From an optimization exercise on the open Yosys and OpenROAD flow, aimed at small area; shortcuts taken in it are not production practice. At most, simulation tests tie the RTL to the original design; equivalence was not proved. The series may have gaps, and a smaller design here may also do less where the tests do not look. The RTL of runs 3 to 5 was laid out without a check of its function.

## config.mk

```make
export PLATFORM = sky130hd
export DESIGN_NAME = dk_walk
export DESIGN_NICKNAME = dk_walk
export VERILOG_FILES = /design/flow/design.v
export SDC_FILE = /design/flow/constraint.sdc
export NUM_CORES = 4
export LEC_CHECK = 0
export CAP_MARGIN = 20
export CORE_MARGIN = 2
export CORE_UTILIZATION = 40
export SLEW_MARGIN = 20
```

## constraint.sdc

```tcl
create_clock -name core_clock -period 30.0 [get_ports {clk}]
set_input_delay 6.0000 -clock core_clock [delete_from_list [all_inputs] [get_ports {clk}]]
set_output_delay 6.0000 -clock core_clock [all_outputs]
set_load 0.01 [all_outputs]
```

## design.v

```verilog
module dkw_add #(parameter W = 8) (
    input  [W-1:0] a,
    input  [W-1:0] b,
    input          ci,
    output [W-1:0] s,
    output         co
);
    wire [W:0] c;
    assign c[0] = ci;
    genvar i;
    generate for (i = 0; i < W; i = i + 1) begin : g
        assign s[i] = a[i] ^ b[i] ^ c[i];
        assign c[i+1] = (a[i] & b[i]) | (a[i] & c[i]) | (b[i] & c[i]);
    end endgenerate
    assign co = c[W];
endmodule
module dkw_inc #(parameter W = 8) (
    input  [W-1:0] a,
    input          ci,
    output [W-1:0] s
);
    wire [W:0] c;
    assign c[0] = ci;
    genvar i;
    generate for (i = 0; i < W; i = i + 1) begin : g
        assign s[i] = a[i] ^ c[i];
        assign c[i+1] = a[i] & c[i];
    end endgenerate
endmodule
module dk_walk #(
    parameter CLOCK_RATE = 1000000,
    parameter SAMPLE_RATE = 96000
)(
    input clk,
    input I_RSTn,
    input audio_clk_en,
    input walk_en,
    output reg signed[15:0] out
);
    wire en = audio_clk_en;
    reg [7:0] lfsr;
    always @(posedge clk, negedge I_RSTn) begin
        if (!I_RSTn) lfsr <= 8'd255;
        else if (en) lfsr <= {lfsr[6:4], lfsr[3] ^ lfsr[7], lfsr[2] ^ lfsr[7], lfsr[1] ^ lfsr[7], lfsr[0], lfsr[7]};
    end
    wire [2:0] noise = {1'b0, lfsr[7:6]} - 3'd2;    
    reg [13:0] w2;
    wire w_up = !walk_en;                      
    wire w_lt = w2 < 14'd8183;                 
    wire w_gt = w2 > 14'd9;                    
    wire [13:0] w2_pm;
    dkw_add #(14) u_wpm(.a(w2), .b(w_up ? 14'd9 : 14'h3ff7), .ci(1'b0), .s(w2_pm), .co());
    wire w_sat = w_up ? !w_lt : !w_gt;
    wire [13:0] w2_next = !w_sat ? w2_pm : (w_up ? 14'd8192 : 14'd0);
    wire [4:0] nw2 = -w2[4:0];
    wire [4:0] step_h = !w_sat ? (w_up ? 5'd9 : 5'h17) : nw2;    
    always @(posedge clk, negedge I_RSTn) begin
        if (!I_RSTn) w2 <= 14'd0;
        else if (en) w2 <= w2_next;
    end
    reg [16:0] sq_cnt;
    reg sq_unf;
    reg [13:0] sq2;
    wire [16:0] sq_cnt_inc;
    dkw_inc #(17) u_sqc(.a(sq_cnt), .ci(1'b1), .s(sq_cnt_inc));
    wire sq_wrap = sq_cnt == 17'd112323;
    wire sq_lt = sq2 < 14'd8175;               
    wire sq_gt = sq2 > 14'd17;                 
    wire [13:0] sq2_pm;
    dkw_add #(14) u_sqpm(.a(sq2), .b(sq_unf ? 14'd17 : 14'h3fef), .ci(1'b0), .s(sq2_pm), .co());
    wire sq_sat = sq_unf ? !sq_lt : !sq_gt;
    wire [13:0] sq2_next = !sq_sat ? sq2_pm : (sq_unf ? 14'd8192 : 14'd0);
    always @(posedge clk, negedge I_RSTn) begin
        if (!I_RSTn) begin
            sq_cnt <= 17'd0;
            sq_unf <= 1'b0;
            sq2 <= 14'd0;
        end else begin
            sq_cnt <= sq_wrap ? 17'd0 : sq_cnt_inc;
            if (en) begin
                sq_unf <= sq_cnt < 17'd56161;
                sq2 <= sq2_next;
            end
        end
    end
    reg [26:0] t;
    wire [14:0] wd;                            
    wire wd_c;
    dkw_add #(14) u_wd(.a({w2[12:0], 1'b0}), .b({1'b0, w2[13:1]}), .ci(1'b0), .s(wd[13:0]), .co(wd_c));
    assign wd[14] = wd_c | w2[13];
    wire [17:0] w9;                            
    dkw_add #(15) u_w9(.a(wd), .b({wd[11:0], 3'b0}), .ci(1'b0), .s(w9[14:0]), .co(w9[15]));
    wire [2:0] w9_hi;
    dkw_inc #(3) u_w9h(.a(wd[14:12]), .ci(w9[15]), .s(w9_hi));
    wire [17:0] w9f = {w9_hi, w9[14:0]};
    wire [25:0] w_a;                           
    dkw_add #(26) u_wa(.a({w9f, 8'd0}), .b({8'd0, w9f}), .ci(1'b0), .s(w_a), .co());
    wire [25:0] w_p;                           
    dkw_add #(26) u_wp(.a(w_a), .b(~{4'd0, w9f, 4'd0}), .ci(1'b1), .s(w_p), .co());
    wire [13:0] tmp1 = w_p[25:12];
    wire [14:0] sd;
    wire sd_c;
    dkw_add #(14) u_sd(.a({sq2[12:0], 1'b0}), .b({1'b0, sq2[13:1]}), .ci(1'b0), .s(sd[13:0]), .co(sd_c));
    assign sd[14] = sd_c | sq2[13];
    wire [18:0] s15;                           
    dkw_add #(19) u_s15(.a({sd, 4'd0}), .b(~{4'd0, sd}), .ci(1'b1), .s(s15), .co());
    wire [26:0] s_a;                           
    dkw_add #(27) u_sa(.a({s15, 8'd0}), .b({8'd0, s15}), .ci(1'b0), .s(s_a), .co());
    wire [26:0] s_p;                           
    dkw_add #(27) u_sp(.a(s_a), .b(~{4'd0, s15, 4'd0}), .ci(1'b1), .s(s_p), .co());
    wire [14:0] tmp3 = s_p[26:12];
    wire [15:0] c_a;
    wire c_a_c;
    dkw_add #(15) u_ca(.a({tmp1, 1'b0}), .b(tmp3), .ci(1'b0), .s(c_a[14:0]), .co(c_a_c));
    assign c_a[15] = c_a_c;
    wire [16:0] c_k;
    dkw_add #(17) u_ck(.a({1'b0, c_a}), .b(17'd52920), .ci(1'b0), .s(c_k), .co());
    wire [28:0] t5;
    dkw_add #(29) u_t5(.a({t, 2'b0}), .b({2'b0, t}), .ci(1'b0), .s(t5), .co());
    wire [16:0] H = t5[28:12];
    wire z = (t[11:0] == 12'd0);
    wire [26:0] t_u;
    dkw_add #(27) u_tu(.a(t), .b(~{10'd0, H}), .ci(z), .s(t_u), .co());
    wire [26:0] t_next;
    dkw_add #(27) u_tn(.a(t_u), .b({10'd0, c_k}), .ci(1'b0), .s(t_next), .co());
    always @(posedge clk) begin
        if (!I_RSTn) t <= 27'd0;
        else if (en) t <= t_next;
    end
    wire [28:0] t3;
    dkw_add #(28) u_t3(.a({t, 1'b0}), .b({1'b0, t}), .ci(1'b0), .s(t3[27:0]), .co(t3[28]));
    wire [36:0] t3a;                           
    dkw_add #(33) u_t3a(.a({t3, 4'd0}), .b({4'd0, t3}), .ci(1'b0), .s(t3a[32:0]), .co(t3a[33]));
    assign t3a[36:34] = 3'd0;
    wire [36:0] t819;                          
    dkw_add #(37) u_t819(.a(t3a), .b({t3, 8'd0}), .ci(1'b0), .s(t819), .co());
    wire [13:0] v_next = t819[35:22];
    reg [13:0] V;
    reg [6:0] D;
    wire d_dec = (V[6:0] == 7'd0) & (V[13:7] != 7'd0);
    wire [6:0] D_next;
    dkw_inc #(7) u_dn(.a(~V[13:7]), .ci(d_dec), .s(D_next));
    always @(posedge clk, negedge I_RSTn) begin
        if (!I_RSTn) begin
            V <= 14'd14849;                    
            D <= 7'd0;                         
        end else begin
            V <= v_next;
            D <= D_next;
        end
    end
    wire [11:0] N = V[13:2];
    wire [7:0] dr [0:9];
    wire [8:0] q4;
    assign dr[0] = {4'd0, N[11:8]};
    genvar gi;
    generate for (gi = 0; gi < 9; gi = gi + 1) begin : dv
        wire [7:0] a = (gi == 0) ? dr[0] : {dr[gi][6:0], N[8-gi]};
        wire [7:0] df;
        wire co;
        dkw_add #(8) u_s(.a(a), .b(~{1'b0, D}), .ci(1'b1), .s(df), .co(co));
        assign q4[8-gi] = co;
        assign dr[gi+1] = co ? df : a;
    end endgenerate
    wire [6:0] q4m48 = q4[8:2] - 7'd48;
    reg [7:0] code_next;
    always @* begin
        if (D == 7'd0)             code_next = {2'd3, 6'd37};    
        else if (q4[8:6] == 3'd0)  code_next = {2'd0, (q4[5:0] == 6'd0) ? 6'd1 : q4[5:0]};
        else if (q4 < 9'd192)      code_next = {2'd1, q4[7], q4[5:1]};
        else                       code_next = {2'd2, q4m48[5:0]};
    end
    reg [7:0] c2, c3, c4, c5, c6, c7;
    always @(posedge clk, negedge I_RSTn) begin
        if (!I_RSTn) begin
            c2 <= {2'd0, 6'd1};     
            c6 <= 8'd0;             
            c7 <= {2'd3, 6'd0};     
        end else begin
            c2 <= code_next;
            c6 <= c5;
            c7 <= c6;
        end
    end
    always @(posedge clk) begin
        c3 <= c2;
        c4 <= c3;
        c5 <= c4;
    end
    reg [12:0] ch;
    always @* begin
        case (c7)
            8'd0: ch = 13'd0;
            8'd1: ch = 13'd38;
            8'd2: ch = 13'd66;
            8'd3: ch = 13'd104;
            8'd4: ch = 13'd142;
            8'd5: ch = 13'd180;
            8'd6: ch = 13'd209;
            8'd7: ch = 13'd247;
            8'd8: ch = 13'd285;
            8'd9: ch = 13'd313;
            8'd10: ch = 13'd351;
            8'd11: ch = 13'd380;
            8'd12: ch = 13'd408;
            8'd13: ch = 13'd446;
            8'd14: ch = 13'd475;
            8'd15: ch = 13'd513;
            8'd16: ch = 13'd532;
            8'd17: ch = 13'd570;
            8'd18: ch = 13'd598;
            8'd19: ch = 13'd627;
            8'd20: ch = 13'd655;
            8'd21: ch = 13'd684;
            8'd22: ch = 13'd712;
            8'd23: ch = 13'd741;
            8'd24: ch = 13'd769;
            8'd25: ch = 13'd798;
            8'd26: ch = 13'd826;
            8'd27: ch = 13'd855;
            8'd28: ch = 13'd874;
            8'd29: ch = 13'd902;
            8'd30: ch = 13'd931;
            8'd31: ch = 13'd959;
            8'd32: ch = 13'd978;
            8'd33: ch = 13'd1007;
            8'd34: ch = 13'd1026;
            8'd35: ch = 13'd1054;
            8'd36: ch = 13'd1083;
            8'd37: ch = 13'd1111;
            8'd38: ch = 13'd1130;
            8'd39: ch = 13'd1149;
            8'd40: ch = 13'd1178;
            8'd41: ch = 13'd1197;
            8'd42: ch = 13'd1216;
            8'd43: ch = 13'd1244;
            8'd44: ch = 13'd1263;
            8'd45: ch = 13'd1292;
            8'd46: ch = 13'd1311;
            8'd47: ch = 13'd1330;
            8'd48: ch = 13'd1358;
            8'd49: ch = 13'd1377;
            8'd50: ch = 13'd1396;
            8'd51: ch = 13'd1415;
            8'd52: ch = 13'd1444;
            8'd53: ch = 13'd1463;
            8'd54: ch = 13'd1482;
            8'd55: ch = 13'd1501;
            8'd56: ch = 13'd1520;
            8'd57: ch = 13'd1539;
            8'd58: ch = 13'd1558;
            8'd59: ch = 13'd1586;
            8'd60: ch = 13'd1605;
            8'd61: ch = 13'd1624;
            8'd62: ch = 13'd1643;
            8'd63: ch = 13'd1662;
            8'd64: ch = 13'd1681;
            8'd65: ch = 13'd1719;
            8'd66: ch = 13'd1757;
            8'd67: ch = 13'd1795;
            8'd68: ch = 13'd1824;
            8'd69: ch = 13'd1862;
            8'd70: ch = 13'd1900;
            8'd71: ch = 13'd1928;
            8'd72: ch = 13'd1966;
            8'd73: ch = 13'd2004;
            8'd74: ch = 13'd2033;
            8'd75: ch = 13'd2071;
            8'd76: ch = 13'd2099;
            8'd77: ch = 13'd2128;
            8'd78: ch = 13'd2166;
            8'd79: ch = 13'd2194;
            8'd80: ch = 13'd2223;
            8'd81: ch = 13'd2251;
            8'd82: ch = 13'd2289;
            8'd83: ch = 13'd2308;
            8'd84: ch = 13'd2337;
            8'd85: ch = 13'd2375;
            8'd86: ch = 13'd2394;
            8'd87: ch = 13'd2422;
            8'd88: ch = 13'd2460;
            8'd89: ch = 13'd2489;
            8'd90: ch = 13'd2508;
            8'd91: ch = 13'd2536;
            8'd92: ch = 13'd2565;
            8'd93: ch = 13'd2593;
            8'd94: ch = 13'd2612;
            8'd95: ch = 13'd2641;
            8'd96: ch = 13'd2669;
            8'd97: ch = 13'd2698;
            8'd98: ch = 13'd2717;
            8'd99: ch = 13'd2745;
            8'd100: ch = 13'd2764;
            8'd101: ch = 13'd2793;
            8'd102: ch = 13'd2812;
            8'd103: ch = 13'd2840;
            8'd104: ch = 13'd2859;
            8'd105: ch = 13'd2888;
            8'd106: ch = 13'd2907;
            8'd107: ch = 13'd2935;
            8'd108: ch = 13'd2954;
            8'd109: ch = 13'd2973;
            8'd110: ch = 13'd3002;
            8'd111: ch = 13'd3021;
            8'd112: ch = 13'd3040;
            8'd113: ch = 13'd3068;
            8'd114: ch = 13'd3087;
            8'd115: ch = 13'd3106;
            8'd116: ch = 13'd3125;
            8'd117: ch = 13'd3154;
            8'd118: ch = 13'd3173;
            8'd119: ch = 13'd3192;
            8'd120: ch = 13'd3211;
            8'd121: ch = 13'd3230;
            8'd122: ch = 13'd3249;
            8'd123: ch = 13'd3268;
            8'd124: ch = 13'd3287;
            8'd125: ch = 13'd3306;
            8'd126: ch = 13'd3325;
            8'd127: ch = 13'd3344;
            8'd128: ch = 13'd3363;
            8'd129: ch = 13'd3410;
            8'd130: ch = 13'd3439;
            8'd131: ch = 13'd3477;
            8'd132: ch = 13'd3515;
            8'd133: ch = 13'd3553;
            8'd134: ch = 13'd3581;
            8'd135: ch = 13'd3619;
            8'd136: ch = 13'd3657;
            8'd137: ch = 13'd3686;
            8'd138: ch = 13'd3724;
            8'd139: ch = 13'd3752;
            8'd140: ch = 13'd3781;
            8'd141: ch = 13'd3819;
            8'd142: ch = 13'd3847;
            8'd143: ch = 13'd3876;
            8'd144: ch = 13'd3904;
            8'd145: ch = 13'd3942;
            8'd146: ch = 13'd3971;
            8'd147: ch = 13'd3999;
            8'd148: ch = 13'd4028;
            8'd149: ch = 13'd4056;
            8'd150: ch = 13'd4085;
            8'd151: ch = 13'd4113;
            8'd152: ch = 13'd4142;
            8'd153: ch = 13'd4170;
            8'd154: ch = 13'd4199;
            8'd155: ch = 13'd4218;
            8'd156: ch = 13'd4246;
            8'd157: ch = 13'd4275;
            8'd192: ch = 13'd1000;
            8'd229: ch = 13'd6165;
            default: ch = 13'd0;
        endcase
    end
    reg [12:0] vco_cnt;
    wire [13:0] S;
    dkw_add #(13) u_S(.a(ch), .b(~vco_cnt), .ci(1'b0), .s(S[12:0]), .co(S[13]));
    wire vco_lt_ch = S[13];
    wire vco_lt_wl = S >= 14'd7575;
    wire [12:0] vco_cnt_inc;
    dkw_inc #(13) u_vc(.a(vco_cnt), .ci(1'b1), .s(vco_cnt_inc));
    reg vco_unf;
    reg vco_c;           
    reg [2:0] vco_k;
    always @(posedge clk, negedge I_RSTn) begin
        if (!I_RSTn) begin
            vco_cnt <= 13'd0;
            vco_unf <= 1'b0;
            vco_c <= 1'b0;
            vco_k <= 3'd0;
        end else begin
            vco_cnt <= vco_lt_wl ? vco_cnt_inc : 13'd0;
            if (en) begin
                vco_unf <= vco_lt_ch;
                if (vco_unf != vco_c) begin
                    if (vco_k == 3'd5) begin vco_c <= vco_unf; vco_k <= 3'd0; end
                    else vco_k <= vco_k + 3'd1;
                end else if (vco_k != 3'd0) vco_k <= vco_k - 3'd1;
            end
        end
    end
    wire vco_on = vco_c | (vco_k != 3'd0);     
    reg signed [15:0] h7;
    reg signed [5:0] r7;
    wire [16:0] x7;                            
    wire x7_c;
    dkw_add #(16) u_x7(.a(h7), .b({{10{r7[5]}}, r7}), .ci(1'b0), .s(x7[15:0]), .co(x7_c));
    assign x7[16] = h7[15] ^ r7[5] ^ x7_c;
    wire [21:0] x7e = {{5{x7[16]}}, x7};
    wire [21:0] x7_5;                          
    dkw_add #(22) u_x75(.a(x7e), .b({x7e[19:0], 2'b0}), .ci(1'b0), .s(x7_5), .co());
    wire [21:0] x7_21;                         
    dkw_add #(22) u_x721(.a(x7_5), .b({x7e[17:0], 4'b0}), .ci(1'b0), .s(x7_21), .co());
    wire [5:0] y7 = x7_21[21:16];              
    wire nz7 = (x7[15:0] != 16'd0);            
    wire [15:0] h7_next;                       
    dkw_add #(16) u_h7(.a(x7[15:0]), .b(~{{10{y7[5]}}, y7}), .ci(!nz7), .s(h7_next), .co());
    wire [5:0] r7_next = {step_h, 1'b0} - {{3{noise[2]}}, noise};
    always @(posedge clk, negedge I_RSTn) begin
        if (!I_RSTn) begin
            h7 <= 16'sd0;
            r7 <= 6'sd0;
        end else if (en) begin
            h7 <= h7_next;
            r7 <= r7_next;
        end
    end
    wire [15:0] rect = (h7 > 16'sd0) ? h7 : {9'd0, h7[15:9]};
    wire [15:0] in8 = vco_on ? {rect[14:0], 1'b0} : 16'd0;
    reg signed [15:0] h8;
    reg [15:0] last8;
    wire [17:0] x8a;                           
    dkw_add #(18) u_x8a(.a({{2{h8[15]}}, h8}), .b({{2{in8[15]}}, in8}), .ci(1'b0), .s(x8a), .co());
    wire [17:0] x8;                            
    dkw_add #(18) u_x8(.a(x8a), .b(~{{2{last8[15]}}, last8}), .ci(1'b1), .s(x8), .co());
    wire [22:0] x8e = {{5{x8[17]}}, x8};
    wire [22:0] x8_13a;                        
    dkw_add #(23) u_x813a(.a(x8e), .b({x8e[20:0], 2'b0}), .ci(1'b0), .s(x8_13a), .co());
    wire [22:0] x8_13;                         
    dkw_add #(23) u_x813(.a(x8_13a), .b({x8e[19:0], 3'b0}), .ci(1'b0), .s(x8_13), .co());
    wire [6:0] y8f = x8_13[21:15];             
    wire nz8 = (x8[14:0] != 15'd0);            
    wire [15:0] h8_next;
    dkw_add #(16) u_h8(.a(x8[15:0]), .b(~{{9{y8f[6]}}, y8f}), .ci(!nz8), .s(h8_next), .co());
    wire [15:0] last8_next = in8 + {{13{noise[2]}}, noise};
    always @(posedge clk, negedge I_RSTn) begin
        if (!I_RSTn) begin
            h8 <= 16'sd0;
            last8 <= 16'd0;
        end else if (en) begin
            h8 <= h8_next;
            last8 <= last8_next;
        end
    end
    reg signed [15:0] lp;
    reg signed [11:0] g, sm;
    wire [15:0] dlp;
    dkw_add #(16) u_dlp(.a(h8), .b(~lp), .ci(1'b1), .s(dlp), .co());
    wire [21:0] dle = {{6{dlp[15]}}, dlp};
    wire [21:0] d40;                           
    dkw_add #(22) u_d40(.a({dle[16:0], 5'b0}), .b({dle[18:0], 3'b0}), .ci(1'b0), .s(d40), .co());
    wire [21:0] d39;                           
    dkw_add #(22) u_d39(.a(d40), .b(~dle), .ci(1'b1), .s(d39), .co());
    wire [15:0] lp_next;
    dkw_add #(16) u_lp(.a(lp), .b({{4{sm[11]}}, sm}), .ci(1'b0), .s(lp_next), .co());
    always @(posedge clk, negedge I_RSTn) begin
        if (!I_RSTn) begin
            lp <= 16'sd0;
            g <= 12'sd0;
            sm <= 12'sd0;
        end else if (en) begin
            lp <= lp_next;
        end else begin
            g <= d39[21:10];
            sm <= g;
        end
    end
    always @(posedge clk, negedge I_RSTn) begin
        if (!I_RSTn) out <= 16'sd0;
        else if (en) out <= lp;
    end
endmodule
```

## run.sh

```bash
#!/bin/bash
# synth_recipe.tcl (not shown) runs the flow's synth.tcl, then flattens the netlist and writes it again
# the make line also repeats each setting of config.mk as NAME=value (left out here)
make -C /OpenROAD-flow-scripts/flow DESIGN_CONFIG=/design/flow/config.mk WORK_HOME=/design/flow/orfs CLKGATE_MAP_FILE= SYNTH_SCRIPT=/design/flow/synth_recipe.tcl finish
```

run_1/clock_tree.png
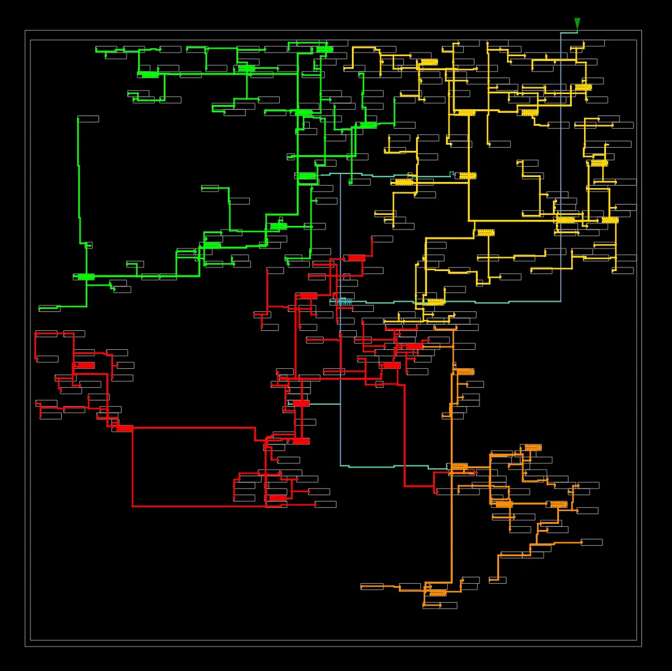
CTS Buf Count: 36
Clock Root Buffer: clkbuf_16

run_1/chip.png
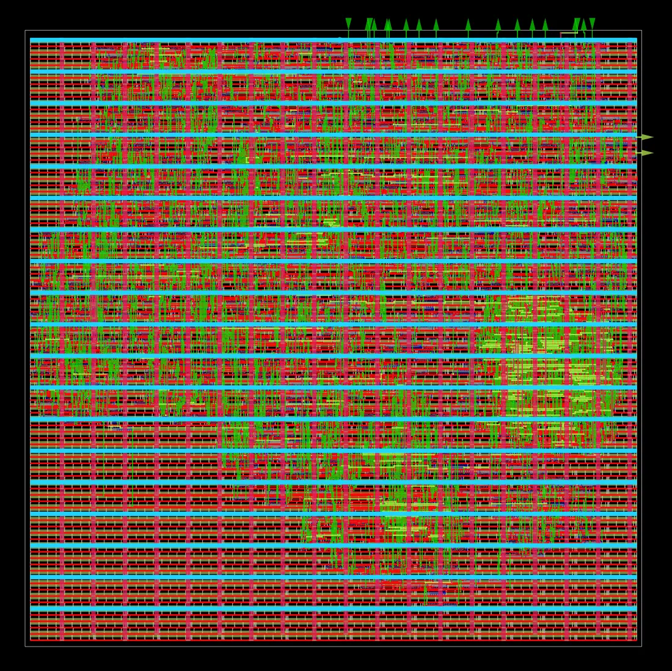
die area: 70400 um2
std cell rows: 95
Die W: 265 um

run_1/clk_routes.png
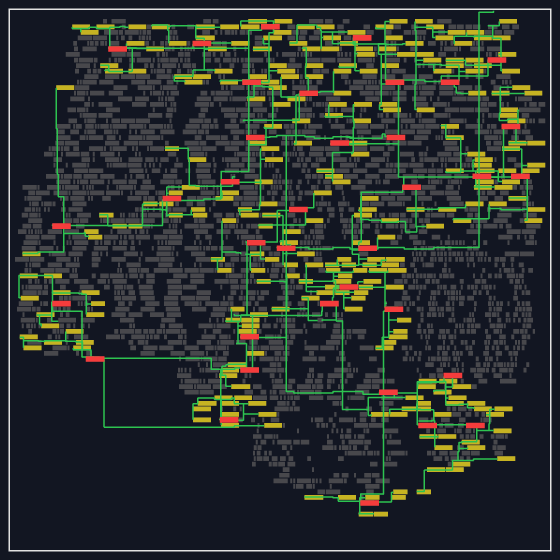
legend:
  yellow:
    item: flip-flops
    count: 277
  red:
    item: clock drivers
    count: 36
  green:
    item: clock wires
    length: 4680 um
flops lie: all over the die
routed clock nets: 37
later-pin clock latency in the skew report: 0.56 ns
Setup Skew: 0.0371 ns

run_1/placement_by_type.png
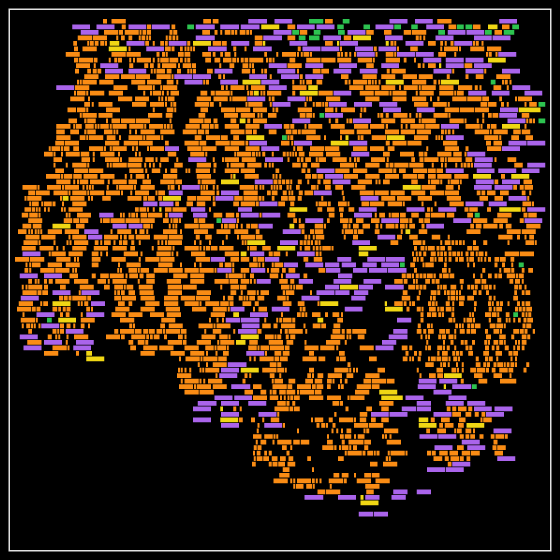
legend:
  purple:
    class: sequential cells
    cells: 277
    share_of_their_area: 24%
  yellow:
    class: clock drivers and dummy loads
    cells: 66
    share_of_their_area: 4.3%
  orange:
    class: combinational and other logic
    cells: 2211
    share_of_their_area: 71%
  green:
    class: remaining buffers and delay cells
    cells: 30
    share_of_their_area: 1.0%
final instance area: 29500 um2
core area: 67400 um2
register share of the cell area: 22.7%

[run 1: routing by layer]
metal	track usage (%)	part of all wire [%]	up-vias
met2	29.3	48	415
met1	24.8	45	9230
met4	4.63	2.2	0
met3	2.23	4.5	99
li1	-	-	8466
met5	0	0	-
[run 1: per-stage QoR]
| stage | cells | setup WS [ns] | hold WS, ns | utilization (%) |
|---|---|---|---|---|
| 3_3_place_gp | 3391 | 3.97 | 0.312 | 42.0 |
| 6_report | 3457 | 3.66 | 0.304 | 43.8 |
| 3_5_place_dp | 3391 | 3.73 | 0.312 | 42.0 |
| 5_1_grt | 3457 | 2.26 | 0.306 | 43.8 |
| 2_1_floorplan | 2585 | 6.80 | 0.310 | - |
| 4_1_cts | 3457 | 3.68 | 0.297 | 43.8 |
[run 1: state kept, by name, summed over array words and instances (netlist names), 12 cells and up]
register,count
out,16
sm,12
sq_cnt,17
vco_cnt,13
lp,16
w2,14
h8,16
h7,16
t,27
V,14
g,12
last8,16
sq2,14
[run 1: layout by cell type, fill, tap and decap left out, types with 17 or more instances in the layout]
cell type        instances
o21ai_0                110
mux2i_1                 44
clkbuf_16               37
clkdlybuf4s50_1         17
a211oi_1                24
dfxtp_1                 51
o211ai_1                18
a21oi_1                127
nor2b_1                 38
maj3_1                  33
nor2_1                 133
fa_1                   452
nor3_1                  25
dfrtp_1                207
and2_1                  36
ha_1                   175
nand2_1                150
nand2b_1                28
nand3_1                 23
inv_1                  424
o22ai_1                 36
mux2_2                  61
xnor2_1                 34
[run 1: how the worst min path moves through the flow]
stage                     endpoint   from  cells after the start  slack, ns
after floorplan              c4[0]  c3[0]                      0       0.31
after global placement       c5[5]  c4[5]                      0       0.31
final                        c6[4]  c5[4]                      0       0.30
after global routing         c6[4]  c5[4]                      0       0.31
after detailed placement     c4[1]  c3[1]                      0       0.31
after CTS                    c6[4]  c5[4]                      0       0.30
[run 1: area by class of cell]
type                       instances  area [um2]  area share (%)
inverter                         427        1610            5.45
multi-input combinational       1784       18600            63.0
clock inverter                    16         185           0.627
timing repair buffer              30         295            1.00
sequential                       277        6700            22.7
tap                              873        1090            3.70
clock buffer                      50        1030            3.51
==> results.json, run 1 <==
{
  "status": "complete, no violations",
  "maxCapViolations": 0,
  "yosys_warnings": 1,
  "clk_pin_slew_ns": 0.06,
  "fin_nets": 3187,
  "vias": 18200,
  "synth.distinct_cells": 90,
  "track_usage_pct": 17.7,
  "antenna_found_initial": 0,
  "fin_setup_tns_ns": 0,
  "routed_wl_mm": 59.4,
  "fillCellCount": 6339,
  "regToRegStartpoint": "D[1]",
  "crit_path_end_kind": "flip-flop",
  "ant_nets": 0,
  "synthTopCellsByCount": "fa_1 (452), inv_1 (424), dfrtp_1 (210)",
  "cts_hold_buf": 0,
  "reg2reg_depth": 87,
  "htree_levels": 2,
  "r2r-end": "c2[0]",
  "cts.sinks": 277,
  "synthAdderAreaFrac_pct": 42.6,
  "tritoncts": "done",
  "rsz0062_at_grt": "no",
  "grt_pass1_wl_mm": 102,
  "cp_slowest_cell": "dfrtp_1",
  "post-synth-top-area-fraction_pct": 33.1,
  "path_common_cell": "fa_1",
  "hold_path.class": "flip-flop to flip-flop",
  "hpwl_mm": 45.6,
  "critPathKind": "flip-flop to flip-flop",
  "post-synth-top-count-cell": "fa_1",
  "synth_edf_count": 0,
  "fin_crit_ns": 26.34,
  "yosys.area.top_type": "fa_1",
  "synth_compound_area_share_pct": 10.8,
  "drt_iter0_drc": 1295,
  "slew_viol_final": 0,
  "post_dp_cell_area_um2": 28300,
  "synth-seq-area-share_pct": 24.5,
  "synth-simple-area-share_pct": 8.89,
  "cp-endpoint": "c2[0]",
  "synth_nets": 3216,
  "worstPathArrival_ns": 26.80,
  "clk_path_buf_depth": 3,
  "critical_path_required_ns": 30.46,
  "synth_top_family_by_area": "adder cells",
  "syn_inst": 2585,
  "cts_resized": 0,
  "final-hold-violation-count": 0,
  "syn_area_um2": 27300,
  "slowest_delay_ns": 0.81,
  "syn_to_final_growth_pct": 8.07,
  "cts_setup_buffers": 0,
  "firstDrtPassIters": 5,
  "cp.depth": 87,
  "crit_family": "adder cells",
  "r2r_slack_ns": 3.66,
  "max-slew-margin-rel_pct": 29.6,
  "start_kind": "flip-flop",
  "drive_above_1_share_pct": 7.16,
  "synthFlopType": "dfrtp_1",
  "io_buffers": 19,
  "synth_mux_area_share_pct": 4.27,
  "crit_buf_inv": 9,
  "finalCritPeriodShare_pct": 87.8,
  "synth_area_per_cell_um2": 10.6
}
## Run 2: files that changed since run 1, shown whole
==> design.v <==
module dkw_add #(parameter W = 8) (
    input  [W-1:0] a,
    input  [W-1:0] b,
    input          ci,
    output [W-1:0] s,
    output         co
);
    wire [W:0] c;
    assign c[0] = ci;
    genvar i;
    generate for (i = 0; i < W; i = i + 1) begin : g
        assign s[i] = a[i] ^ b[i] ^ c[i];
        assign c[i+1] = (a[i] & b[i]) | (a[i] & c[i]) | (b[i] & c[i]);
    end endgenerate
    assign co = c[W];
endmodule
module dkw_inc #(parameter W = 8) (
    input  [W-1:0] a,
    input          ci,
    output [W-1:0] s
);
    wire [W:0] c;
    assign c[0] = ci;
    genvar i;
    generate for (i = 0; i < W; i = i + 1) begin : g
        assign s[i] = a[i] ^ c[i];
        assign c[i+1] = a[i] & c[i];
    end endgenerate
endmodule
module dk_walk #(
    parameter CLOCK_RATE = 1000000,
    parameter SAMPLE_RATE = 96000
)(
    input clk,
    input I_RSTn,
    input audio_clk_en,
    input walk_en,
    output reg signed[15:0] out
);
    wire en = audio_clk_en;
    reg [7:0] lfsr;
    always @(posedge clk, negedge I_RSTn) begin
        if (!I_RSTn) lfsr <= 8'd255;
        else if (en) lfsr <= {lfsr[6:4], lfsr[3] ^ lfsr[7], lfsr[2] ^ lfsr[7], lfsr[1] ^ lfsr[7], lfsr[0], lfsr[7]};
    end
    wire [2:0] noise = {1'b0, lfsr[7:6]} - 3'd2;    
    reg [25:0] P1;
    reg w1;
    wire w_up = !walk_en;                                
    wire w_sat = w_up ? (P1 >= 26'd44371233)             
                      : (P1 <= 26'd47718);               
    wire [25:0] P1_add = w_up ? (w1 ? 26'd49887 : 26'd47718)
                              : (w1 ? -26'd47718 : -26'd49887);
    wire [25:0] P1_step;
    dkw_add #(26) u_p1(.a(P1_add), .b(P1), .ci(1'b0), .s(P1_step), .co());
    reg [4:0] step_h;
    always @* begin
        if (!w_sat)    step_h = w_up ? 5'd9 : 5'h17;
        else if (w_up) step_h = P1[0] ? (P1[1] ? 5'd2 : 5'd9) : 5'd0;
        else           step_h = P1[1] ? 5'h17 : (P1[0] ? 5'h1e : 5'd0);
    end
    always @(posedge clk, negedge I_RSTn) begin
        if (!I_RSTn) begin
            P1 <= 26'd0;
            w1 <= 1'b0;
        end else if (en) begin
            P1 <= w_sat ? (w_up ? 26'd44421120 : 26'd0) : P1_step;
            w1 <= !w_sat & !w1;
        end
    end
    wire [13:0] tmp1 = P1[25:12];              
    reg [16:0] sq_cnt;
    reg sq_unf;
    reg [26:0] P3;
    reg s1;
    wire [16:0] sq_cnt_inc;
    dkw_inc #(17) u_sqc(.a(sq_cnt), .ci(1'b1), .s(sq_cnt_inc));
    wire sq_wrap = sq_cnt == 17'd112323;
    wire sq_sat = sq_unf ? (P3 >= 27'd73879755)          
                         : (P3 <= 27'd151830);           
    wire [26:0] P3_add = sq_unf ? (s1 ? 27'd155445 : 27'd151830)
                                : (s1 ? -27'd151830 : -27'd155445);
    wire [26:0] P3_step;
    dkw_add #(27) u_p3(.a(P3_add), .b(P3), .ci(1'b0), .s(P3_step), .co());
    always @(posedge clk, negedge I_RSTn) begin
        if (!I_RSTn) begin
            sq_cnt <= 17'd0;
            sq_unf <= 1'b0;
            P3 <= 27'd0;
            s1 <= 1'b0;
        end else begin
            sq_cnt <= sq_wrap ? 17'd0 : sq_cnt_inc;
            if (en) begin
                sq_unf <= sq_cnt < 17'd56161;
                P3 <= sq_sat ? (sq_unf ? 27'd74035200 : 27'd0) : P3_step;
                s1 <= !sq_sat & !s1;
            end
        end
    end
    wire [14:0] tmp3 = P3[26:12];              
    reg [26:0] t;
    wire [15:0] c_a;                           
    dkw_add #(15) u_ca(.a({tmp1, 1'b0}), .b(tmp3), .ci(1'b0), .s(c_a[14:0]), .co(c_a[15]));
    wire [16:0] c_k;                           
    dkw_add #(17) u_ck(.a(17'd52920), .b({1'b0, c_a}), .ci(1'b0), .s(c_k), .co());
    wire [28:0] t5;
    dkw_add #(29) u_t5(.a({t, 2'b0}), .b({2'b0, t}), .ci(1'b0), .s(t5), .co());
    wire [16:0] H = t5[28:12];
    wire z = (t[11:0] == 12'd0);
    wire [26:0] t_u;
    dkw_add #(27) u_tu(.a({10'd0, c_k}), .b(t), .ci(z), .s(t_u), .co());
    wire [26:0] t_next;
    dkw_add #(27) u_tn(.a(~{10'd0, H}), .b(t_u), .ci(1'b0), .s(t_next), .co());
    always @(posedge clk) begin
        if (!I_RSTn) t <= 27'd0;
        else if (en) t <= t_next;
    end
    wire [28:0] t3;
    dkw_add #(28) u_t3(.a({t, 1'b0}), .b({1'b0, t}), .ci(1'b0), .s(t3[27:0]), .co(t3[28]));
    wire [36:0] t3a;                           
    dkw_add #(33) u_t3a(.a({t3, 4'd0}), .b({4'd0, t3}), .ci(1'b0), .s(t3a[32:0]), .co(t3a[33]));
    assign t3a[36:34] = 3'd0;
    wire [36:0] t819;                          
    dkw_add #(37) u_t819(.a({t3, 8'd0}), .b(t3a), .ci(1'b0), .s(t819), .co());
    wire [13:0] v_next = t819[35:22];
    reg [13:0] V;
    reg [6:0] E;
    wire e_dec = (V[6:0] == 7'd0) & (V[13:7] != 7'd0);
    wire [6:0] E_next = V[13:7] - {6'd0, e_dec};
    always @(posedge clk, negedge I_RSTn) begin
        if (!I_RSTn) begin
            V <= 14'd0;
            E <= 7'd0;
        end else begin
            V <= v_next;
            E <= E_next;
        end
    end
    wire [11:0] N = V[13:2];
    wire [6:0] dr [0:9];
    wire [8:0] q4;
    assign dr[0] = {3'd0, N[11:8]};
    genvar gi;
    generate for (gi = 0; gi < 9; gi = gi + 1) begin : dv
        wire [7:0] a = (gi == 0) ? {1'b0, dr[0]} : {dr[gi], N[8-gi]};
        wire [7:0] sm;
        dkw_add #(8) u_s(.a({1'b0, E}), .b(a), .ci(1'b1), .s(sm), .co());
        assign q4[8-gi] = sm[7];
        assign dr[gi+1] = sm[7] ? sm[6:0] : a[6:0];
    end endgenerate
    wire [6:0] q4m48 = q4[8:2] - 7'd48;
    reg [7:0] code_next;
    always @* begin
        if (q4[8:6] == 3'd0)  code_next = {2'd0, (q4[5:0] == 6'd0) ? 6'd1 : q4[5:0]};
        else if (q4 < 9'd192) code_next = {2'd1, q4[7], q4[5:1]};
        else                  code_next = {2'd2, q4m48[5:0]};
    end
    reg [7:0] c2, c3, c4, c5, c6, c7;
    always @(posedge clk, negedge I_RSTn) begin
        if (!I_RSTn) begin
            c2 <= {2'd0, 6'd1};     
            c6 <= 8'd0;             
            c7 <= {2'd0, 6'd1};     
        end else begin
            c2 <= code_next;
            c6 <= c5;
            c7 <= c6;
        end
    end
    always @(posedge clk) begin
        c3 <= c2;
        c4 <= c3;
        c5 <= c4;
    end
    reg [7:0] t0;
    always @* begin
        case (c7[5:0])
            6'd0: t0 = 8'd0;
            6'd1: t0 = 8'd4;
            6'd2: t0 = 8'd7;
            6'd3: t0 = 8'd11;
            6'd4: t0 = 8'd15;
            6'd5: t0 = 8'd19;
            6'd6: t0 = 8'd22;
            6'd7: t0 = 8'd26;
            6'd8: t0 = 8'd30;
            6'd9: t0 = 8'd33;
            6'd10: t0 = 8'd37;
            6'd11: t0 = 8'd40;
            6'd12: t0 = 8'd43;
            6'd13: t0 = 8'd47;
            6'd14: t0 = 8'd50;
            6'd15: t0 = 8'd54;
            6'd16: t0 = 8'd56;
            6'd17: t0 = 8'd60;
            6'd18: t0 = 8'd63;
            6'd19: t0 = 8'd66;
            6'd20: t0 = 8'd69;
            6'd21: t0 = 8'd72;
            6'd22: t0 = 8'd75;
            6'd23: t0 = 8'd78;
            6'd24: t0 = 8'd81;
            6'd25: t0 = 8'd84;
            6'd26: t0 = 8'd87;
            6'd27: t0 = 8'd90;
            6'd28: t0 = 8'd92;
            6'd29: t0 = 8'd95;
            6'd30: t0 = 8'd98;
            6'd31: t0 = 8'd101;
            6'd32: t0 = 8'd103;
            6'd33: t0 = 8'd106;
            6'd34: t0 = 8'd108;
            6'd35: t0 = 8'd111;
            6'd36: t0 = 8'd114;
            6'd37: t0 = 8'd117;
            6'd38: t0 = 8'd119;
            6'd39: t0 = 8'd121;
            6'd40: t0 = 8'd124;
            6'd41: t0 = 8'd126;
            6'd42: t0 = 8'd128;
            6'd43: t0 = 8'd131;
            6'd44: t0 = 8'd133;
            6'd45: t0 = 8'd136;
            6'd46: t0 = 8'd138;
            6'd47: t0 = 8'd140;
            6'd48: t0 = 8'd143;
            6'd49: t0 = 8'd145;
            6'd50: t0 = 8'd147;
            6'd51: t0 = 8'd149;
            6'd52: t0 = 8'd152;
            6'd53: t0 = 8'd154;
            6'd54: t0 = 8'd156;
            6'd55: t0 = 8'd158;
            6'd56: t0 = 8'd160;
            6'd57: t0 = 8'd162;
            6'd58: t0 = 8'd164;
            6'd59: t0 = 8'd167;
            6'd60: t0 = 8'd169;
            6'd61: t0 = 8'd171;
            6'd62: t0 = 8'd173;
            6'd63: t0 = 8'd175;
        endcase
    end
    reg bb;
    always @* begin
        case (c7)
            8'd66,
            8'd67,
            8'd70,
            8'd73,
            8'd75,
            8'd76,
            8'd78,
            8'd80,
            8'd82,
            8'd85,
            8'd88,
            8'd89,
            8'd92,
            8'd93,
            8'd96,
            8'd97,
            8'd98,
            8'd99,
            8'd103,
            8'd105,
            8'd106,
            8'd107,
            8'd108,
            8'd110,
            8'd111,
            8'd113,
            8'd114,
            8'd115,
            8'd117,
            8'd118,
            8'd119,
            8'd120,
            8'd121,
            8'd122,
            8'd129,
            8'd130,
            8'd131,
            8'd132,
            8'd133,
            8'd134,
            8'd135,
            8'd136,
            8'd137,
            8'd138,
            8'd139,
            8'd140,
            8'd141,
            8'd142,
            8'd144,
            8'd145,
            8'd146,
            8'd147,
            8'd148,
            8'd149,
            8'd150,
            8'd151,
            8'd152,
            8'd153,
            8'd154,
            8'd156,
            8'd157: bb = 1'b1;
            default: bb = 1'b0;
        endcase
    end
    wire [8:0] c177 = c7[7] ? 9'd354 : (c7[6] ? 9'd177 : 9'd0);
    wire [8:0] lnv;
    dkw_add #(9) u_ln(.a(c177), .b({1'b0, t0}), .ci(bb), .s(lnv), .co());
    reg [9:0] qc;
    reg [4:0] rc;
    wire [10:0] dq;                            
    dkw_add #(11) u_dq(.a(~{1'b0, qc}), .b({2'b0, lnv}), .ci(1'b1), .s(dq), .co());
    wire dq_zero = (dq == 11'd0);
    wire vco_lt_ch = !dq[10] & (!dq_zero | (rc == 5'd0));
    wire vco_lt_wl = !dq[10] | (dq[9:6] == 4'b1111);
    wire rc_wrap = rc >= 5'd17;
    wire [9:0] qc_inc;
    dkw_inc #(10) u_qc(.a(qc), .ci(rc_wrap), .s(qc_inc));
    reg vco_unf;
    reg vco_c;           
    reg [2:0] vco_k;
    always @(posedge clk, negedge I_RSTn) begin
        if (!I_RSTn) begin
            qc <= 10'd0;
            rc <= 5'd2;
            vco_unf <= 1'b0;
            vco_c <= 1'b0;
            vco_k <= 3'd0;
        end else begin
            if (vco_lt_wl) begin
                qc <= qc_inc;
                rc <= rc_wrap ? rc - 5'd17 : rc + 5'd2;
            end else begin
                qc <= 10'd0;
                rc <= 5'd2;
            end
            if (en) begin
                vco_unf <= vco_lt_ch;
                if (vco_unf != vco_c) begin
                    if (vco_k == 3'd5) begin vco_c <= vco_unf; vco_k <= 3'd0; end
                    else vco_k <= vco_k + 3'd1;
                end else if (vco_k != 3'd0) vco_k <= vco_k - 3'd1;
            end
        end
    end
    wire vco_on = vco_c | (vco_k != 3'd0);     
    reg signed [15:0] h7;
    reg signed [5:0] r7;
    wire [16:0] x7;                            
    wire x7_c;
    dkw_add #(16) u_x7(.a(h7), .b({{10{r7[5]}}, r7}), .ci(1'b0), .s(x7[15:0]), .co(x7_c));
    assign x7[16] = h7[15] ^ r7[5] ^ x7_c;
    wire [21:0] x7e = {{5{x7[16]}}, x7};
    wire [21:0] x7_5;                          
    dkw_add #(22) u_x75(.a(x7e), .b({x7e[19:0], 2'b0}), .ci(1'b0), .s(x7_5), .co());
    wire [21:0] x7_21;                         
    dkw_add #(22) u_x721(.a(x7_5), .b({x7e[17:0], 4'b0}), .ci(1'b0), .s(x7_21), .co());
    wire [5:0] y7 = x7_21[21:16];              
    wire nz7 = (x7[15:0] != 16'd0);            
    wire [15:0] h7_next;                       
    dkw_add #(16) u_h7(.a(x7[15:0]), .b(~{{10{y7[5]}}, y7}), .ci(!nz7), .s(h7_next), .co());
    wire [5:0] r7_next = {step_h, 1'b0} - {{3{noise[2]}}, noise};
    always @(posedge clk, negedge I_RSTn) begin
        if (!I_RSTn) begin
            h7 <= 16'sd0;
            r7 <= 6'sd0;
        end else if (en) begin
            h7 <= h7_next;
            r7 <= r7_next;
        end
    end
    wire [15:0] rect = (h7 > 16'sd0) ? h7 : {9'd0, h7[15:9]};
    wire [15:0] in8 = vco_on ? {rect[14:0], 1'b0} : 16'd0;
    reg signed [15:0] h8;
    reg [15:0] last8;
    wire [17:0] x8a;                           
    dkw_add #(18) u_x8a(.a({{2{h8[15]}}, h8}), .b({{2{in8[15]}}, in8}), .ci(1'b0), .s(x8a), .co());
    wire [17:0] x8;                            
    dkw_add #(18) u_x8(.a(x8a), .b(~{{2{last8[15]}}, last8}), .ci(1'b1), .s(x8), .co());
    wire [22:0] x8e = {{5{x8[17]}}, x8};
    wire [22:0] x8_13a;                        
    dkw_add #(23) u_x813a(.a(x8e), .b({x8e[20:0], 2'b0}), .ci(1'b0), .s(x8_13a), .co());
    wire [22:0] x8_13;                         
    dkw_add #(23) u_x813(.a(x8_13a), .b({x8e[19:0], 3'b0}), .ci(1'b0), .s(x8_13), .co());
    wire [6:0] y8f = x8_13[21:15];             
    wire nz8 = (x8[14:0] != 15'd0);            
    wire [15:0] h8_next;
    dkw_add #(16) u_h8(.a(x8[15:0]), .b(~{{9{y8f[6]}}, y8f}), .ci(!nz8), .s(h8_next), .co());
    wire [15:0] last8_next = in8 + {{13{noise[2]}}, noise};
    always @(posedge clk, negedge I_RSTn) begin
        if (!I_RSTn) begin
            h8 <= 16'sd0;
            last8 <= 16'd0;
        end else if (en) begin
            h8 <= h8_next;
            last8 <= last8_next;
        end
    end
    reg signed [15:0] lp;
    reg signed [11:0] g, sm;
    wire [15:0] dlp;
    dkw_add #(16) u_dlp(.a(h8), .b(~lp), .ci(1'b1), .s(dlp), .co());
    wire [21:0] dle = {{6{dlp[15]}}, dlp};
    wire [21:0] d40;                           
    dkw_add #(22) u_d40(.a({dle[16:0], 5'b0}), .b({dle[18:0], 3'b0}), .ci(1'b0), .s(d40), .co());
    wire [21:0] d39;                           
    dkw_add #(22) u_d39(.a(d40), .b(~dle), .ci(1'b1), .s(d39), .co());
    wire [15:0] lp_next;
    dkw_add #(16) u_lp(.a(lp), .b({{4{sm[11]}}, sm}), .ci(1'b0), .s(lp_next), .co());
    always @(posedge clk, negedge I_RSTn) begin
        if (!I_RSTn) begin
            lp <= 16'sd0;
            g <= 12'sd0;
            sm <= 12'sd0;
        end else if (en) begin
            lp <= lp_next;
        end else begin
            g <= d39[21:10];
            sm <= g;
        end
    end
    always @(posedge clk, negedge I_RSTn) begin
        if (!I_RSTn) out <= 16'sd0;
        else if (en) out <= lp;
    end
endmodule
==> run 2 against run 1 <==
  * Routed wire length down 15%
  * Hold slack improved by 0.0087 ns
  * Clock skew grew 0.0035 ns
  * Via count is 10% lower
  * Count of clock-buffer cells in the layout grew 6
  * First-iteration DRC count down 33%
  * Fmax shrank 7.4%
  * Non-clock buffer count increased by 9
  * Sequential share of layout area grew 3.7 points
  * Worst setup slack lost 2.1 ns
  * Largest cell class unchanged
  * Highest routed layer is now met5
==> results.json, run 2 <==
{
  "track_usage_pct": 16.3,
  "fin_nets": 2901,
  "grt_pass1_wl_mm": 89.5,
  "start_util_pct": 40.6,
  "overflow": 0,
  "crit_path_end_kind": "flip-flop",
  "post_dp_cell_area_um2": 26800,
  "synthFlopType": "dfrtp_1",
  "finalCritPeriodShare_pct": 94.8,
  "crit_fanout": 19,
  "vias": 16400,
  "cts_hold_buf": 0,
  "fin_crit_ns": 28.45,
  "hold_path.class": "flip-flop to flip-flop",
  "yosys.area.top_type": "fa_1",
  "synth_top_family_by_area": "adder cells",
  "whs_ns": 0.313,
  "cp_slowest_cell": "fa_1",
  "ios": 20,
  "post-synth-top-area-fraction_pct": 30.8,
  "wl_per_cell_um": 15.6,
  "fin_setup_tns_ns": 0,
  "io_buffers": 19,
  "top_regs": "P3 x27, t x27, P1 x26",
  "slowest_delay_ns": 0.67,
  "path_common_cell": "fa_1",
  "worstPathArrival_ns": 28.92,
  "numCtsBuffers": 38,
  "synthAdderAreaFrac_pct": 39.2,
  "die_area_um2": 66200,
  "synth-simple-area-share_pct": 8.40,
  "synthTopCellsByArea": "fa_1 (31%), dfrtp_1 (24%), ha_1 (6.7%)",
  "setup_violations": 0,
  "synthXorXnorAreaFrac_pct": 1.81,
  "worst_slack_ns": 1.55,
  "routed_wl_mm": 50.7,
  "async_flop_share_pct": 83.3,
  "crit_family": "adder cells",
  "post-synth-top-count-cell": "fa_1",
  "critical_path_required_ns": 30.47,
  "yosys_warnings": 1,
  "start_kind": "flip-flop",
  "dpl_worst_slack_ns": 1.04,
  "worst_pin_slew_ns": 1.11,
  "antenna_found_initial": 1,
  "cts.sinks": 306,
  "syn_area_um2": 25700,
  "grt_max_degree": 171,
  "cts_root_buffer": "clkbuf_16",
  "ant_nets": 0,
  "final_common_cell": "fa_1",
  "fp.dieW_um": 257,
  "maxCapViolations": 0,
  "hpwl_mm": 39.1,
  "synth_mux_area_share_pct": 4.03,
  "synth.distinct_cells": 87,
  "drt_iter0_drc": 873,
  "drive_above_1_share_pct": 8.35,
  "max_freq_mhz": 35.1,
  "crit_buf_inv": 13,
  "diodes": 0,
  "synth-seq-area-share_pct": 28.9,
  "final_cell_mix": "fa_1 (395), inv_1 (388), dfrtp_1 (243)",
  "clk_path_buf_depth": 3,
  "syn_inst": 2355,
  "max-slew-margin-rel_pct": 25.8,
  "first_global_vias": 17900,
  "gp_congestion": 0.863,
  "rsz0062_at_grt": "no",
  "final-hold-violation-count": 0,
  "synth_nets": 2892,
  "synth_area_per_cell_um2": 10.9,
  "firstDrtPassIters": 5,
  "synth_edf_count": 0,
  "synth_compound_area_share_pct": 10.9,
  "clk_pin_slew_ns": 0.06,
  "status": "complete, no violations",
  "ys_ff_latch": 306,
  "die_h_um": 257,
  "tritoncts": "done",
  "critPathKind": "flip-flop to flip-flop",
  "syn_to_final_growth_pct": 9.66,
  "slew_viol_final": 0,
  "vias_per_cell": 5.06,
  "drc": 0,
  "synthTopCellsByCount": "fa_1 (395), inv_1 (388), dfrtp_1 (244)",
  "htree_levels": 2
}
==> run 2: changes by cell type after synthesis, sizes merged, moves of 15 or more <==
cell	before	now
dfrtp	210	244
fa	452	395
ha	175	138
inv	425	390
mux2i	44	23
nor2	134	110
nor2b	38	23
o211a	4	25
==> run 2: layout make-up <==
class,count,area [um2]
sequential,306,7420
timing repair buffer,39,362
inverter,391,1470
tap,846,1060
clock buffer,56,1160
clock inverter,14,145
fill,5923,35100
multi-input combinational,1588,16500
==> run 2: path summary, 6_finish.rpt <==
check	start	endpoint	slack (ns)	cells past startpoint
worst max-delay path	E[0]	c2[0]	1.55	97
worst min-delay path	c6[1]	c7[1]	0.31	0
worst max register to register	E[0]	c2[0]	1.55	97
worst min register to register	c6[1]	c7[1]	0.31	0
max in group asynchronous	I_RSTn	E[1]	23.07	2
min in group asynchronous	I_RSTn	sq_cnt[10]	5.49	1
==> run 2: per-layer routing <==
metal | global-route usage [%] | routed length, um | share of wire [%] | vias to the layer above
li1 | - | - | - | 7748
met1 | 22.2 | 23300 | 46 | 8336
met5 | 0 | 18 | 0.036 | -
met3 | 2.11 | 1640 | 3.2 | 73
met4 | 4.54 | 1050 | 2.1 | 2
met2 | 27.4 | 24700 | 49 | 224
==> run 2: cells by family (layout without fill, tap and decap cells) <==
family                     count (synthesis)  count (layout)
and+or+nand+nor                          445             445
DFF                                      306             306
buffers and inverters                    461             500
AOI/OAI and AO/OA                        422             422
muxes                                     94              94
xor gates and xnor gates                  53              53
adders and majority gates                574             574
==> run 2: repair_timing <==
action / CTS / global route
endpoints found under the setup margin: 0 / 1
gates resized for setup: 0 / 4
setup buffers: 0 / 7
hold endpoints to repair: 0 / 0
==> run 2: worst register-to-register path, delay by kind of cell (launching register included) <==
kind,cells,cell delay (ns)
AOI/OAI and AO/OA,19,3.92
xor gates and xnor gates,1,0.44
adders and majority gates,50,19.24
buffers and inverters,13,1.75
DFF,1,0.37
muxes,2,0.41
and+or+nand+nor,12,2.33
==> run 2: stage by stage <==
stage,utilization (%),instances
2_1_floorplan,-,2355
3_3_place_gp,42.3,3163
3_5_place_dp,42.3,3163
4_1_cts,44.4,3233
5_1_grt,44.5,3240
6_report,44.5,3240
run_2/clk_routes.png
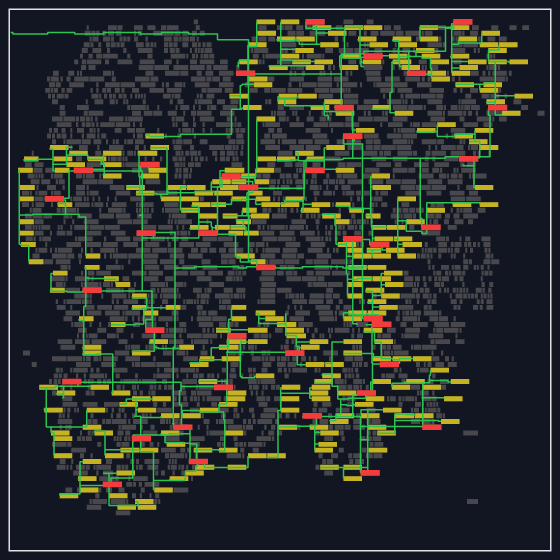
later-pin clock latency in the skew report: 0.58 ns
Setup Skew: 0.0407 ns

run_2/placement_by_type.png
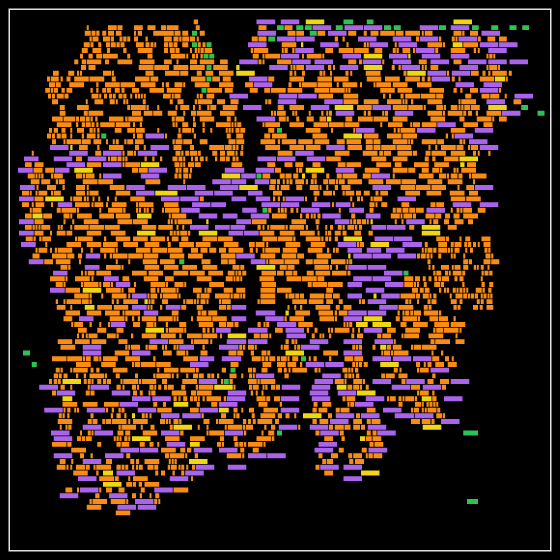
legend:
  yellow:
    class: clock drivers and dummy loads
    cells: 70
    share_of_their_area: 4.8%
  orange:
    class: combinational and other logic
    cells: 1979
    share_of_their_area: 66%
  purple:
    class: sequential cells
    cells: 306
    share_of_their_area: 27%
  green:
    class: remaining buffers and delay cells
    cells: 39
    share_of_their_area: 1.3%
std cell rows: 92
final instance area: 28100 um2
core area: 63200 um2
register share of the cell area: 26.4%
Util after Layout: 44.5%

==> run 3: changes to the inputs <==
--- a/design.v
+++ b/design.v
@@ -49,7 +49,8 @@
     wire w_up = !walk_en;                                
     wire w_sat = w_up ? (P1 >= 26'd44371233)             
                       : (P1 <= 26'd47718);               
-    wire [25:0] P1_add = w_up ? (w1 ? 26'd49887 : 26'd47718)
+    wire [25:0] P1_add = !en ? 26'd0
+                       : w_up ? (w1 ? 26'd49887 : 26'd47718)
                               : (w1 ? -26'd47718 : -26'd49887);
     wire [25:0] P1_step;
     dkw_add #(26) u_p1(.a(P1_add), .b(P1), .ci(1'b0), .s(P1_step), .co());
@@ -63,9 +64,9 @@
         if (!I_RSTn) begin
             P1 <= 26'd0;
             w1 <= 1'b0;
-        end else if (en) begin
-            P1 <= w_sat ? (w_up ? 26'd44421120 : 26'd0) : P1_step;
-            w1 <= !w_sat & !w1;
+        end else begin
+            P1 <= (en & w_sat) ? (w_up ? 26'd44421120 : 26'd0) : P1_step;
+            if (en) w1 <= !w_sat & !w1;
         end
     end
     wire [13:0] tmp1 = P1[25:12];              
@@ -78,7 +79,8 @@
     wire sq_wrap = sq_cnt == 17'd112323;
     wire sq_sat = sq_unf ? (P3 >= 27'd73879755)          
                          : (P3 <= 27'd151830);           
-    wire [26:0] P3_add = sq_unf ? (s1 ? 27'd155445 : 27'd151830)
+    wire [26:0] P3_add = !en ? 27'd0
+                       : sq_unf ? (s1 ? 27'd155445 : 27'd151830)
                                 : (s1 ? -27'd151830 : -27'd155445);
     wire [26:0] P3_step;
     dkw_add #(27) u_p3(.a(P3_add), .b(P3), .ci(1'b0), .s(P3_step), .co());
@@ -90,9 +92,9 @@
             s1 <= 1'b0;
         end else begin
             sq_cnt <= sq_wrap ? 17'd0 : sq_cnt_inc;
+            P3 <= (en & sq_sat) ? (sq_unf ? 27'd74035200 : 27'd0) : P3_step;
             if (en) begin
                 sq_unf <= sq_cnt < 17'd56161;
-                P3 <= sq_sat ? (sq_unf ? 27'd74035200 : 27'd0) : P3_step;
                 s1 <= !sq_sat & !s1;
             end
         end
@@ -108,20 +110,17 @@
     wire [16:0] H = t5[28:12];
     wire z = (t[11:0] == 12'd0);
     wire [26:0] t_u;
-    dkw_add #(27) u_tu(.a({10'd0, c_k}), .b(t), .ci(z), .s(t_u), .co());
+    dkw_add #(27) u_tu(.a({10'd0, c_k & {17{en}}}), .b(t), .ci(z & en), .s(t_u), .co());
     wire [26:0] t_next;
-    dkw_add #(27) u_tn(.a(~{10'd0, H}), .b(t_u), .ci(1'b0), .s(t_next), .co());
+    dkw_add #(27) u_tn(.a(~{10'd0, H} & {27{en}}), .b(t_u), .ci(1'b0), .s(t_next), .co());
     always @(posedge clk) begin
         if (!I_RSTn) t <= 27'd0;
-        else if (en) t <= t_next;
+        else t <= t_next;
     end
-    wire [28:0] t3;
-    dkw_add #(28) u_t3(.a({t, 1'b0}), .b({1'b0, t}), .ci(1'b0), .s(t3[27:0]), .co(t3[28]));
-    wire [36:0] t3a;                           
-    dkw_add #(33) u_t3a(.a({t3, 4'd0}), .b({4'd0, t3}), .ci(1'b0), .s(t3a[32:0]), .co(t3a[33]));
-    assign t3a[36:34] = 3'd0;
-    wire [36:0] t819;                          
-    dkw_add #(37) u_t819(.a({t3, 8'd0}), .b(t3a), .ci(1'b0), .s(t819), .co());
+    wire [29:0] t13;                           
+    dkw_add #(30) u_t13(.a({t, 3'b0}), .b({1'b0, t5}), .ci(1'b0), .s(t13), .co());
+    wire [35:0] t819;                          
+    dkw_add #(36) u_t819(.a(~{6'd0, t13}), .b({t13, 6'd0}), .ci(1'b1), .s(t819), .co());
     wire [13:0] v_next = t819[35:22];
     reg [13:0] V;
     reg [6:0] E;
@@ -353,8 +352,9 @@
     reg signed [5:0] r7;
     wire [16:0] x7;                            
     wire x7_c;
-    dkw_add #(16) u_x7(.a(h7), .b({{10{r7[5]}}, r7}), .ci(1'b0), .s(x7[15:0]), .co(x7_c));
-    assign x7[16] = h7[15] ^ r7[5] ^ x7_c;
+    wire [5:0] r7g = r7 & {6{en}};            
+    dkw_add #(16) u_x7(.a({{10{r7g[5]}}, r7g}), .b(h7), .ci(1'b0), .s(x7[15:0]), .co(x7_c));
+    assign x7[16] = h7[15] ^ r7g[5] ^ x7_c;
     wire [21:0] x7e = {{5{x7[16]}}, x7};
     wire [21:0] x7_5;                          
     dkw_add #(22) u_x75(.a(x7e), .b({x7e[19:0], 2'b0}), .ci(1'b0), .s(x7_5), .co());
@@ -363,25 +363,25 @@
     wire [5:0] y7 = x7_21[21:16];              
     wire nz7 = (x7[15:0] != 16'd0);            
     wire [15:0] h7_next;                       
-    dkw_add #(16) u_h7(.a(x7[15:0]), .b(~{{10{y7[5]}}, y7}), .ci(!nz7), .s(h7_next), .co());
+    dkw_add #(16) u_h7(.a(~{{10{y7[5]}}, y7} & {16{en}}), .b(x7[15:0]), .ci(!nz7 & en), .s(h7_next), .co());
     wire [5:0] r7_next = {step_h, 1'b0} - {{3{noise[2]}}, noise};
     always @(posedge clk, negedge I_RSTn) begin
         if (!I_RSTn) begin
             h7 <= 16'sd0;
             r7 <= 6'sd0;
-        end else if (en) begin
+        end else begin
             h7 <= h7_next;
-            r7 <= r7_next;
+            if (en) r7 <= r7_next;
         end
     end
     wire [15:0] rect = (h7 > 16'sd0) ? h7 : {9'd0, h7[15:9]};
     wire [15:0] in8 = vco_on ? {rect[14:0], 1'b0} : 16'd0;
     reg signed [15:0] h8;
-    reg [15:0] last8;
+    reg [15:0] nl8;                            
     wire [17:0] x8a;                           
     dkw_add #(18) u_x8a(.a({{2{h8[15]}}, h8}), .b({{2{in8[15]}}, in8}), .ci(1'b0), .s(x8a), .co());
     wire [17:0] x8;                            
-    dkw_add #(18) u_x8(.a(x8a), .b(~{{2{last8[15]}}, last8}), .ci(1'b1), .s(x8), .co());
+    dkw_add #(18) u_x8(.a({{2{nl8[15]}}, nl8}), .b(x8a), .ci(1'b1), .s(x8), .co());
     wire [22:0] x8e = {{5{x8[17]}}, x8};
     wire [22:0] x8_13a;                        
     dkw_add #(23) u_x813a(.a(x8e), .b({x8e[20:0], 2'b0}), .ci(1'b0), .s(x8_13a), .co());
@@ -391,14 +391,14 @@
     wire nz8 = (x8[14:0] != 15'd0);            
     wire [15:0] h8_next;
     dkw_add #(16) u_h8(.a(x8[15:0]), .b(~{{9{y8f[6]}}, y8f}), .ci(!nz8), .s(h8_next), .co());
-    wire [15:0] last8_next = in8 + {{13{noise[2]}}, noise};
+    wire [15:0] nl8_next = ~(in8 + {{13{noise[2]}}, noise});
     always @(posedge clk, negedge I_RSTn) begin
         if (!I_RSTn) begin
             h8 <= 16'sd0;
-            last8 <= 16'd0;
+            nl8 <= 16'hffff;
         end else if (en) begin
             h8 <= h8_next;
-            last8 <= last8_next;
+            nl8 <= nl8_next;
         end
     end
     reg signed [15:0] lp;
@@ -411,17 +411,18 @@
     wire [21:0] d39;                           
     dkw_add #(22) u_d39(.a(d40), .b(~dle), .ci(1'b1), .s(d39), .co());
     wire [15:0] lp_next;
-    dkw_add #(16) u_lp(.a(lp), .b({{4{sm[11]}}, sm}), .ci(1'b0), .s(lp_next), .co());
+    dkw_add #(16) u_lp(.a({{4{sm[11]}}, sm} & {16{en}}), .b(lp), .ci(1'b0), .s(lp_next), .co());
     always @(posedge clk, negedge I_RSTn) begin
         if (!I_RSTn) begin
             lp <= 16'sd0;
             g <= 12'sd0;
             sm <= 12'sd0;
-        end else if (en) begin
-            lp <= lp_next;
         end else begin
-            g <= d39[21:10];
-            sm <= g;
+            lp <= lp_next;
+            if (!en) begin
+                g <= d39[21:10];
+                sm <= g;
+            end
         end
     end
     always @(posedge clk, negedge I_RSTn) begin
--- a/config.mk
+++ b/config.mk
@@ -7,5 +7,8 @@
 export LEC_CHECK = 0
 export CAP_MARGIN = 20
 export CORE_MARGIN = 2
-export CORE_UTILIZATION = 40
+export CORE_UTILIZATION = 65
+export CTS_BUF_LIST = sky130_fd_sc_hd__clkbuf_16
+export CTS_CLUSTER_DIAMETER = 100
+export CTS_CLUSTER_SIZE = 30
 export SLEW_MARGIN = 20
==> run 3 against run 2 <==
  * Still clean
  * Hold slack better by 0.022 ns
  * Final area down 7.9%
  * Routed wire length shrank 7.4%
  * Via count fell by 7.0%
  * Global-route usage rose by 9.7 points
==> results.json, run 3 <==
{
  "yosys.area.top_type": "fa_1",
  "syn_inst": 2285,
  "fin_setup_tns_ns": 0,
  "synthFlopType": "dfrtp_1",
  "vias": 15200,
  "crit_fanout": 30,
  "final_core_util_pct": 68.9,
  "critPathKind": "flip-flop to flip-flop",
  "hold_path.class": "flip-flop to flip-flop",
  "die_h_um": 199,
  "maxCapViolations": 0,
  "min_to": "c6[6]",
  "fillCellCount": 2929,
  "clk_pin_slew_ns": 0.10,
  "max-slew-margin-rel_pct": 32.4,
  "setup_violations": 0,
  "hpwl_mm": 37.1,
  "antenna_found_initial": 0,
  "first_global_vias": 16500,
  "status": "complete, no violations",
  "fp.dieW_um": 199,
  "cts_resized": 0,
  "hold_start": "c5[6]",
  "ys_ff_latch": 307,
  "vias_per_cell": 5.46,
  "tritoncts": "done",
  "synthTopCellsByArea": "fa_1 (31%), dfrtp_1 (23%), inv_1 (6.5%)",
  "clk_path_buf_depth": 3,
  "die_area_um2": 39600,
  "synth_nets": 2798,
  "cts.sinks": 307,
  "final_cell_mix": "inv_1 (428), fa_1 (388), dfrtp_1 (229)",
  "reg2reg_depth": 81,
  "io_buffers": 19,
  "drc": 0,
  "cts_hold_buf": 0,
  "whs_ns": 0.335,
  "synth_edf_count": 0,
  "grt_max_degree": 102,
  "dpl_worst_slack_ns": 2.21,
  "firstDrtPassIters": 5,
  "crit_path_end_kind": "flip-flop",
  "hold_depth": 0,
  "fin_crit_ns": 27.98,
  "yosys_warnings": 1,
  "drive_above_1_share_pct": 6.35,
  "fin_nets": 2785,
  "synth-seq-area-share_pct": 30.2,
  "dp_cells": 2765,
  "finalCritPeriodShare_pct": 93.3,
  "htree_levels": 1,
  "ant_nets": 0,
  "syn_area_um2": 24700,
  "slowest_delay_ns": 0.78,
  "cts_setup_buffers": 0,
  "wl_per_cell_um": 16.8,
  "path_common_cell": "fa_1",
  "max_freq_mhz": 35.7,
  "overflow": 0,
  "r2r_slack_ns": 2.02,
  "worst_pin_slew_ns": 1.01,
  "diodes": 0,
  "top_regs": "P3 x27, t x27, P1 x26",
  "start_kind": "flip-flop",
  "ios": 20,
  "numCtsBuffers": 16,
  "cts_root_buffer": "clkbuf_16",
  "routed_wl_mm": 46.9,
  "start_util_pct": 65.7,
  "grt_pass1_wl_mm": 81.7,
  "slew_viol_final": 0,
  "post-synth-top-count-cell": "inv_1",
  "rsz0062_at_grt": "no",
  "async_flop_share_pct": 83.4,
  "r2r-end": "c2[0]",
  "final-hold-violation-count": 0,
  "worstPathArrival_ns": 28.45,
  "cp_slowest_cell": "ha_1",
  "drt_iter0_drc": 798,
  "stdcell_area_um2": 25900,
  "critical_path_required_ns": 30.47,
  "regToRegStartpoint": "E[1]",
  "track_usage_pct": 26.1,
  "synth_area_per_cell_um2": 10.8,
  "core-area_um2": 37600,
  "gp_congestion": 0.927,
  "row_count": 71,
  "synthTopCellsByCount": "inv_1 (425), fa_1 (388), dfrtp_1 (229)",
  "post_dp_cell_area_um2": 25400,
  "fin_cells": 2793,
  "final_common_cell": "inv_1",
  "post-synth-top-area-fraction_pct": 31.5,
  "synth.distinct_cells": 80
}
run 3: cell types whose count changed after synthesis, sizes merged, moves of 17 or more:
cell	previous run	this run
nor2b	23	51
ha	138	121
mux2	71	48
nor2	110	134
and2	24	41
a21oi	116	84
o22ai	36	14
o211a	25	0
inv	390	427
run 3: worst max-delay path by stage:
stage,startpoint,cells past startpoint,slack [ns],end
floorplan,E[1],90,4.57,c2[0]
global placement,E[1],80,2.72,c2[0]
detailed placement,E[1],80,2.21,c2[0]
CTS,E[1],80,2.14,c2[0]
global route,E[1],80,0.56,c2[0]
finish,E[1],81,2.02,c2[0]
run 3: logic make-up (layout without fill, tap and decap cells):
| group | Yosys count | after routing | share of synthesized area (%) |
|---|---|---|---|
| DFF | 307 | 307 | 30.2 |
| buffers and inverters | 488 | 485 | 7.51 |
| AOI/OAI and AO/OA | 306 | 306 | 7.85 |
| muxes | 63 | 63 | 2.83 |
| adders and majority gates | 544 | 544 | 39.0 |
| xor gates and xnor gates | 61 | 61 | 2.27 |
| and+or+nand+nor | 516 | 516 | 10.3 |
run 3: final cells by class:
type | instances | area [um2] | share of cell area [%]
sequential | 307 | 7460 | 28.8
multi-input combinational | 1490 | 15400 | 59.4
clock buffer | 17 | 425 | 1.64
timing repair buffer | 29 | 272 | 1.05
inverter | 428 | 1610 | 6.20
tap | 511 | 639 | 2.47
clock inverter | 11 | 111 | 0.430
run 3: worst max-delay path, delay by kind of cell, from the launching register on:
kind | cells | cell delay [ns]
AOI/OAI and AO/OA | 12 | 2.06
xor gates and xnor gates | 5 | 2.26
adders and majority gates | 48 | 19.49
buffers and inverters | 7 | 0.91
DFF | 1 | 0.73
muxes | 5 | 1.30
and+or+nand+nor | 4 | 1.11
run 3: per-layer routing:
layer,vias to the layer above,routed length (um),track usage [%]
li1,7226,-,-
met3,50,1530,2.75
met4,0,807,6.05
met1,7758,21700,37.2
met2,205,22900,43.7
met5,-,0,0
run_3/clk_routes.png
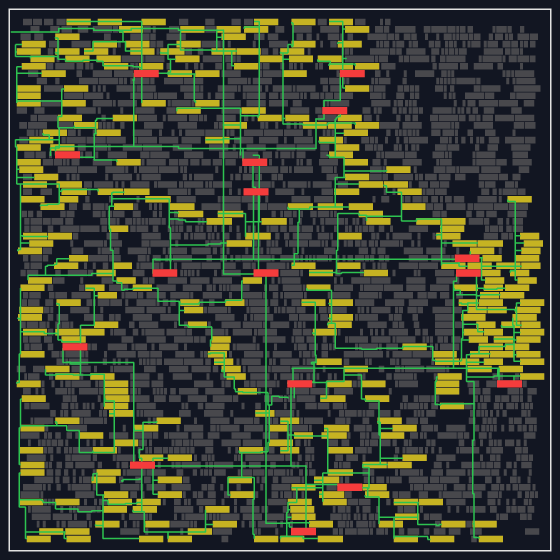
legend:
  yellow:
    item: flip-flops
    count: 307
  green:
    item: clock wires
    length: 3890 um
  red:
    item: clock drivers
    count: 16
flops lie: all over the die
routed clock nets: 17
later-pin clock latency in the skew report: 0.54 ns
Setup Skew: 0.0276 ns

run_3/sizes.png
Scale bar: 50 um.
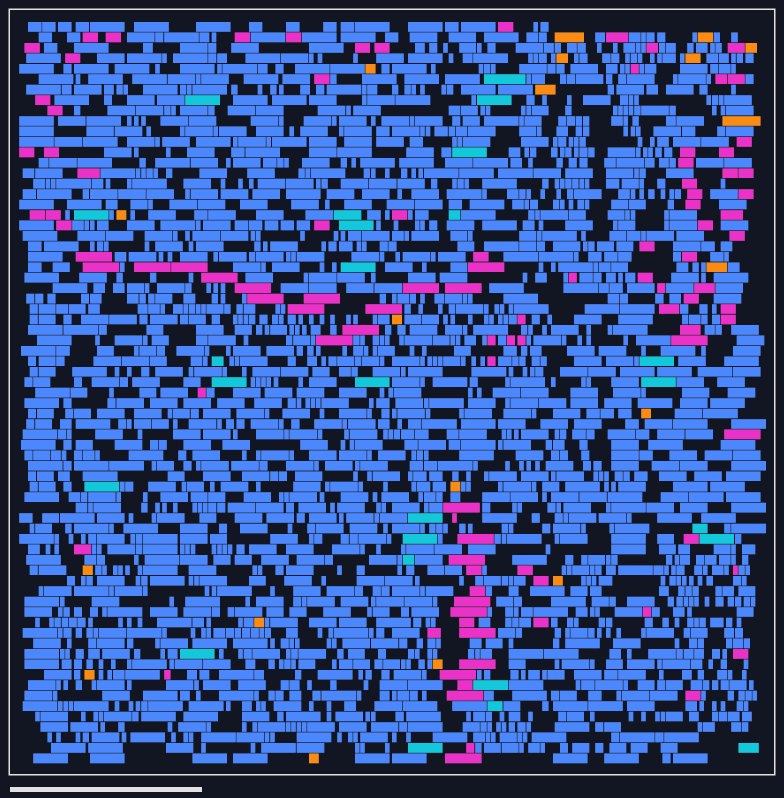
legend:
  orange:
    size: _3 and _4 cells
    cells: 19
    share: 0.83%
  blue:
    size: _0 and _1 cells
    cells: 2137
    share: 94%
  cyan:
    size: _6 and larger
    cells: 25
    share: 1.1%
  magenta:
    size: _2 cells
    cells: 101
    share: 4.4%
area grow syn2layout: 4.94%
slack of the critical path: 2.02 ns
Buffers excl. clock: 29

==> run 4: changes to the inputs <==
--- a/config.mk
+++ b/config.mk
@@ -8,7 +8,7 @@
 export CAP_MARGIN = 20
 export CORE_MARGIN = 2
 export CORE_UTILIZATION = 65
-export CTS_BUF_LIST = sky130_fd_sc_hd__clkbuf_16
-export CTS_CLUSTER_DIAMETER = 100
-export CTS_CLUSTER_SIZE = 30
+export CTS_BUF_LIST = sky130_fd_sc_hd__clkbuf_8
+export CTS_CLUSTER_DIAMETER = 60
+export CTS_CLUSTER_SIZE = 16
 export SLEW_MARGIN = 20
==> run 4 against run 3 <==
  * Still clean on timing, DRC and antenna
  * Fmax about the same
  * Hold slack got worse by 0.0029 ns
  * Synthesized cell count stayed put
  * Register-to-register slack hardly changed
  * Worst setup slack improved by 0.00073 ns
  * Final cell count increased by 0.97%
  * Count of clock-buffer cells in the layout up 14
  * Non-clock buffer count unchanged
  * Final area increased by 0.41%
  * Largest cell class unchanged
==> results.json, run 4 <==
{
  "synthTopCellsByCount": "inv_1 (425), fa_1 (388), dfrtp_1 (229)",
  "r2r-end": "c2[0]",
  "diodes": 0,
  "slew_viol_final": 0,
  "post-synth-top-count-cell": "inv_1",
  "slowest_delay_ns": 0.78,
  "maxCapViolations": 0,
  "htree_levels": 1,
  "yosys_warnings": 1,
  "hold_start": "c3[3]",
  "regToRegStartpoint": "E[1]",
  "row_count": 71,
  "synthFlopType": "dfrtp_1",
  "syn_area_um2": 24700,
  "cts_root_buffer": "clkbuf_8",
  "ios": 20,
  "cp_slowest_cell": "ha_1",
  "cts.sinks": 307,
  "numCtsBuffers": 30,
  "ant_nets": 0,
  "cts_hold_buf": 0,
  "final_common_cell": "inv_1",
  "path_common_cell": "fa_1",
  "cts_setup_buffers": 0,
  "synth_nets": 2798,
  "io_buffers": 19,
  "tritoncts": "done",
  "gp_congestion": 0.927,
  "ys_ff_latch": 307,
  "finalCritPeriodShare_pct": 93.3,
  "die_h_um": 199,
  "fin_crit_ns": 27.98,
  "setup_violations": 0,
  "hpwl_mm": 37.1,
  "synth.distinct_cells": 80,
  "yosys.area.top_type": "fa_1",
  "cts_resized": 0,
  "clk_path_buf_depth": 3,
  "final-hold-violation-count": 0,
  "worst_pin_slew_ns": 1.02,
  "synth-seq-area-share_pct": 30.2,
  "hold_path.class": "flip-flop to flip-flop",
  "syn_inst": 2285,
  "synth_edf_count": 0,
  "grt_pass1_wl_mm": 81.9,
  "status": "complete, no violations",
  "wl_per_cell_um": 16.6,
  "post-synth-top-area-fraction_pct": 31.5,
  "whs_ns": 0.332,
  "firstDrtPassIters": 5,
  "post_dp_cell_area_um2": 25400,
  "track_usage_pct": 26.0,
  "grt_use_met1_pct": 37.2,
  "fp.dieW_um": 199,
  "hold_depth": 0,
  "final_core_util_pct": 69.2,
  "drive_above_1_share_pct": 7.28,
  "start_kind": "flip-flop",
  "stdcell_area_um2": 26000,
  "crit_fanout": 30,
  "drc": 0,
  "die_area_um2": 39600,
  "min_to": "c4[3]",
  "critPathKind": "flip-flop to flip-flop",
  "top_regs": "P3 x27, t x27, P1 x26",
  "max-slew-margin-rel_pct": 31.8,
  "first_global_vias": 16600,
  "synth_area_per_cell_um2": 10.8,
  "reg2reg_depth": 80,
  "overflow": 0,
  "routed_wl_mm": 46.9,
  "r2r_slack_ns": 2.02,
  "clk_pin_slew_ns": 0.09,
  "max_freq_mhz": 35.7,
  "crit_path_end_kind": "flip-flop",
  "fin_setup_tns_ns": 0,
  "async_flop_share_pct": 83.4,
  "core-area_um2": 37600,
  "fin_nets": 2799,
  "start_util_pct": 65.7,
  "syn_to_final_growth_pct": 5.36,
  "antenna_found_initial": 0,
  "final_cell_mix": "inv_1 (432), fa_1 (388), dfrtp_1 (229)",
  "vias_per_cell": 5.45,
  "drt_iter0_drc": 804,
  "use_met3_pct": 3.19,
  "rsz0062_at_grt": "no",
  "grt_max_degree": 102,
  "worstPathArrival_ns": 28.52,
  "critical_path_required_ns": 30.54
}
-- run 4: changes by cell type in the layout (fill, tap and decap cells not counted), sizes merged --
cell      previous run  this run
clkinv               3         7
bufinv               0         1
clkinvlp             1         4
clkbuf              17        31
inv                435       440
-- run 4: worst max path at each step --
stage                       end  cells past startpoint  startpoint
after floorplan           c2[0]                     90        E[1]
after global placement    c2[0]                     80        E[1]
after detailed placement  c2[0]                     80        E[1]
after CTS                 c2[0]                     80        E[1]
after global routing      c2[0]                     80        E[1]
final                     c2[0]                     80        E[1]
-- run 4: area by class of cell --
cell class | instances | area (um2)
Clock buffer | 31 | 427
Clock inverter | 24 | 215
Fill cell | 2929 | 11600
Inverter | 428 | 1610
Multi-Input combinational cell | 1490 | 15400
Sequential cell | 307 | 7460
Tap cell | 511 | 639
Timing Repair Buffer | 29 | 272
-- run 4: metrics by stage --
| step | setup WS, ns | std cells |
|---|---|---|
| floorplan | 4.57 | 2285 |
| detailed placement | 2.21 | 2765 |
| global placement | 2.72 | 2765 |
| finish | 2.02 | 2820 |
| global route | 0.578 | 2820 |
| CTS | 2.15 | 2820 |
-- run 4: per-layer routing --
| metal | part of all wire [%] | up-vias | wire [um] |
|---|---|---|---|
| met2 | 49 | 264 | 22900 |
| met3 | 3.7 | 63 | 1730 |
| met1 | 46 | 7792 | 21300 |
| met4 | 2.0 | 0 | 920 |
| li1 | - | 7260 | - |
| met5 | 0 | - | 0 |
-- run 4: critical path, delay by kind of cell (launching register included) --
kind,cells,cell delay [ns]
AOI/OAI and AO/OA,11,2.04
xor gates and xnor gates,5,2.26
adders and majority gates,48,19.48
buffers and inverters,7,0.91
DFF,1,0.73
muxes,5,1.29
and+or+nand+nor,4,1.14
-- run 4: cells by family after synthesis --
kind of cell / count (synthesis) / share of synthesized area [%]
xor gates and xnor gates: 61 / 2.27
DFF: 307 / 30.2
AOI/OAI and AO/OA: 306 / 7.85
adders and majority gates: 544 / 39.0
muxes: 63 / 2.83
and+or+nand+nor: 516 / 10.3
buffers and inverters: 488 / 7.51
run_4/layer_met2.png
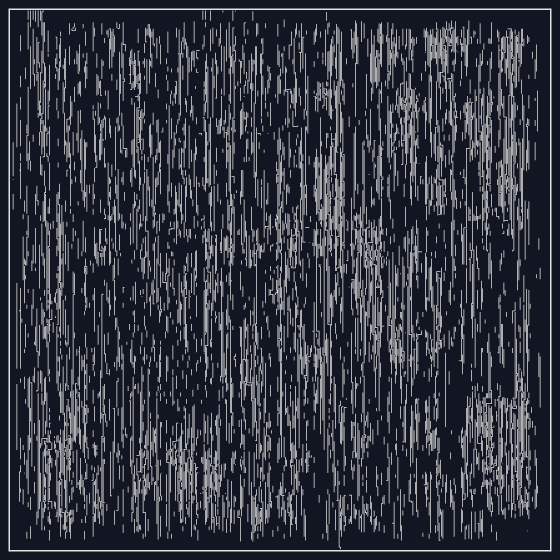
longest straight run: 67.7 um
share of all routed wire: 49%
main direction: vertical
nets with wire on the layer: 2356
met2 global-route usage: 43.4%
vias post-DR: 15400

run_4/clk_routes.png
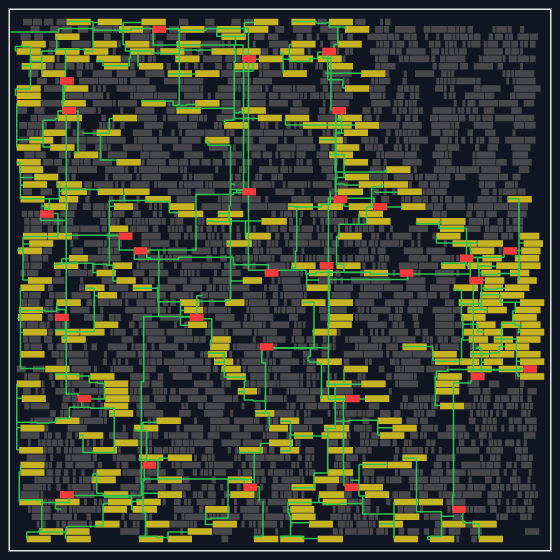
legend:
  yellow:
    item: flip-flops
    count: 307
  red:
    item: clock drivers
    count: 30
  green:
    item: clock wires
    length: 4020 um
flops lie: all over the die
routed clock nets: 31
Setup Skew: 0.0463 ns
later-pin clock latency in the skew report: 0.65 ns

==> run 5: changes to the inputs <==
--- a/design.v
+++ b/design.v
@@ -47,8 +47,8 @@
     reg [25:0] P1;
     reg w1;
     wire w_up = !walk_en;                                
-    wire w_sat = w_up ? (P1 >= 26'd44371233)             
-                      : (P1 <= 26'd47718);               
+    wire w_sat = w_up ? (P1[25:12] >= 14'd10832)
+                      : (P1[25:16] == 10'd0) & (P1[15:14] != 2'b11);
     wire [25:0] P1_add = !en ? 26'd0
                        : w_up ? (w1 ? 26'd49887 : 26'd47718)
                               : (w1 ? -26'd47718 : -26'd49887);
@@ -77,8 +77,8 @@
     wire [16:0] sq_cnt_inc;
     dkw_inc #(17) u_sqc(.a(sq_cnt), .ci(1'b1), .s(sq_cnt_inc));
     wire sq_wrap = sq_cnt == 17'd112323;
-    wire sq_sat = sq_unf ? (P3 >= 27'd73879755)          
-                         : (P3 <= 27'd151830);           
+    wire sq_sat = sq_unf ? (P3[26:17] >= 10'd563)
+                         : (P3[26:18] == 9'd0);
     wire [26:0] P3_add = !en ? 27'd0
                        : sq_unf ? (s1 ? 27'd155445 : 27'd151830)
                                 : (s1 ? -27'd151830 : -27'd155445);
@@ -126,14 +126,9 @@
     reg [6:0] E;
     wire e_dec = (V[6:0] == 7'd0) & (V[13:7] != 7'd0);
     wire [6:0] E_next = V[13:7] - {6'd0, e_dec};
-    always @(posedge clk, negedge I_RSTn) begin
-        if (!I_RSTn) begin
-            V <= 14'd0;
-            E <= 7'd0;
-        end else begin
-            V <= v_next;
-            E <= E_next;
-        end
+    always @(posedge clk) begin
+        V <= v_next;
+        E <= E_next;
     end
     wire [11:0] N = V[13:2];
     wire [6:0] dr [0:9];
@@ -141,11 +136,13 @@
     assign dr[0] = {3'd0, N[11:8]};
     genvar gi;
     generate for (gi = 0; gi < 9; gi = gi + 1) begin : dv
+        localparam AW = (gi < 4) ? 4 + gi : 8;
         wire [7:0] a = (gi == 0) ? {1'b0, dr[0]} : {dr[gi], N[8-gi]};
+        wire [7:0] am = a & ((9'd1 << AW) - 9'd1);
         wire [7:0] sm;
-        dkw_add #(8) u_s(.a({1'b0, E}), .b(a), .ci(1'b1), .s(sm), .co());
+        dkw_add #(8) u_s(.a({1'b0, E}), .b(am), .ci(1'b1), .s(sm), .co());
         assign q4[8-gi] = sm[7];
-        assign dr[gi+1] = sm[7] ? sm[6:0] : a[6:0];
+        assign dr[gi+1] = (sm[7] ? sm[6:0] : am[6:0]) & ((8'd1 << ((AW < 7) ? AW : 7)) - 8'd1);
     end endgenerate
     wire [6:0] q4m48 = q4[8:2] - 7'd48;
     reg [7:0] code_next;
@@ -157,16 +154,15 @@
     reg [7:0] c2, c3, c4, c5, c6, c7;
     always @(posedge clk, negedge I_RSTn) begin
         if (!I_RSTn) begin
-            c2 <= {2'd0, 6'd1};     
             c6 <= 8'd0;             
             c7 <= {2'd0, 6'd1};     
         end else begin
-            c2 <= code_next;
             c6 <= c5;
             c7 <= c6;
         end
     end
     always @(posedge clk) begin
+        c2 <= code_next;
         c3 <= c2;
         c4 <= c3;
         c5 <= c4;
@@ -308,12 +304,12 @@
         endcase
     end
     wire [8:0] c177 = c7[7] ? 9'd354 : (c7[6] ? 9'd177 : 9'd0);
-    wire [8:0] lnv;
-    dkw_add #(9) u_ln(.a(c177), .b({1'b0, t0}), .ci(bb), .s(lnv), .co());
+    wire [9:0] lnv;                            
+    dkw_add #(9) u_ln(.a(c177), .b({1'b0, t0}), .ci(bb), .s(lnv[8:0]), .co(lnv[9]));
     reg [9:0] qc;
     reg [4:0] rc;
     wire [10:0] dq;                            
-    dkw_add #(11) u_dq(.a(~{1'b0, qc}), .b({2'b0, lnv}), .ci(1'b1), .s(dq), .co());
+    dkw_add #(11) u_dq(.a(~{1'b0, qc}), .b({1'b0, lnv}), .ci(1'b1), .s(dq), .co());
     wire dq_zero = (dq == 11'd0);
     wire vco_lt_ch = !dq[10] & (!dq_zero | (rc == 5'd0));
     wire vco_lt_wl = !dq[10] | (dq[9:6] == 4'b1111);
--- a/config.mk
+++ b/config.mk
@@ -8,7 +8,7 @@
 export CAP_MARGIN = 20
 export CORE_MARGIN = 2
 export CORE_UTILIZATION = 65
-export CTS_BUF_LIST = sky130_fd_sc_hd__clkbuf_8
-export CTS_CLUSTER_DIAMETER = 60
-export CTS_CLUSTER_SIZE = 16
+export CTS_BUF_LIST = sky130_fd_sc_hd__clkbuf_16
+export CTS_CLUSTER_DIAMETER = 80
+export CTS_CLUSTER_SIZE = 24
 export SLEW_MARGIN = 20
==> run 5 against run 4 <==
  * Largest cell class unchanged
  * First-iteration DRC count fell by 34%
  * Clock skew fell by 0.016 ns
  * Critical path type unchanged
  * Worst setup slack improved by 2.1 ns
==> results.json, run 5 <==
{
  "critical_path_required_ns": 30.45,
  "clk_latency_ns": 0.56,
  "yosys_warnings": 1,
  "gp_congestion": 0.887,
  "drt_iter0_drc": 529,
  "path_common_cell": "fa_1",
  "grt_pass1_wl_mm": 77.7,
  "fp.dieW_um": 196,
  "worst_pin_slew_ns": 0.979,
  "cp_slowest_cell": "dfxtp_1",
  "vias_per_cell": 5.47,
  "final-hold-violation-count": 0,
  "fin_crit_ns": 25.91,
  "r2r-end": "c2[0]",
  "htree_levels": 1,
  "cts_setup_buffers": 0,
  "post-synth-top-count-cell": "inv_1",
  "final_cell_mix": "inv_1 (412), fa_1 (386), dfrtp_1 (201)",
  "synth_compound_area_share_pct": 7.34,
  "critPathKind": "flip-flop to flip-flop",
  "regArea_um2": 7310,
  "first_global_vias": 15900,
  "die_area_um2": 38600,
  "die_h_um": 196,
  "status": "complete, no violations",
  "synthAdderAreaFrac_pct": 39.4,
  "maxCapViolations": 0,
  "ys_ff_latch": 307,
  "overflow": 0,
  "drive_above_1_share_pct": 6.66,
  "synthTopCellsByCount": "inv_1 (413), fa_1 (386), dfrtp_1 (201)",
  "clk_path_buf_depth": 3,
  "synthFlopType": "dfrtp_1",
  "drc": 0,
  "cp-endpoint": "c2[0]",
  "rsz0062_at_grt": "no",
  "tritoncts": "done",
  "synth_mux_area_share_pct": 2.98,
  "synthXorXnorAreaFrac_pct": 2.03,
  "synthTopCellsByArea": "fa_1 (32%), dfrtp_1 (21%), dfxtp_1 (6.7%)",
  "ant_nets": 0,
  "top_regs": "P3 x27, t x27, P1 x26",
  "antenna_found_initial": 0,
  "hold_path.class": "flip-flop to flip-flop",
  "worstPathArrival_ns": 26.36,
  "final_common_cell": "inv_1",
  "regToRegStartpoint": "E[1]",
  "cts_hold_buf": 0,
  "fin_nets": 2714,
  "post_dp_cell_area_um2": 24700,
  "cts_root_buffer": "clkbuf_16",
  "grt_max_degree": 107,
  "crit_fanout": 19,
  "max_freq_mhz": 38.6,
  "synth_area_per_cell_um2": 10.9,
  "cts_resized": 0,
  "skew_ns": 0.0301,
  "hpwl_mm": 34.7,
  "async_flop_share_pct": 73.9,
  "slew_viol_final": 0,
  "clk_pin_slew_ns": 0.09,
  "synth_top_family_by_area": "adder cells",
  "firstDrtPassIters": 5,
  "reg2reg_depth": 76,
  "final_core_util_pct": 69.7,
  "crit_path_end_kind": "flip-flop",
  "synth-simple-area-share_pct": 10.2,
  "max-slew-margin-rel_pct": 34.5,
  "start_kind": "flip-flop",
  "syn_area_um2": 24100,
  "start_util_pct": 65.9,
  "synth.distinct_cells": 84,
  "track_usage_pct": 25.0,
  "setup_violations": 0,
  "wl_per_cell_um": 16.5,
  "core-area_um2": 36500,
  "r2r_slack_ns": 4.09,
  "dpl_worst_slack_ns": 4.19,
  "fillCellCount": 2758,
  "routed_wl_mm": 44.4,
  "io_buffers": 19,
  "diodes": 0,
  "finalCritPeriodShare_pct": 86.4,
  "syn_inst": 2212,
  "ios": 20,
  "slowest_delay_ns": 0.74,
  "vias": 14700,
  "synth-seq-area-share_pct": 30.4,
  "post-synth-top-area-fraction_pct": 32.1,
  "row_count": 70,
  "synth_edf_count": 0,
  "crit_path_start": "E[1]",
  "synth_nets": 2720,
  "yosys.area.top_type": "fa_1"
}
==> run 5: layer usage <==
layer	GRT usage, %	share of wire [%]	up-vias
li1	-	-	6958
met1	35.1	45	7466
met2	42.3	49	212
met3	2.77	3.0	73
met4	6.48	2.3	0
met5	0	0	-
==> run 5: layout make-up <==
| type | instances | area share, % |
|---|---|---|
| Clock buffer | 23 | 2.26 |
| Clock inverter | 18 | 0.884 |
| Inverter | 415 | 6.14 |
| Multi-Input combinational cell | 1429 | 58.6 |
| Sequential cell | 307 | 28.7 |
| Tap cell | 468 | 2.30 |
| Timing Repair Buffer | 30 | 1.11 |
==> run 5: worst min-delay path by stage <==
stage | from | end | depth (start not counted)
3_3_place_gp | c2[3] | c3[3] | 0
2_1_floorplan | c2[0] | c3[0] | 0
3_5_place_dp | c2[3] | c3[3] | 0
6_report | c2[3] | c3[3] | 0
4_1_cts | c2[3] | c3[3] | 0
5_1_grt | c2[4] | c3[4] | 0
==> run 5: cells by family after synthesis <==
family	Yosys count
flops	307
fa+ha+maj	532
compound gates	280
buf+inv	476
simple gates	500
mux	62
xor+xnor	55
==> run 5: metrics by stage <==
stage               hold slack, ns  std cells
finish                       0.320       2690
global route                 0.327       2690
CTS                          0.320       2690
detailed placement           0.312       2649
global placement             0.310       2649
floorplan                    0.310       2212
==> run 5: worst max-delay path: cells and delay by family, from the launching register on <==
family | cells | cell delay (ns)
compound gates | 12 | 1.98
flops | 1 | 0.74
xor+xnor | 3 | 0.85
fa+ha+maj | 42 | 17.54
mux | 2 | 0.43
simple gates | 12 | 3.35
buf+inv | 5 | 0.91
run_5/sizes.png
Scale bar: 50 um.
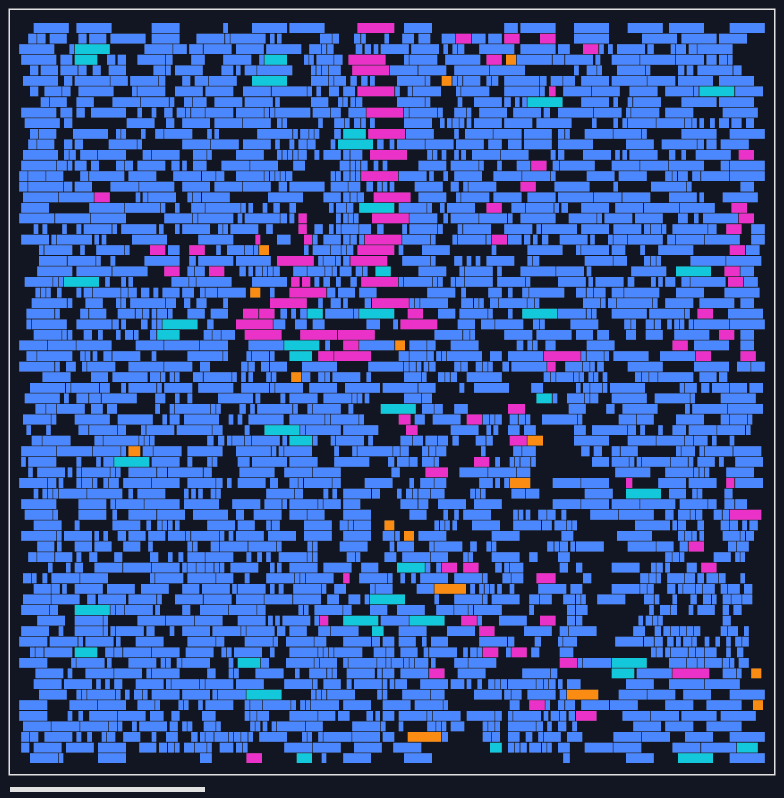
legend:
  magenta:
    size: _2 cells
    cells: 92
    share: 4.1%
  blue:
    size: _0 and _1 cells
    cells: 2074
    share: 93%
  cyan:
    size: _6 and larger
    cells: 40
    share: 1.8%
  orange:
    size: _3 and _4 cells
    cells: 16
    share: 0.72%
area grow syn2layout: 5.87%
Buffers excl. clock: 30
slack of the critical path: 4.09 ns
final instance area: 25500 um2

run_5/clock_tree.png
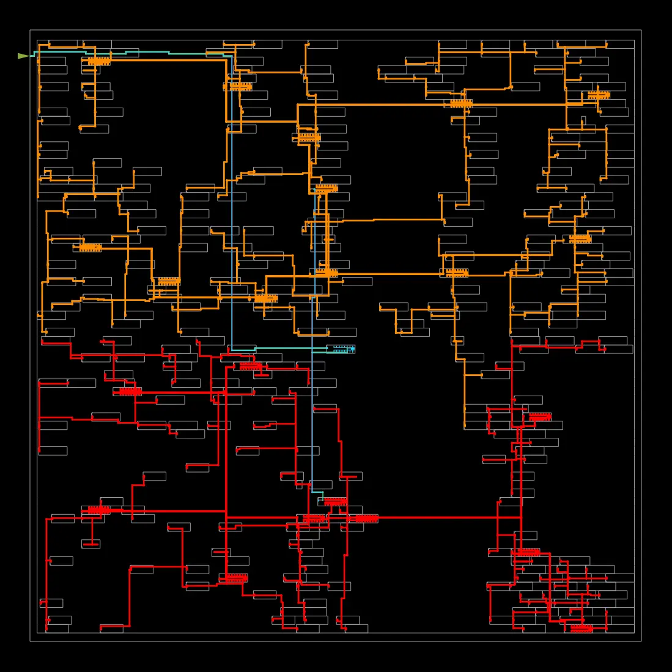
sequential cells: 307
Clock Sinks: 307
CTS Buf Count: 23

==> run 6: changes to the inputs <==
--- a/design.v
+++ b/design.v
@@ -72,39 +72,37 @@
     wire [13:0] tmp1 = P1[25:12];              
     reg [16:0] sq_cnt;
     reg sq_unf;
-    reg [26:0] P3;
+    reg [28:0] P3;
     reg s1;
     wire [16:0] sq_cnt_inc;
     dkw_inc #(17) u_sqc(.a(sq_cnt), .ci(1'b1), .s(sq_cnt_inc));
     wire sq_wrap = sq_cnt == 17'd112323;
-    wire sq_sat = sq_unf ? (P3[26:17] >= 10'd563)
-                         : (P3[26:18] == 9'd0);
-    wire [26:0] P3_add = !en ? 27'd0
-                       : sq_unf ? (s1 ? 27'd155445 : 27'd151830)
-                                : (s1 ? -27'd151830 : -27'd155445);
-    wire [26:0] P3_step;
-    dkw_add #(27) u_p3(.a(P3_add), .b(P3), .ci(1'b0), .s(P3_step), .co());
+    wire sq_sat = sq_unf ? (P3[28:17] >= 12'd2217)
+                         : (P3[28:17] < 12'd1655);
+    wire [28:0] P3_add = !en ? 29'd0
+                       : sq_unf ? (s1 ? 29'd155445 : 29'd151830)
+                                : (s1 ? -29'd151830 : -29'd155445);
+    wire [28:0] P3_step;
+    dkw_add #(29) u_p3(.a(P3_add), .b(P3), .ci(1'b0), .s(P3_step), .co());
     always @(posedge clk, negedge I_RSTn) begin
         if (!I_RSTn) begin
             sq_cnt <= 17'd0;
             sq_unf <= 1'b0;
-            P3 <= 27'd0;
+            P3 <= 29'd216760320;
             s1 <= 1'b0;
         end else begin
             sq_cnt <= sq_wrap ? 17'd0 : sq_cnt_inc;
-            P3 <= (en & sq_sat) ? (sq_unf ? 27'd74035200 : 27'd0) : P3_step;
+            P3 <= (en & sq_sat) ? (sq_unf ? 29'd290795520 : 29'd216760320) : P3_step;
             if (en) begin
                 sq_unf <= sq_cnt < 17'd56161;
                 s1 <= !sq_sat & !s1;
             end
         end
     end
-    wire [14:0] tmp3 = P3[26:12];              
+    wire [16:0] tmp3k = P3[28:12];             
     reg [26:0] t;
-    wire [15:0] c_a;                           
-    dkw_add #(15) u_ca(.a({tmp1, 1'b0}), .b(tmp3), .ci(1'b0), .s(c_a[14:0]), .co(c_a[15]));
     wire [16:0] c_k;                           
-    dkw_add #(17) u_ck(.a(17'd52920), .b({1'b0, c_a}), .ci(1'b0), .s(c_k), .co());
+    dkw_add #(17) u_ck(.a({2'b0, tmp1, 1'b0}), .b(tmp3k), .ci(1'b0), .s(c_k), .co());
     wire [28:0] t5;
     dkw_add #(29) u_t5(.a({t, 2'b0}), .b({2'b0, t}), .ci(1'b0), .s(t5), .co());
     wire [16:0] H = t5[28:12];
==> config.mk (replaced) <==
export PLATFORM = sky130hd
export DESIGN_NAME = dk_walk
export DESIGN_NICKNAME = dk_walk
export VERILOG_FILES = /design/flow/design.v
export SDC_FILE = /design/flow/constraint.sdc
export NUM_CORES = 4
export LEC_CHECK = 0
export ABC_AREA = 1
export CAP_MARGIN = 20
export CORE_MARGIN = 2
export CORE_UTILIZATION = 65
export CTS_BUF_LIST = sky130_fd_sc_hd__clkbuf_8
export CTS_CLUSTER_DIAMETER = 50
export CTS_CLUSTER_SIZE = 18
export SLEW_MARGIN = 20
==> run 6 against run 5 <==
  * Still clean
  * Utilization rose by 0.13 points
  * Sequential share of layout area increased by 0.26 points
  * Clock skew rose by 0.019 ns
  * Worst setup slack gained 1.5 ns
  * Via count rose by 6.5%
  * Critical endpoint unchanged
==> results.json, run 6 <==
{
  "status": "complete, no violations",
  "ys_ff_latch": 309,
  "firstDrtPassIters": 5,
  "synthTopCellsByCount": "inv_1 (522), fa_1 (388), nand2_1 (371)",
  "slowest_delay_ns": 0.74,
  "worstPathArrival_ns": 24.94,
  "top_regs": "P3 x29, t x27, P1 x26",
  "htree_levels": 2,
  "core-area_um2": 36400,
  "synthFlopType": "dfrtp_1",
  "slew_viol_final": 0,
  "regMostFlops": "P3",
  "clk_latency_ns": 0.63,
  "fillCellCount": 2897,
  "overflow": 0,
  "grt_pass1_wl_mm": 80.8,
  "wl_per_cell_um": 15.8,
  "skew_ns": 0.0491,
  "row_count": 70,
  "grt_max_degree": 82,
  "vias_per_cell": 5.32,
  "tritoncts": "done",
  "fin_crit_ns": 24.41,
  "synth.distinct_cells": 63,
  "ios": 20,
  "cts.sinks": 309,
  "first_global_vias": 16800,
  "diodes": 0,
  "crit_family": "adder cells",
  "max-slew-margin-rel_pct": 31.9,
  "fin_nets": 2944,
  "die_area_um2": 38300,
  "maxCapViolations": 0,
  "crit_fanout": 14,
  "synth_nets": 2924,
  "final_common_cell": "inv_1",
  "fp.dieW_um": 196,
  "io_buffers": 19,
  "setup_violations": 0,
  "final-hold-violation-count": 0,
  "cts_root_buffer": "clkbuf_8",
  "clk_path_buf_depth": 3,
  "syn_to_final_growth_pct": 6.45,
  "clk_pin_slew_ns": 0.09,
  "finalCritPeriodShare_pct": 81.4,
  "yosys.area.top_type": "fa_1",
  "crit_buf_inv": 6,
  "max_freq_mhz": 41.0,
  "critical_path_required_ns": 30.53,
  "post-synth-top-count-cell": "inv_1",
  "cts_setup_buffers": 0,
  "syn_area_um2": 23900,
  "crit_path_start": "E[1]",
  "hold_path.class": "flip-flop to flip-flop",
  "track_usage_pct": 26.4,
  "drc": 0,
  "synth-seq-area-share_pct": 30.8,
  "worst_pin_slew_ns": 1.02,
  "critPathKind": "flip-flop to flip-flop",
  "ant_nets": 0,
  "synthTopCellsByArea": "fa_1 (32%), dfrtp_1 (20%), inv_1 (8.2%)"
}
## run 6: cell count changes after synthesis, sizes merged, moves of 31 or more
cell,delta
nand2,+245
inv,+112
nand3,+69
o21ai,+49
nor2b,-47
or2,+44
mux2,-40
a21oi,-39
and2,-37
nand2b,-34
a21o,-31
## run 6: layout make-up
| class | instances | area, um2 | area share [%] |
|---|---|---|---|
| multi-input combinational | 1535 | 14300 | 56.3 |
| tap | 468 | 586 | 2.30 |
| clock buffer | 42 | 578 | 2.27 |
| sequential | 309 | 7380 | 29.0 |
| inverter | 530 | 2000 | 7.84 |
| clock inverter | 31 | 322 | 1.26 |
| timing repair buffer | 28 | 260 | 1.02 |
## run 6: final timing paths
check                                  end  slack (ns)  depth (start not counted)
worst max register to register       c2[0]        5.59                         86
worst min-delay path                 c4[2]        0.32                          0
worst max-delay path                 c2[0]        5.59                         86
max in group asynchronous       sq_cnt[16]       22.73                          3
worst min register to register       c4[2]        0.32                          0
min in group asynchronous            c6[5]        5.24                          1
## run 6: logic make-up (layout without fill, tap and decap cells)
logic type	count (synthesis)	in the layout	synth area share [%]
compound gates	263	263	6.59
xor+xnor	35	35	1.28
fa+ha+maj	495	495	38.1
buf+inv	581	631	9.23
flops	309	309	30.8
mux	1	1	0.0471
simple gates	741	741	13.9
## run 6: layer usage
metal / global-route usage (%) / wire length [um] / vias up
met5: 0 / 0 / -
met4: 7.74 / 1040 / 0
met3: 3.76 / 1900 / 75
met2: 43.5 / 22800 / 265
met1: 37.2 / 20600 / 7852
li1: - / - / 7474
## run 6: stage by stage
step / instances / area, um2 / utilization (%) / worst slack, ns / hold WS (ns)
floorplan: 2425 / 23900 / - / 7.46 / 0.310
finish: 2943 / 25500 / 69.9 / 5.59 / 0.323
CTS: 2943 / 25500 / 69.9 / 5.59 / 0.321
detailed placement: 2870 / 24600 / 67.4 / 5.64 / 0.312
global route: 2943 / 25500 / 69.9 / 4.08 / 0.328
global placement: 2870 / 24600 / 67.4 / 6.17 / 0.310
run_6/layer_met2.png
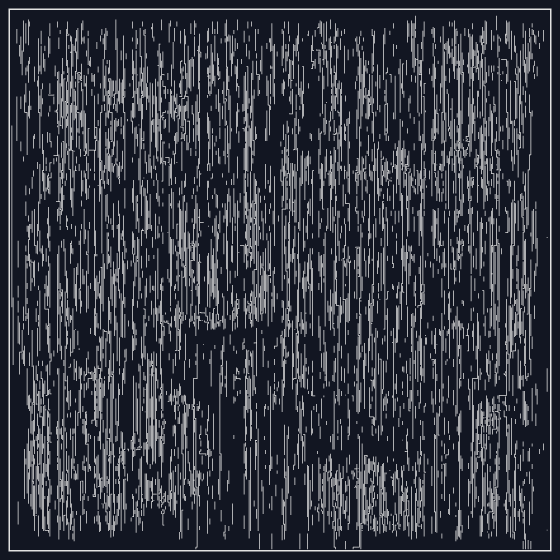
DRT Wirelength: 46.4 mm
met2 global-route usage: 43.5%
vias post-DR: 15700

run_6/clock_tree.png
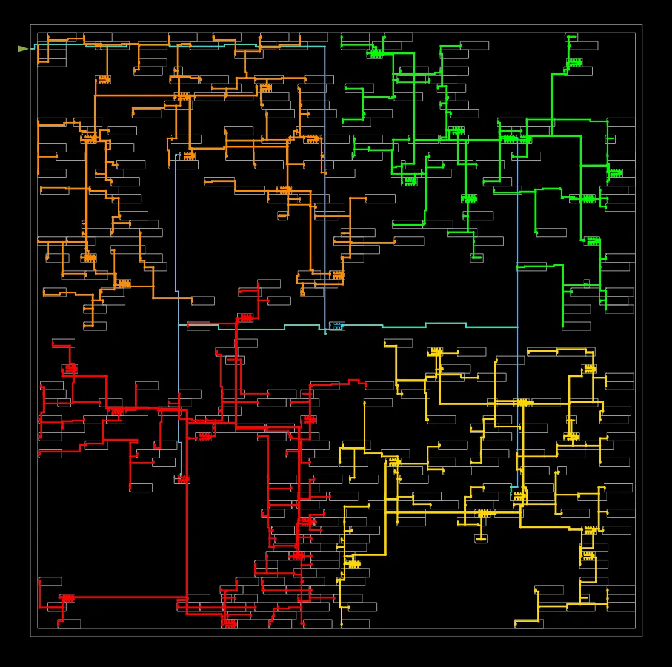
sequential cells: 309
CTS Buf Count: 41

==> run 7: changes to the inputs <==
--- a/config.mk
+++ b/config.mk
@@ -8,8 +8,8 @@
 export ABC_AREA = 1
 export CAP_MARGIN = 20
 export CORE_MARGIN = 2
-export CORE_UTILIZATION = 65
+export CORE_UTILIZATION = 70
 export CTS_BUF_LIST = sky130_fd_sc_hd__clkbuf_8
-export CTS_CLUSTER_DIAMETER = 50
-export CTS_CLUSTER_SIZE = 18
+export CTS_CLUSTER_DIAMETER = 60
+export CTS_CLUSTER_SIZE = 16
 export SLEW_MARGIN = 20
==> run 7 against run 6 <==
  * Still clean on timing, DRC and antenna
  * Utilization rose by 5.3 points
  * Synthesized cell count did not move
  * Critical path depth did not move
  * First-iteration DRC count rose by 28%
  * Register-to-register slack improved by 0.13 ns
  * Area after synthesis did not move
  * Highest routed layer unchanged
==> results.json, run 7 <==
{
  "clk_pin_slew_ns": 0.09,
  "die_h_um": 189,
  "io_buffers": 19,
  "syn_area_um2": 23900,
  "fin_crit_ns": 24.29,
  "stdcell_area_um2": 25300,
  "final_cell_mix": "inv_1 (528), fa_1 (388), nand2_1 (371)",
  "synth_area_per_cell_um2": 9.86,
  "fin_nets": 2936,
  "crit_family": "adder cells",
  "clk_latency_ns": 0.57,
  "final_common_cell": "inv_1",
  "ios": 20,
  "overflow": 0,
  "track_usage_pct": 27.8,
  "fin_setup_tns_ns": 0,
  "hpwl_mm": 35.8,
  "synth.distinct_cells": 63,
  "rsz0062_at_grt": "no",
  "post_dp_cell_area_um2": 24500,
  "finalCritPeriodShare_pct": 81.0,
  "synth_edf_count": 0,
  "synth_nets": 2924,
  "crit_buf_inv": 6,
  "fp.dieW_um": 189,
  "row_count": 67,
  "ys_ff_latch": 309,
  "whs_ns": 0.324,
  "max_freq_mhz": 41.2,
  "clk_path_buf_depth": 3,
  "htree_levels": 2,
  "post-synth-top-count-cell": "inv_1",
  "regMostFlops": "P3",
  "cp_slowest_cell": "dfxtp_1",
  "critical_path_required_ns": 30.45,
  "final-hold-violation-count": 0,
  "crit_path_end_kind": "flip-flop",
  "syn_to_final_growth_pct": 5.69,
  "ant_nets": 0,
  "setup_violations": 0,
  "hold_path.class": "flip-flop to flip-flop",
  "slew_viol_final": 0,
  "dp_cells": 2849,
  "antenna_found_initial": 1,
  "slowest_delay_ns": 0.71,
  "post-synth-top-area-fraction_pct": 32.5,
  "synthFlopType": "dfrtp_1",
  "die_area_um2": 35700,
  "fillCellCount": 2356,
  "first_global_vias": 16900,
  "cts_setup_buffers": 0,
  "grt_max_degree": 97,
  "wl_per_cell_um": 15.5,
  "grt_pass1_wl_mm": 79.9,
  "routed_wl_mm": 45.3,
  "worstPathArrival_ns": 24.74,
  "vias_per_cell": 5.41,
  "vias": 15800,
  "syn_inst": 2425,
  "tritoncts": "done",
  "async_flop_share_pct": 74.1,
  "gp_congestion": 0.879,
  "fin_cells": 2911,
  "status": "complete, no violations"
}
-- run 7: cells by family after synthesis --
group | share of synthesized area (%)
xor+xnor | 1.28
simple gates | 13.9
mux | 0.0471
compound gates | 6.59
flops | 30.8
fa+ha+maj | 38.1
buf+inv | 9.23
-- run 7: worst reg2reg max path, delay by kind of cell, from the launching register on --
family          cells  cell delay [ns]
compound gates      8             1.26
fa+ha+maj          42            17.96
buf+inv             6             1.05
flops               1             0.71
simple gates       30             3.19
-- run 7: path summary, 6_finish.rpt --
kind	start	endpoint	slack, ns	cells past startpoint
worst max-delay path	E[1]	c2[0]	5.71	86
max in group asynchronous	I_RSTn	P3[24]	22.61	3
worst max register to register	E[1]	c2[0]	5.71	86
worst min register to register	c3[3]	c4[3]	0.32	0
min in group asynchronous	I_RSTn	rc[0]	5.47	1
worst min-delay path	c3[3]	c4[3]	0.32	0
-- run 7: metrics by stage --
| stage | setup WS, ns | utilization (%) |
|---|---|---|
| 6_report | 5.71 | 75.2 |
| 5_1_grt | 4.15 | 75.2 |
| 4_1_cts | 5.63 | 75.2 |
| 3_5_place_dp | 5.64 | 73.0 |
| 3_3_place_gp | 6.20 | 73.0 |
| 2_1_floorplan | 7.46 | - |
-- run 7: layout make-up --
| type | instances | area, um2 | share of cell area (%) |
|---|---|---|---|
| clock buffers | 40 | 551 | 2.18 |
| flip-flops and latches | 309 | 7380 | 29.2 |
| multi-input cells | 1535 | 14300 | 56.7 |
| well taps | 448 | 561 | 2.22 |
| repair buffers | 27 | 256 | 1.01 |
| diodes | 1 | 2.50 | 0.00990 |
| inverters | 530 | 2000 | 7.90 |
| clock inverters | 21 | 194 | 0.767 |
-- run 7: layer usage --
metal	GRT usage, %	vias to the layer above	routed length (um)
met5	0	-	0
li1	-	7441	-
met3	4.19	78	2060
met2	46.2	325	22500
met4	7.90	0	1070
met1	38.7	7908	19600
run_7/clk_routes.png
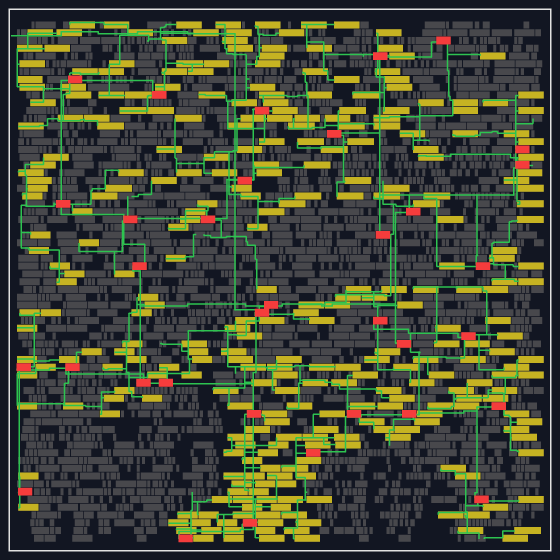
legend:
  green:
    item: clock wires
    length: 4080 um
  yellow:
    item: flip-flops
    count: 309
  red:
    item: clock drivers
    count: 34
flops lie: all over the die
Setup Skew: 0.0396 ns

run_7/clock_tree.png
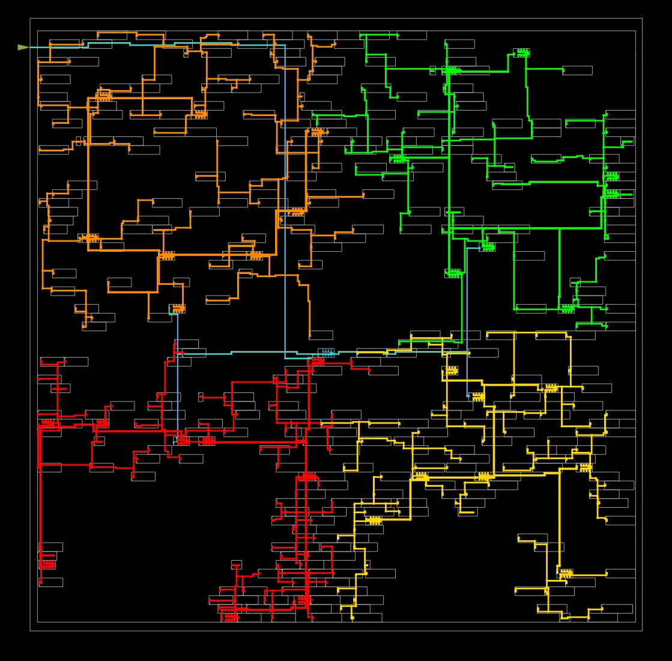
Clock Sinks: 309
CTS Buf Count: 34


==> notes/layouts.md <==
Pictures saved along the way, in no particular order.

Cell sizes after repair.
panel A
Scale bar: 50 um.
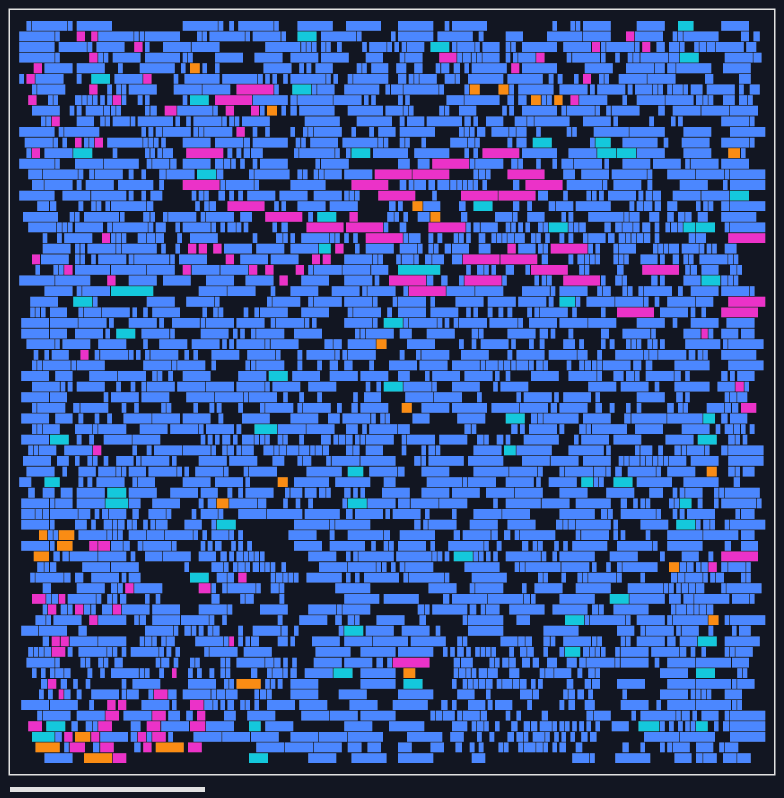
panel B
Scale bar: 50 um.
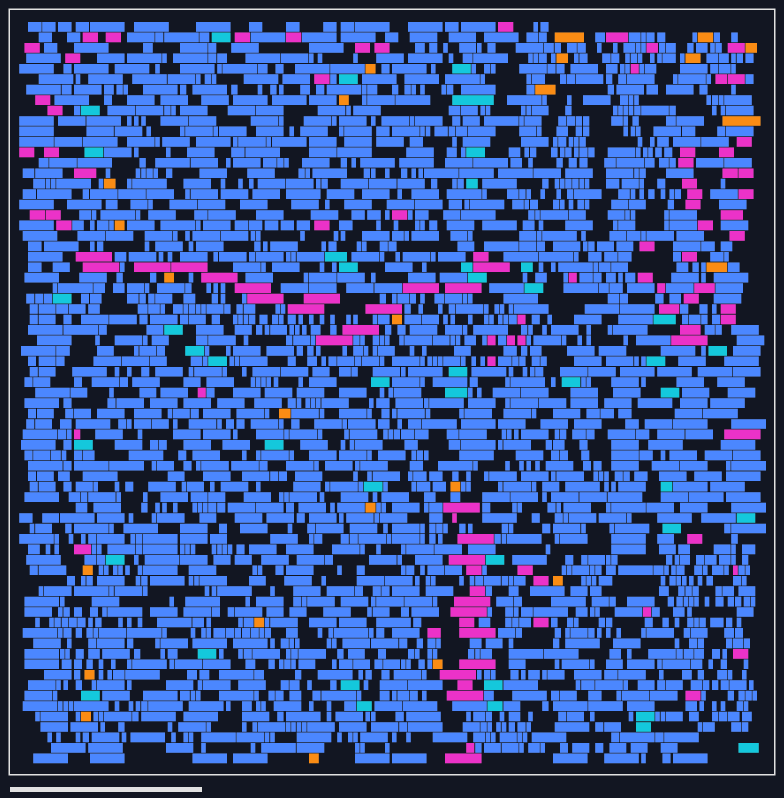
panel C
Scale bar: 50 um.
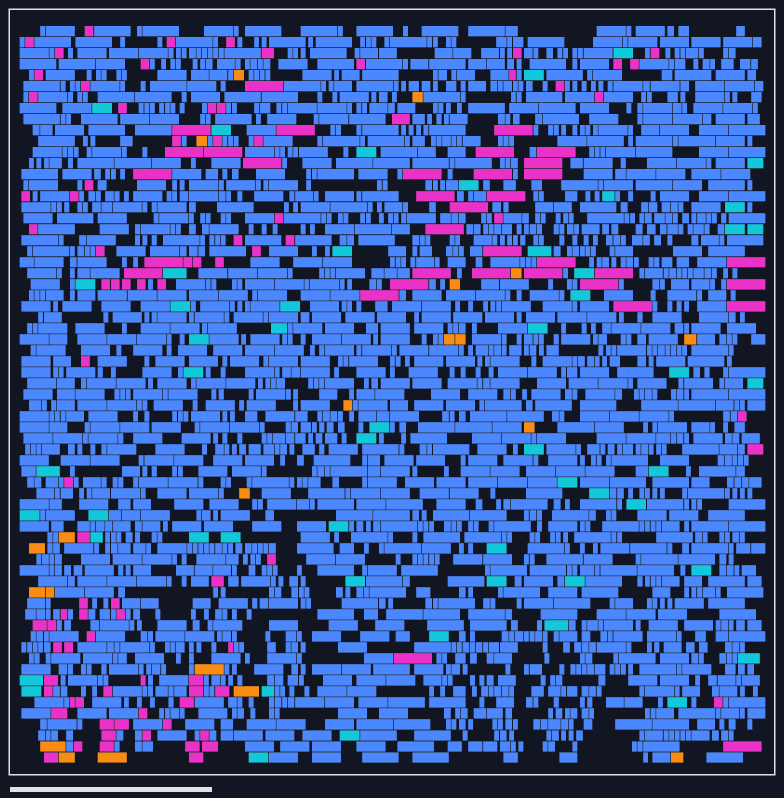
panel D
Scale bar: 100 um.
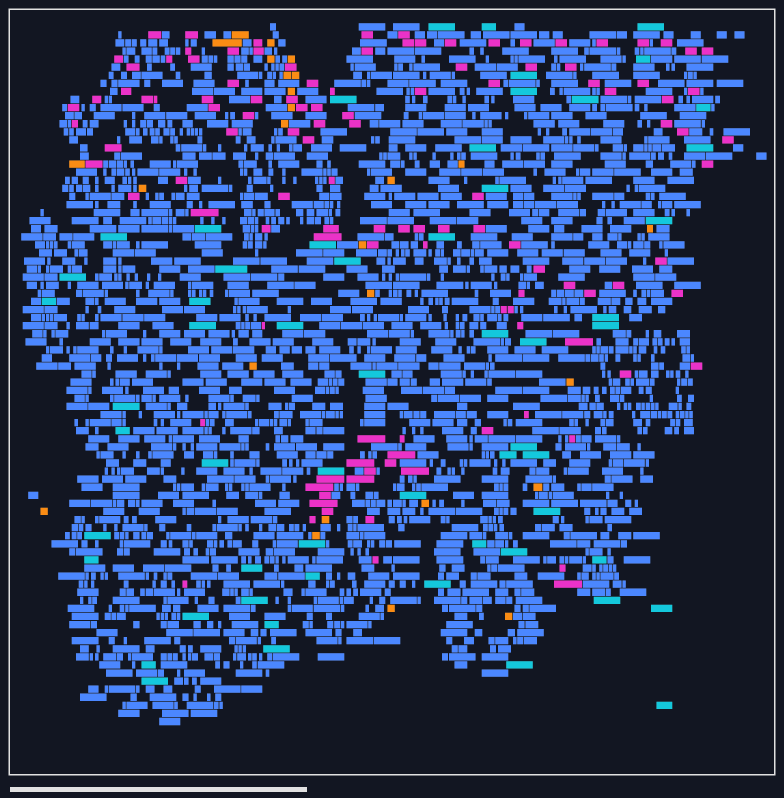
panel E
Scale bar: 100 um.
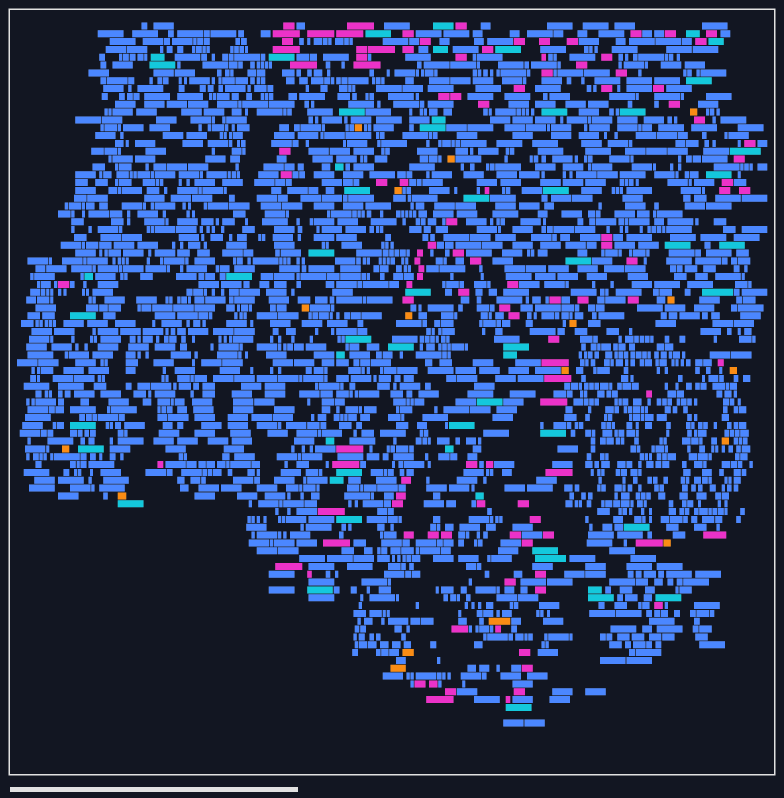
- panel B = run 4
- panel E = run 1
- panel A = run 6
- panel C = run 7
- panel D = run 2

Key to panel B:
legend:
  magenta:
    size: _2 cells
    cells: 101
    share: 4.4%
  cyan:
    size: _6 and larger
    cells: 43
    share: 1.9%
  orange:
    size: _3 and _4 cells
    cells: 24
    share: 1.0%
  blue:
    size: _0 and _1 cells
    cells: 2141
    share: 93%


==> notes/layouts.md <==
Pictures saved along the way, in no particular order.

The clock tree on the layout.
shot_01.png
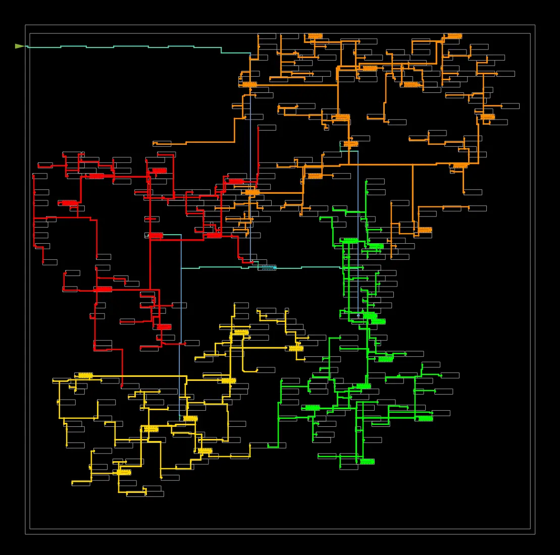
shot_02.png
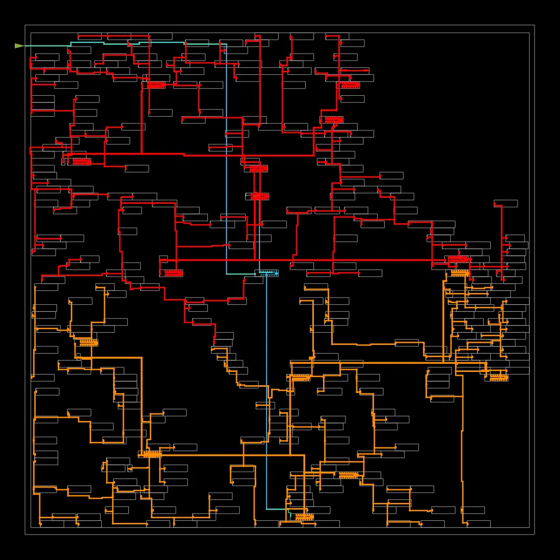
shot_03.png
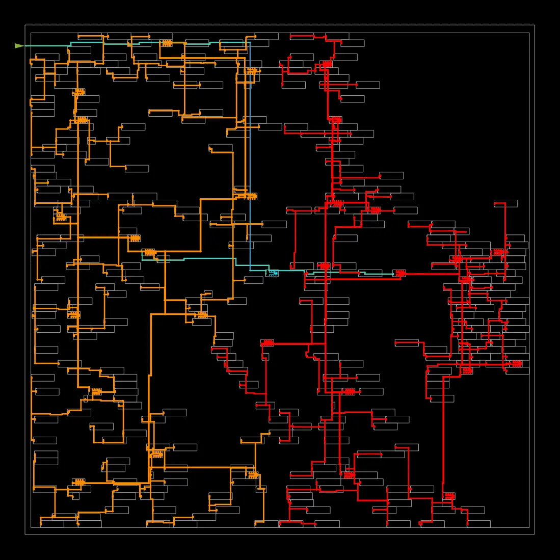
shot_03.png: run 4
shot_01.png: run 2
shot_02.png: run 3

separate check: timing with driven ports:
In the flow no input, the clock included, has a driving cell. The finished layouts below were timed again as built, in two steps.
Step 1 assumes that a clkbuf_16 drives the clock port and a buf_2 every other input.
Step 2 times the ports against the registers' clock, not the clock port: input delays grow and output delays shrink by t, the midpoint of the rising clock arrivals with the driver on.
a / b / c = no drivers / after step 1 / after step 2; a / b = the first two.
run	t, ns	slack for setup (ns)	worst register clock-pin slew, ns
run 1	0.604	3.660 / 3.660 / 3.660	0.07 / 0.07
run 2	0.623	1.546 / 1.546 / 1.546	0.06 / 0.06
run 3	0.585	2.015 / 2.015 / 2.015	0.12 / 0.12
run 4	0.675	2.016 / 2.016 / 2.016	0.10 / 0.10
run 5	0.605	4.087 / 4.087 / 4.087	0.09 / 0.09
run 6	0.661	5.586 / 5.586 / 5.586	0.10 / 0.10
run 7	0.603	5.714 / 5.714 / 5.714	0.11 / 0.11
After both steps every run listed still meets setup and hold.
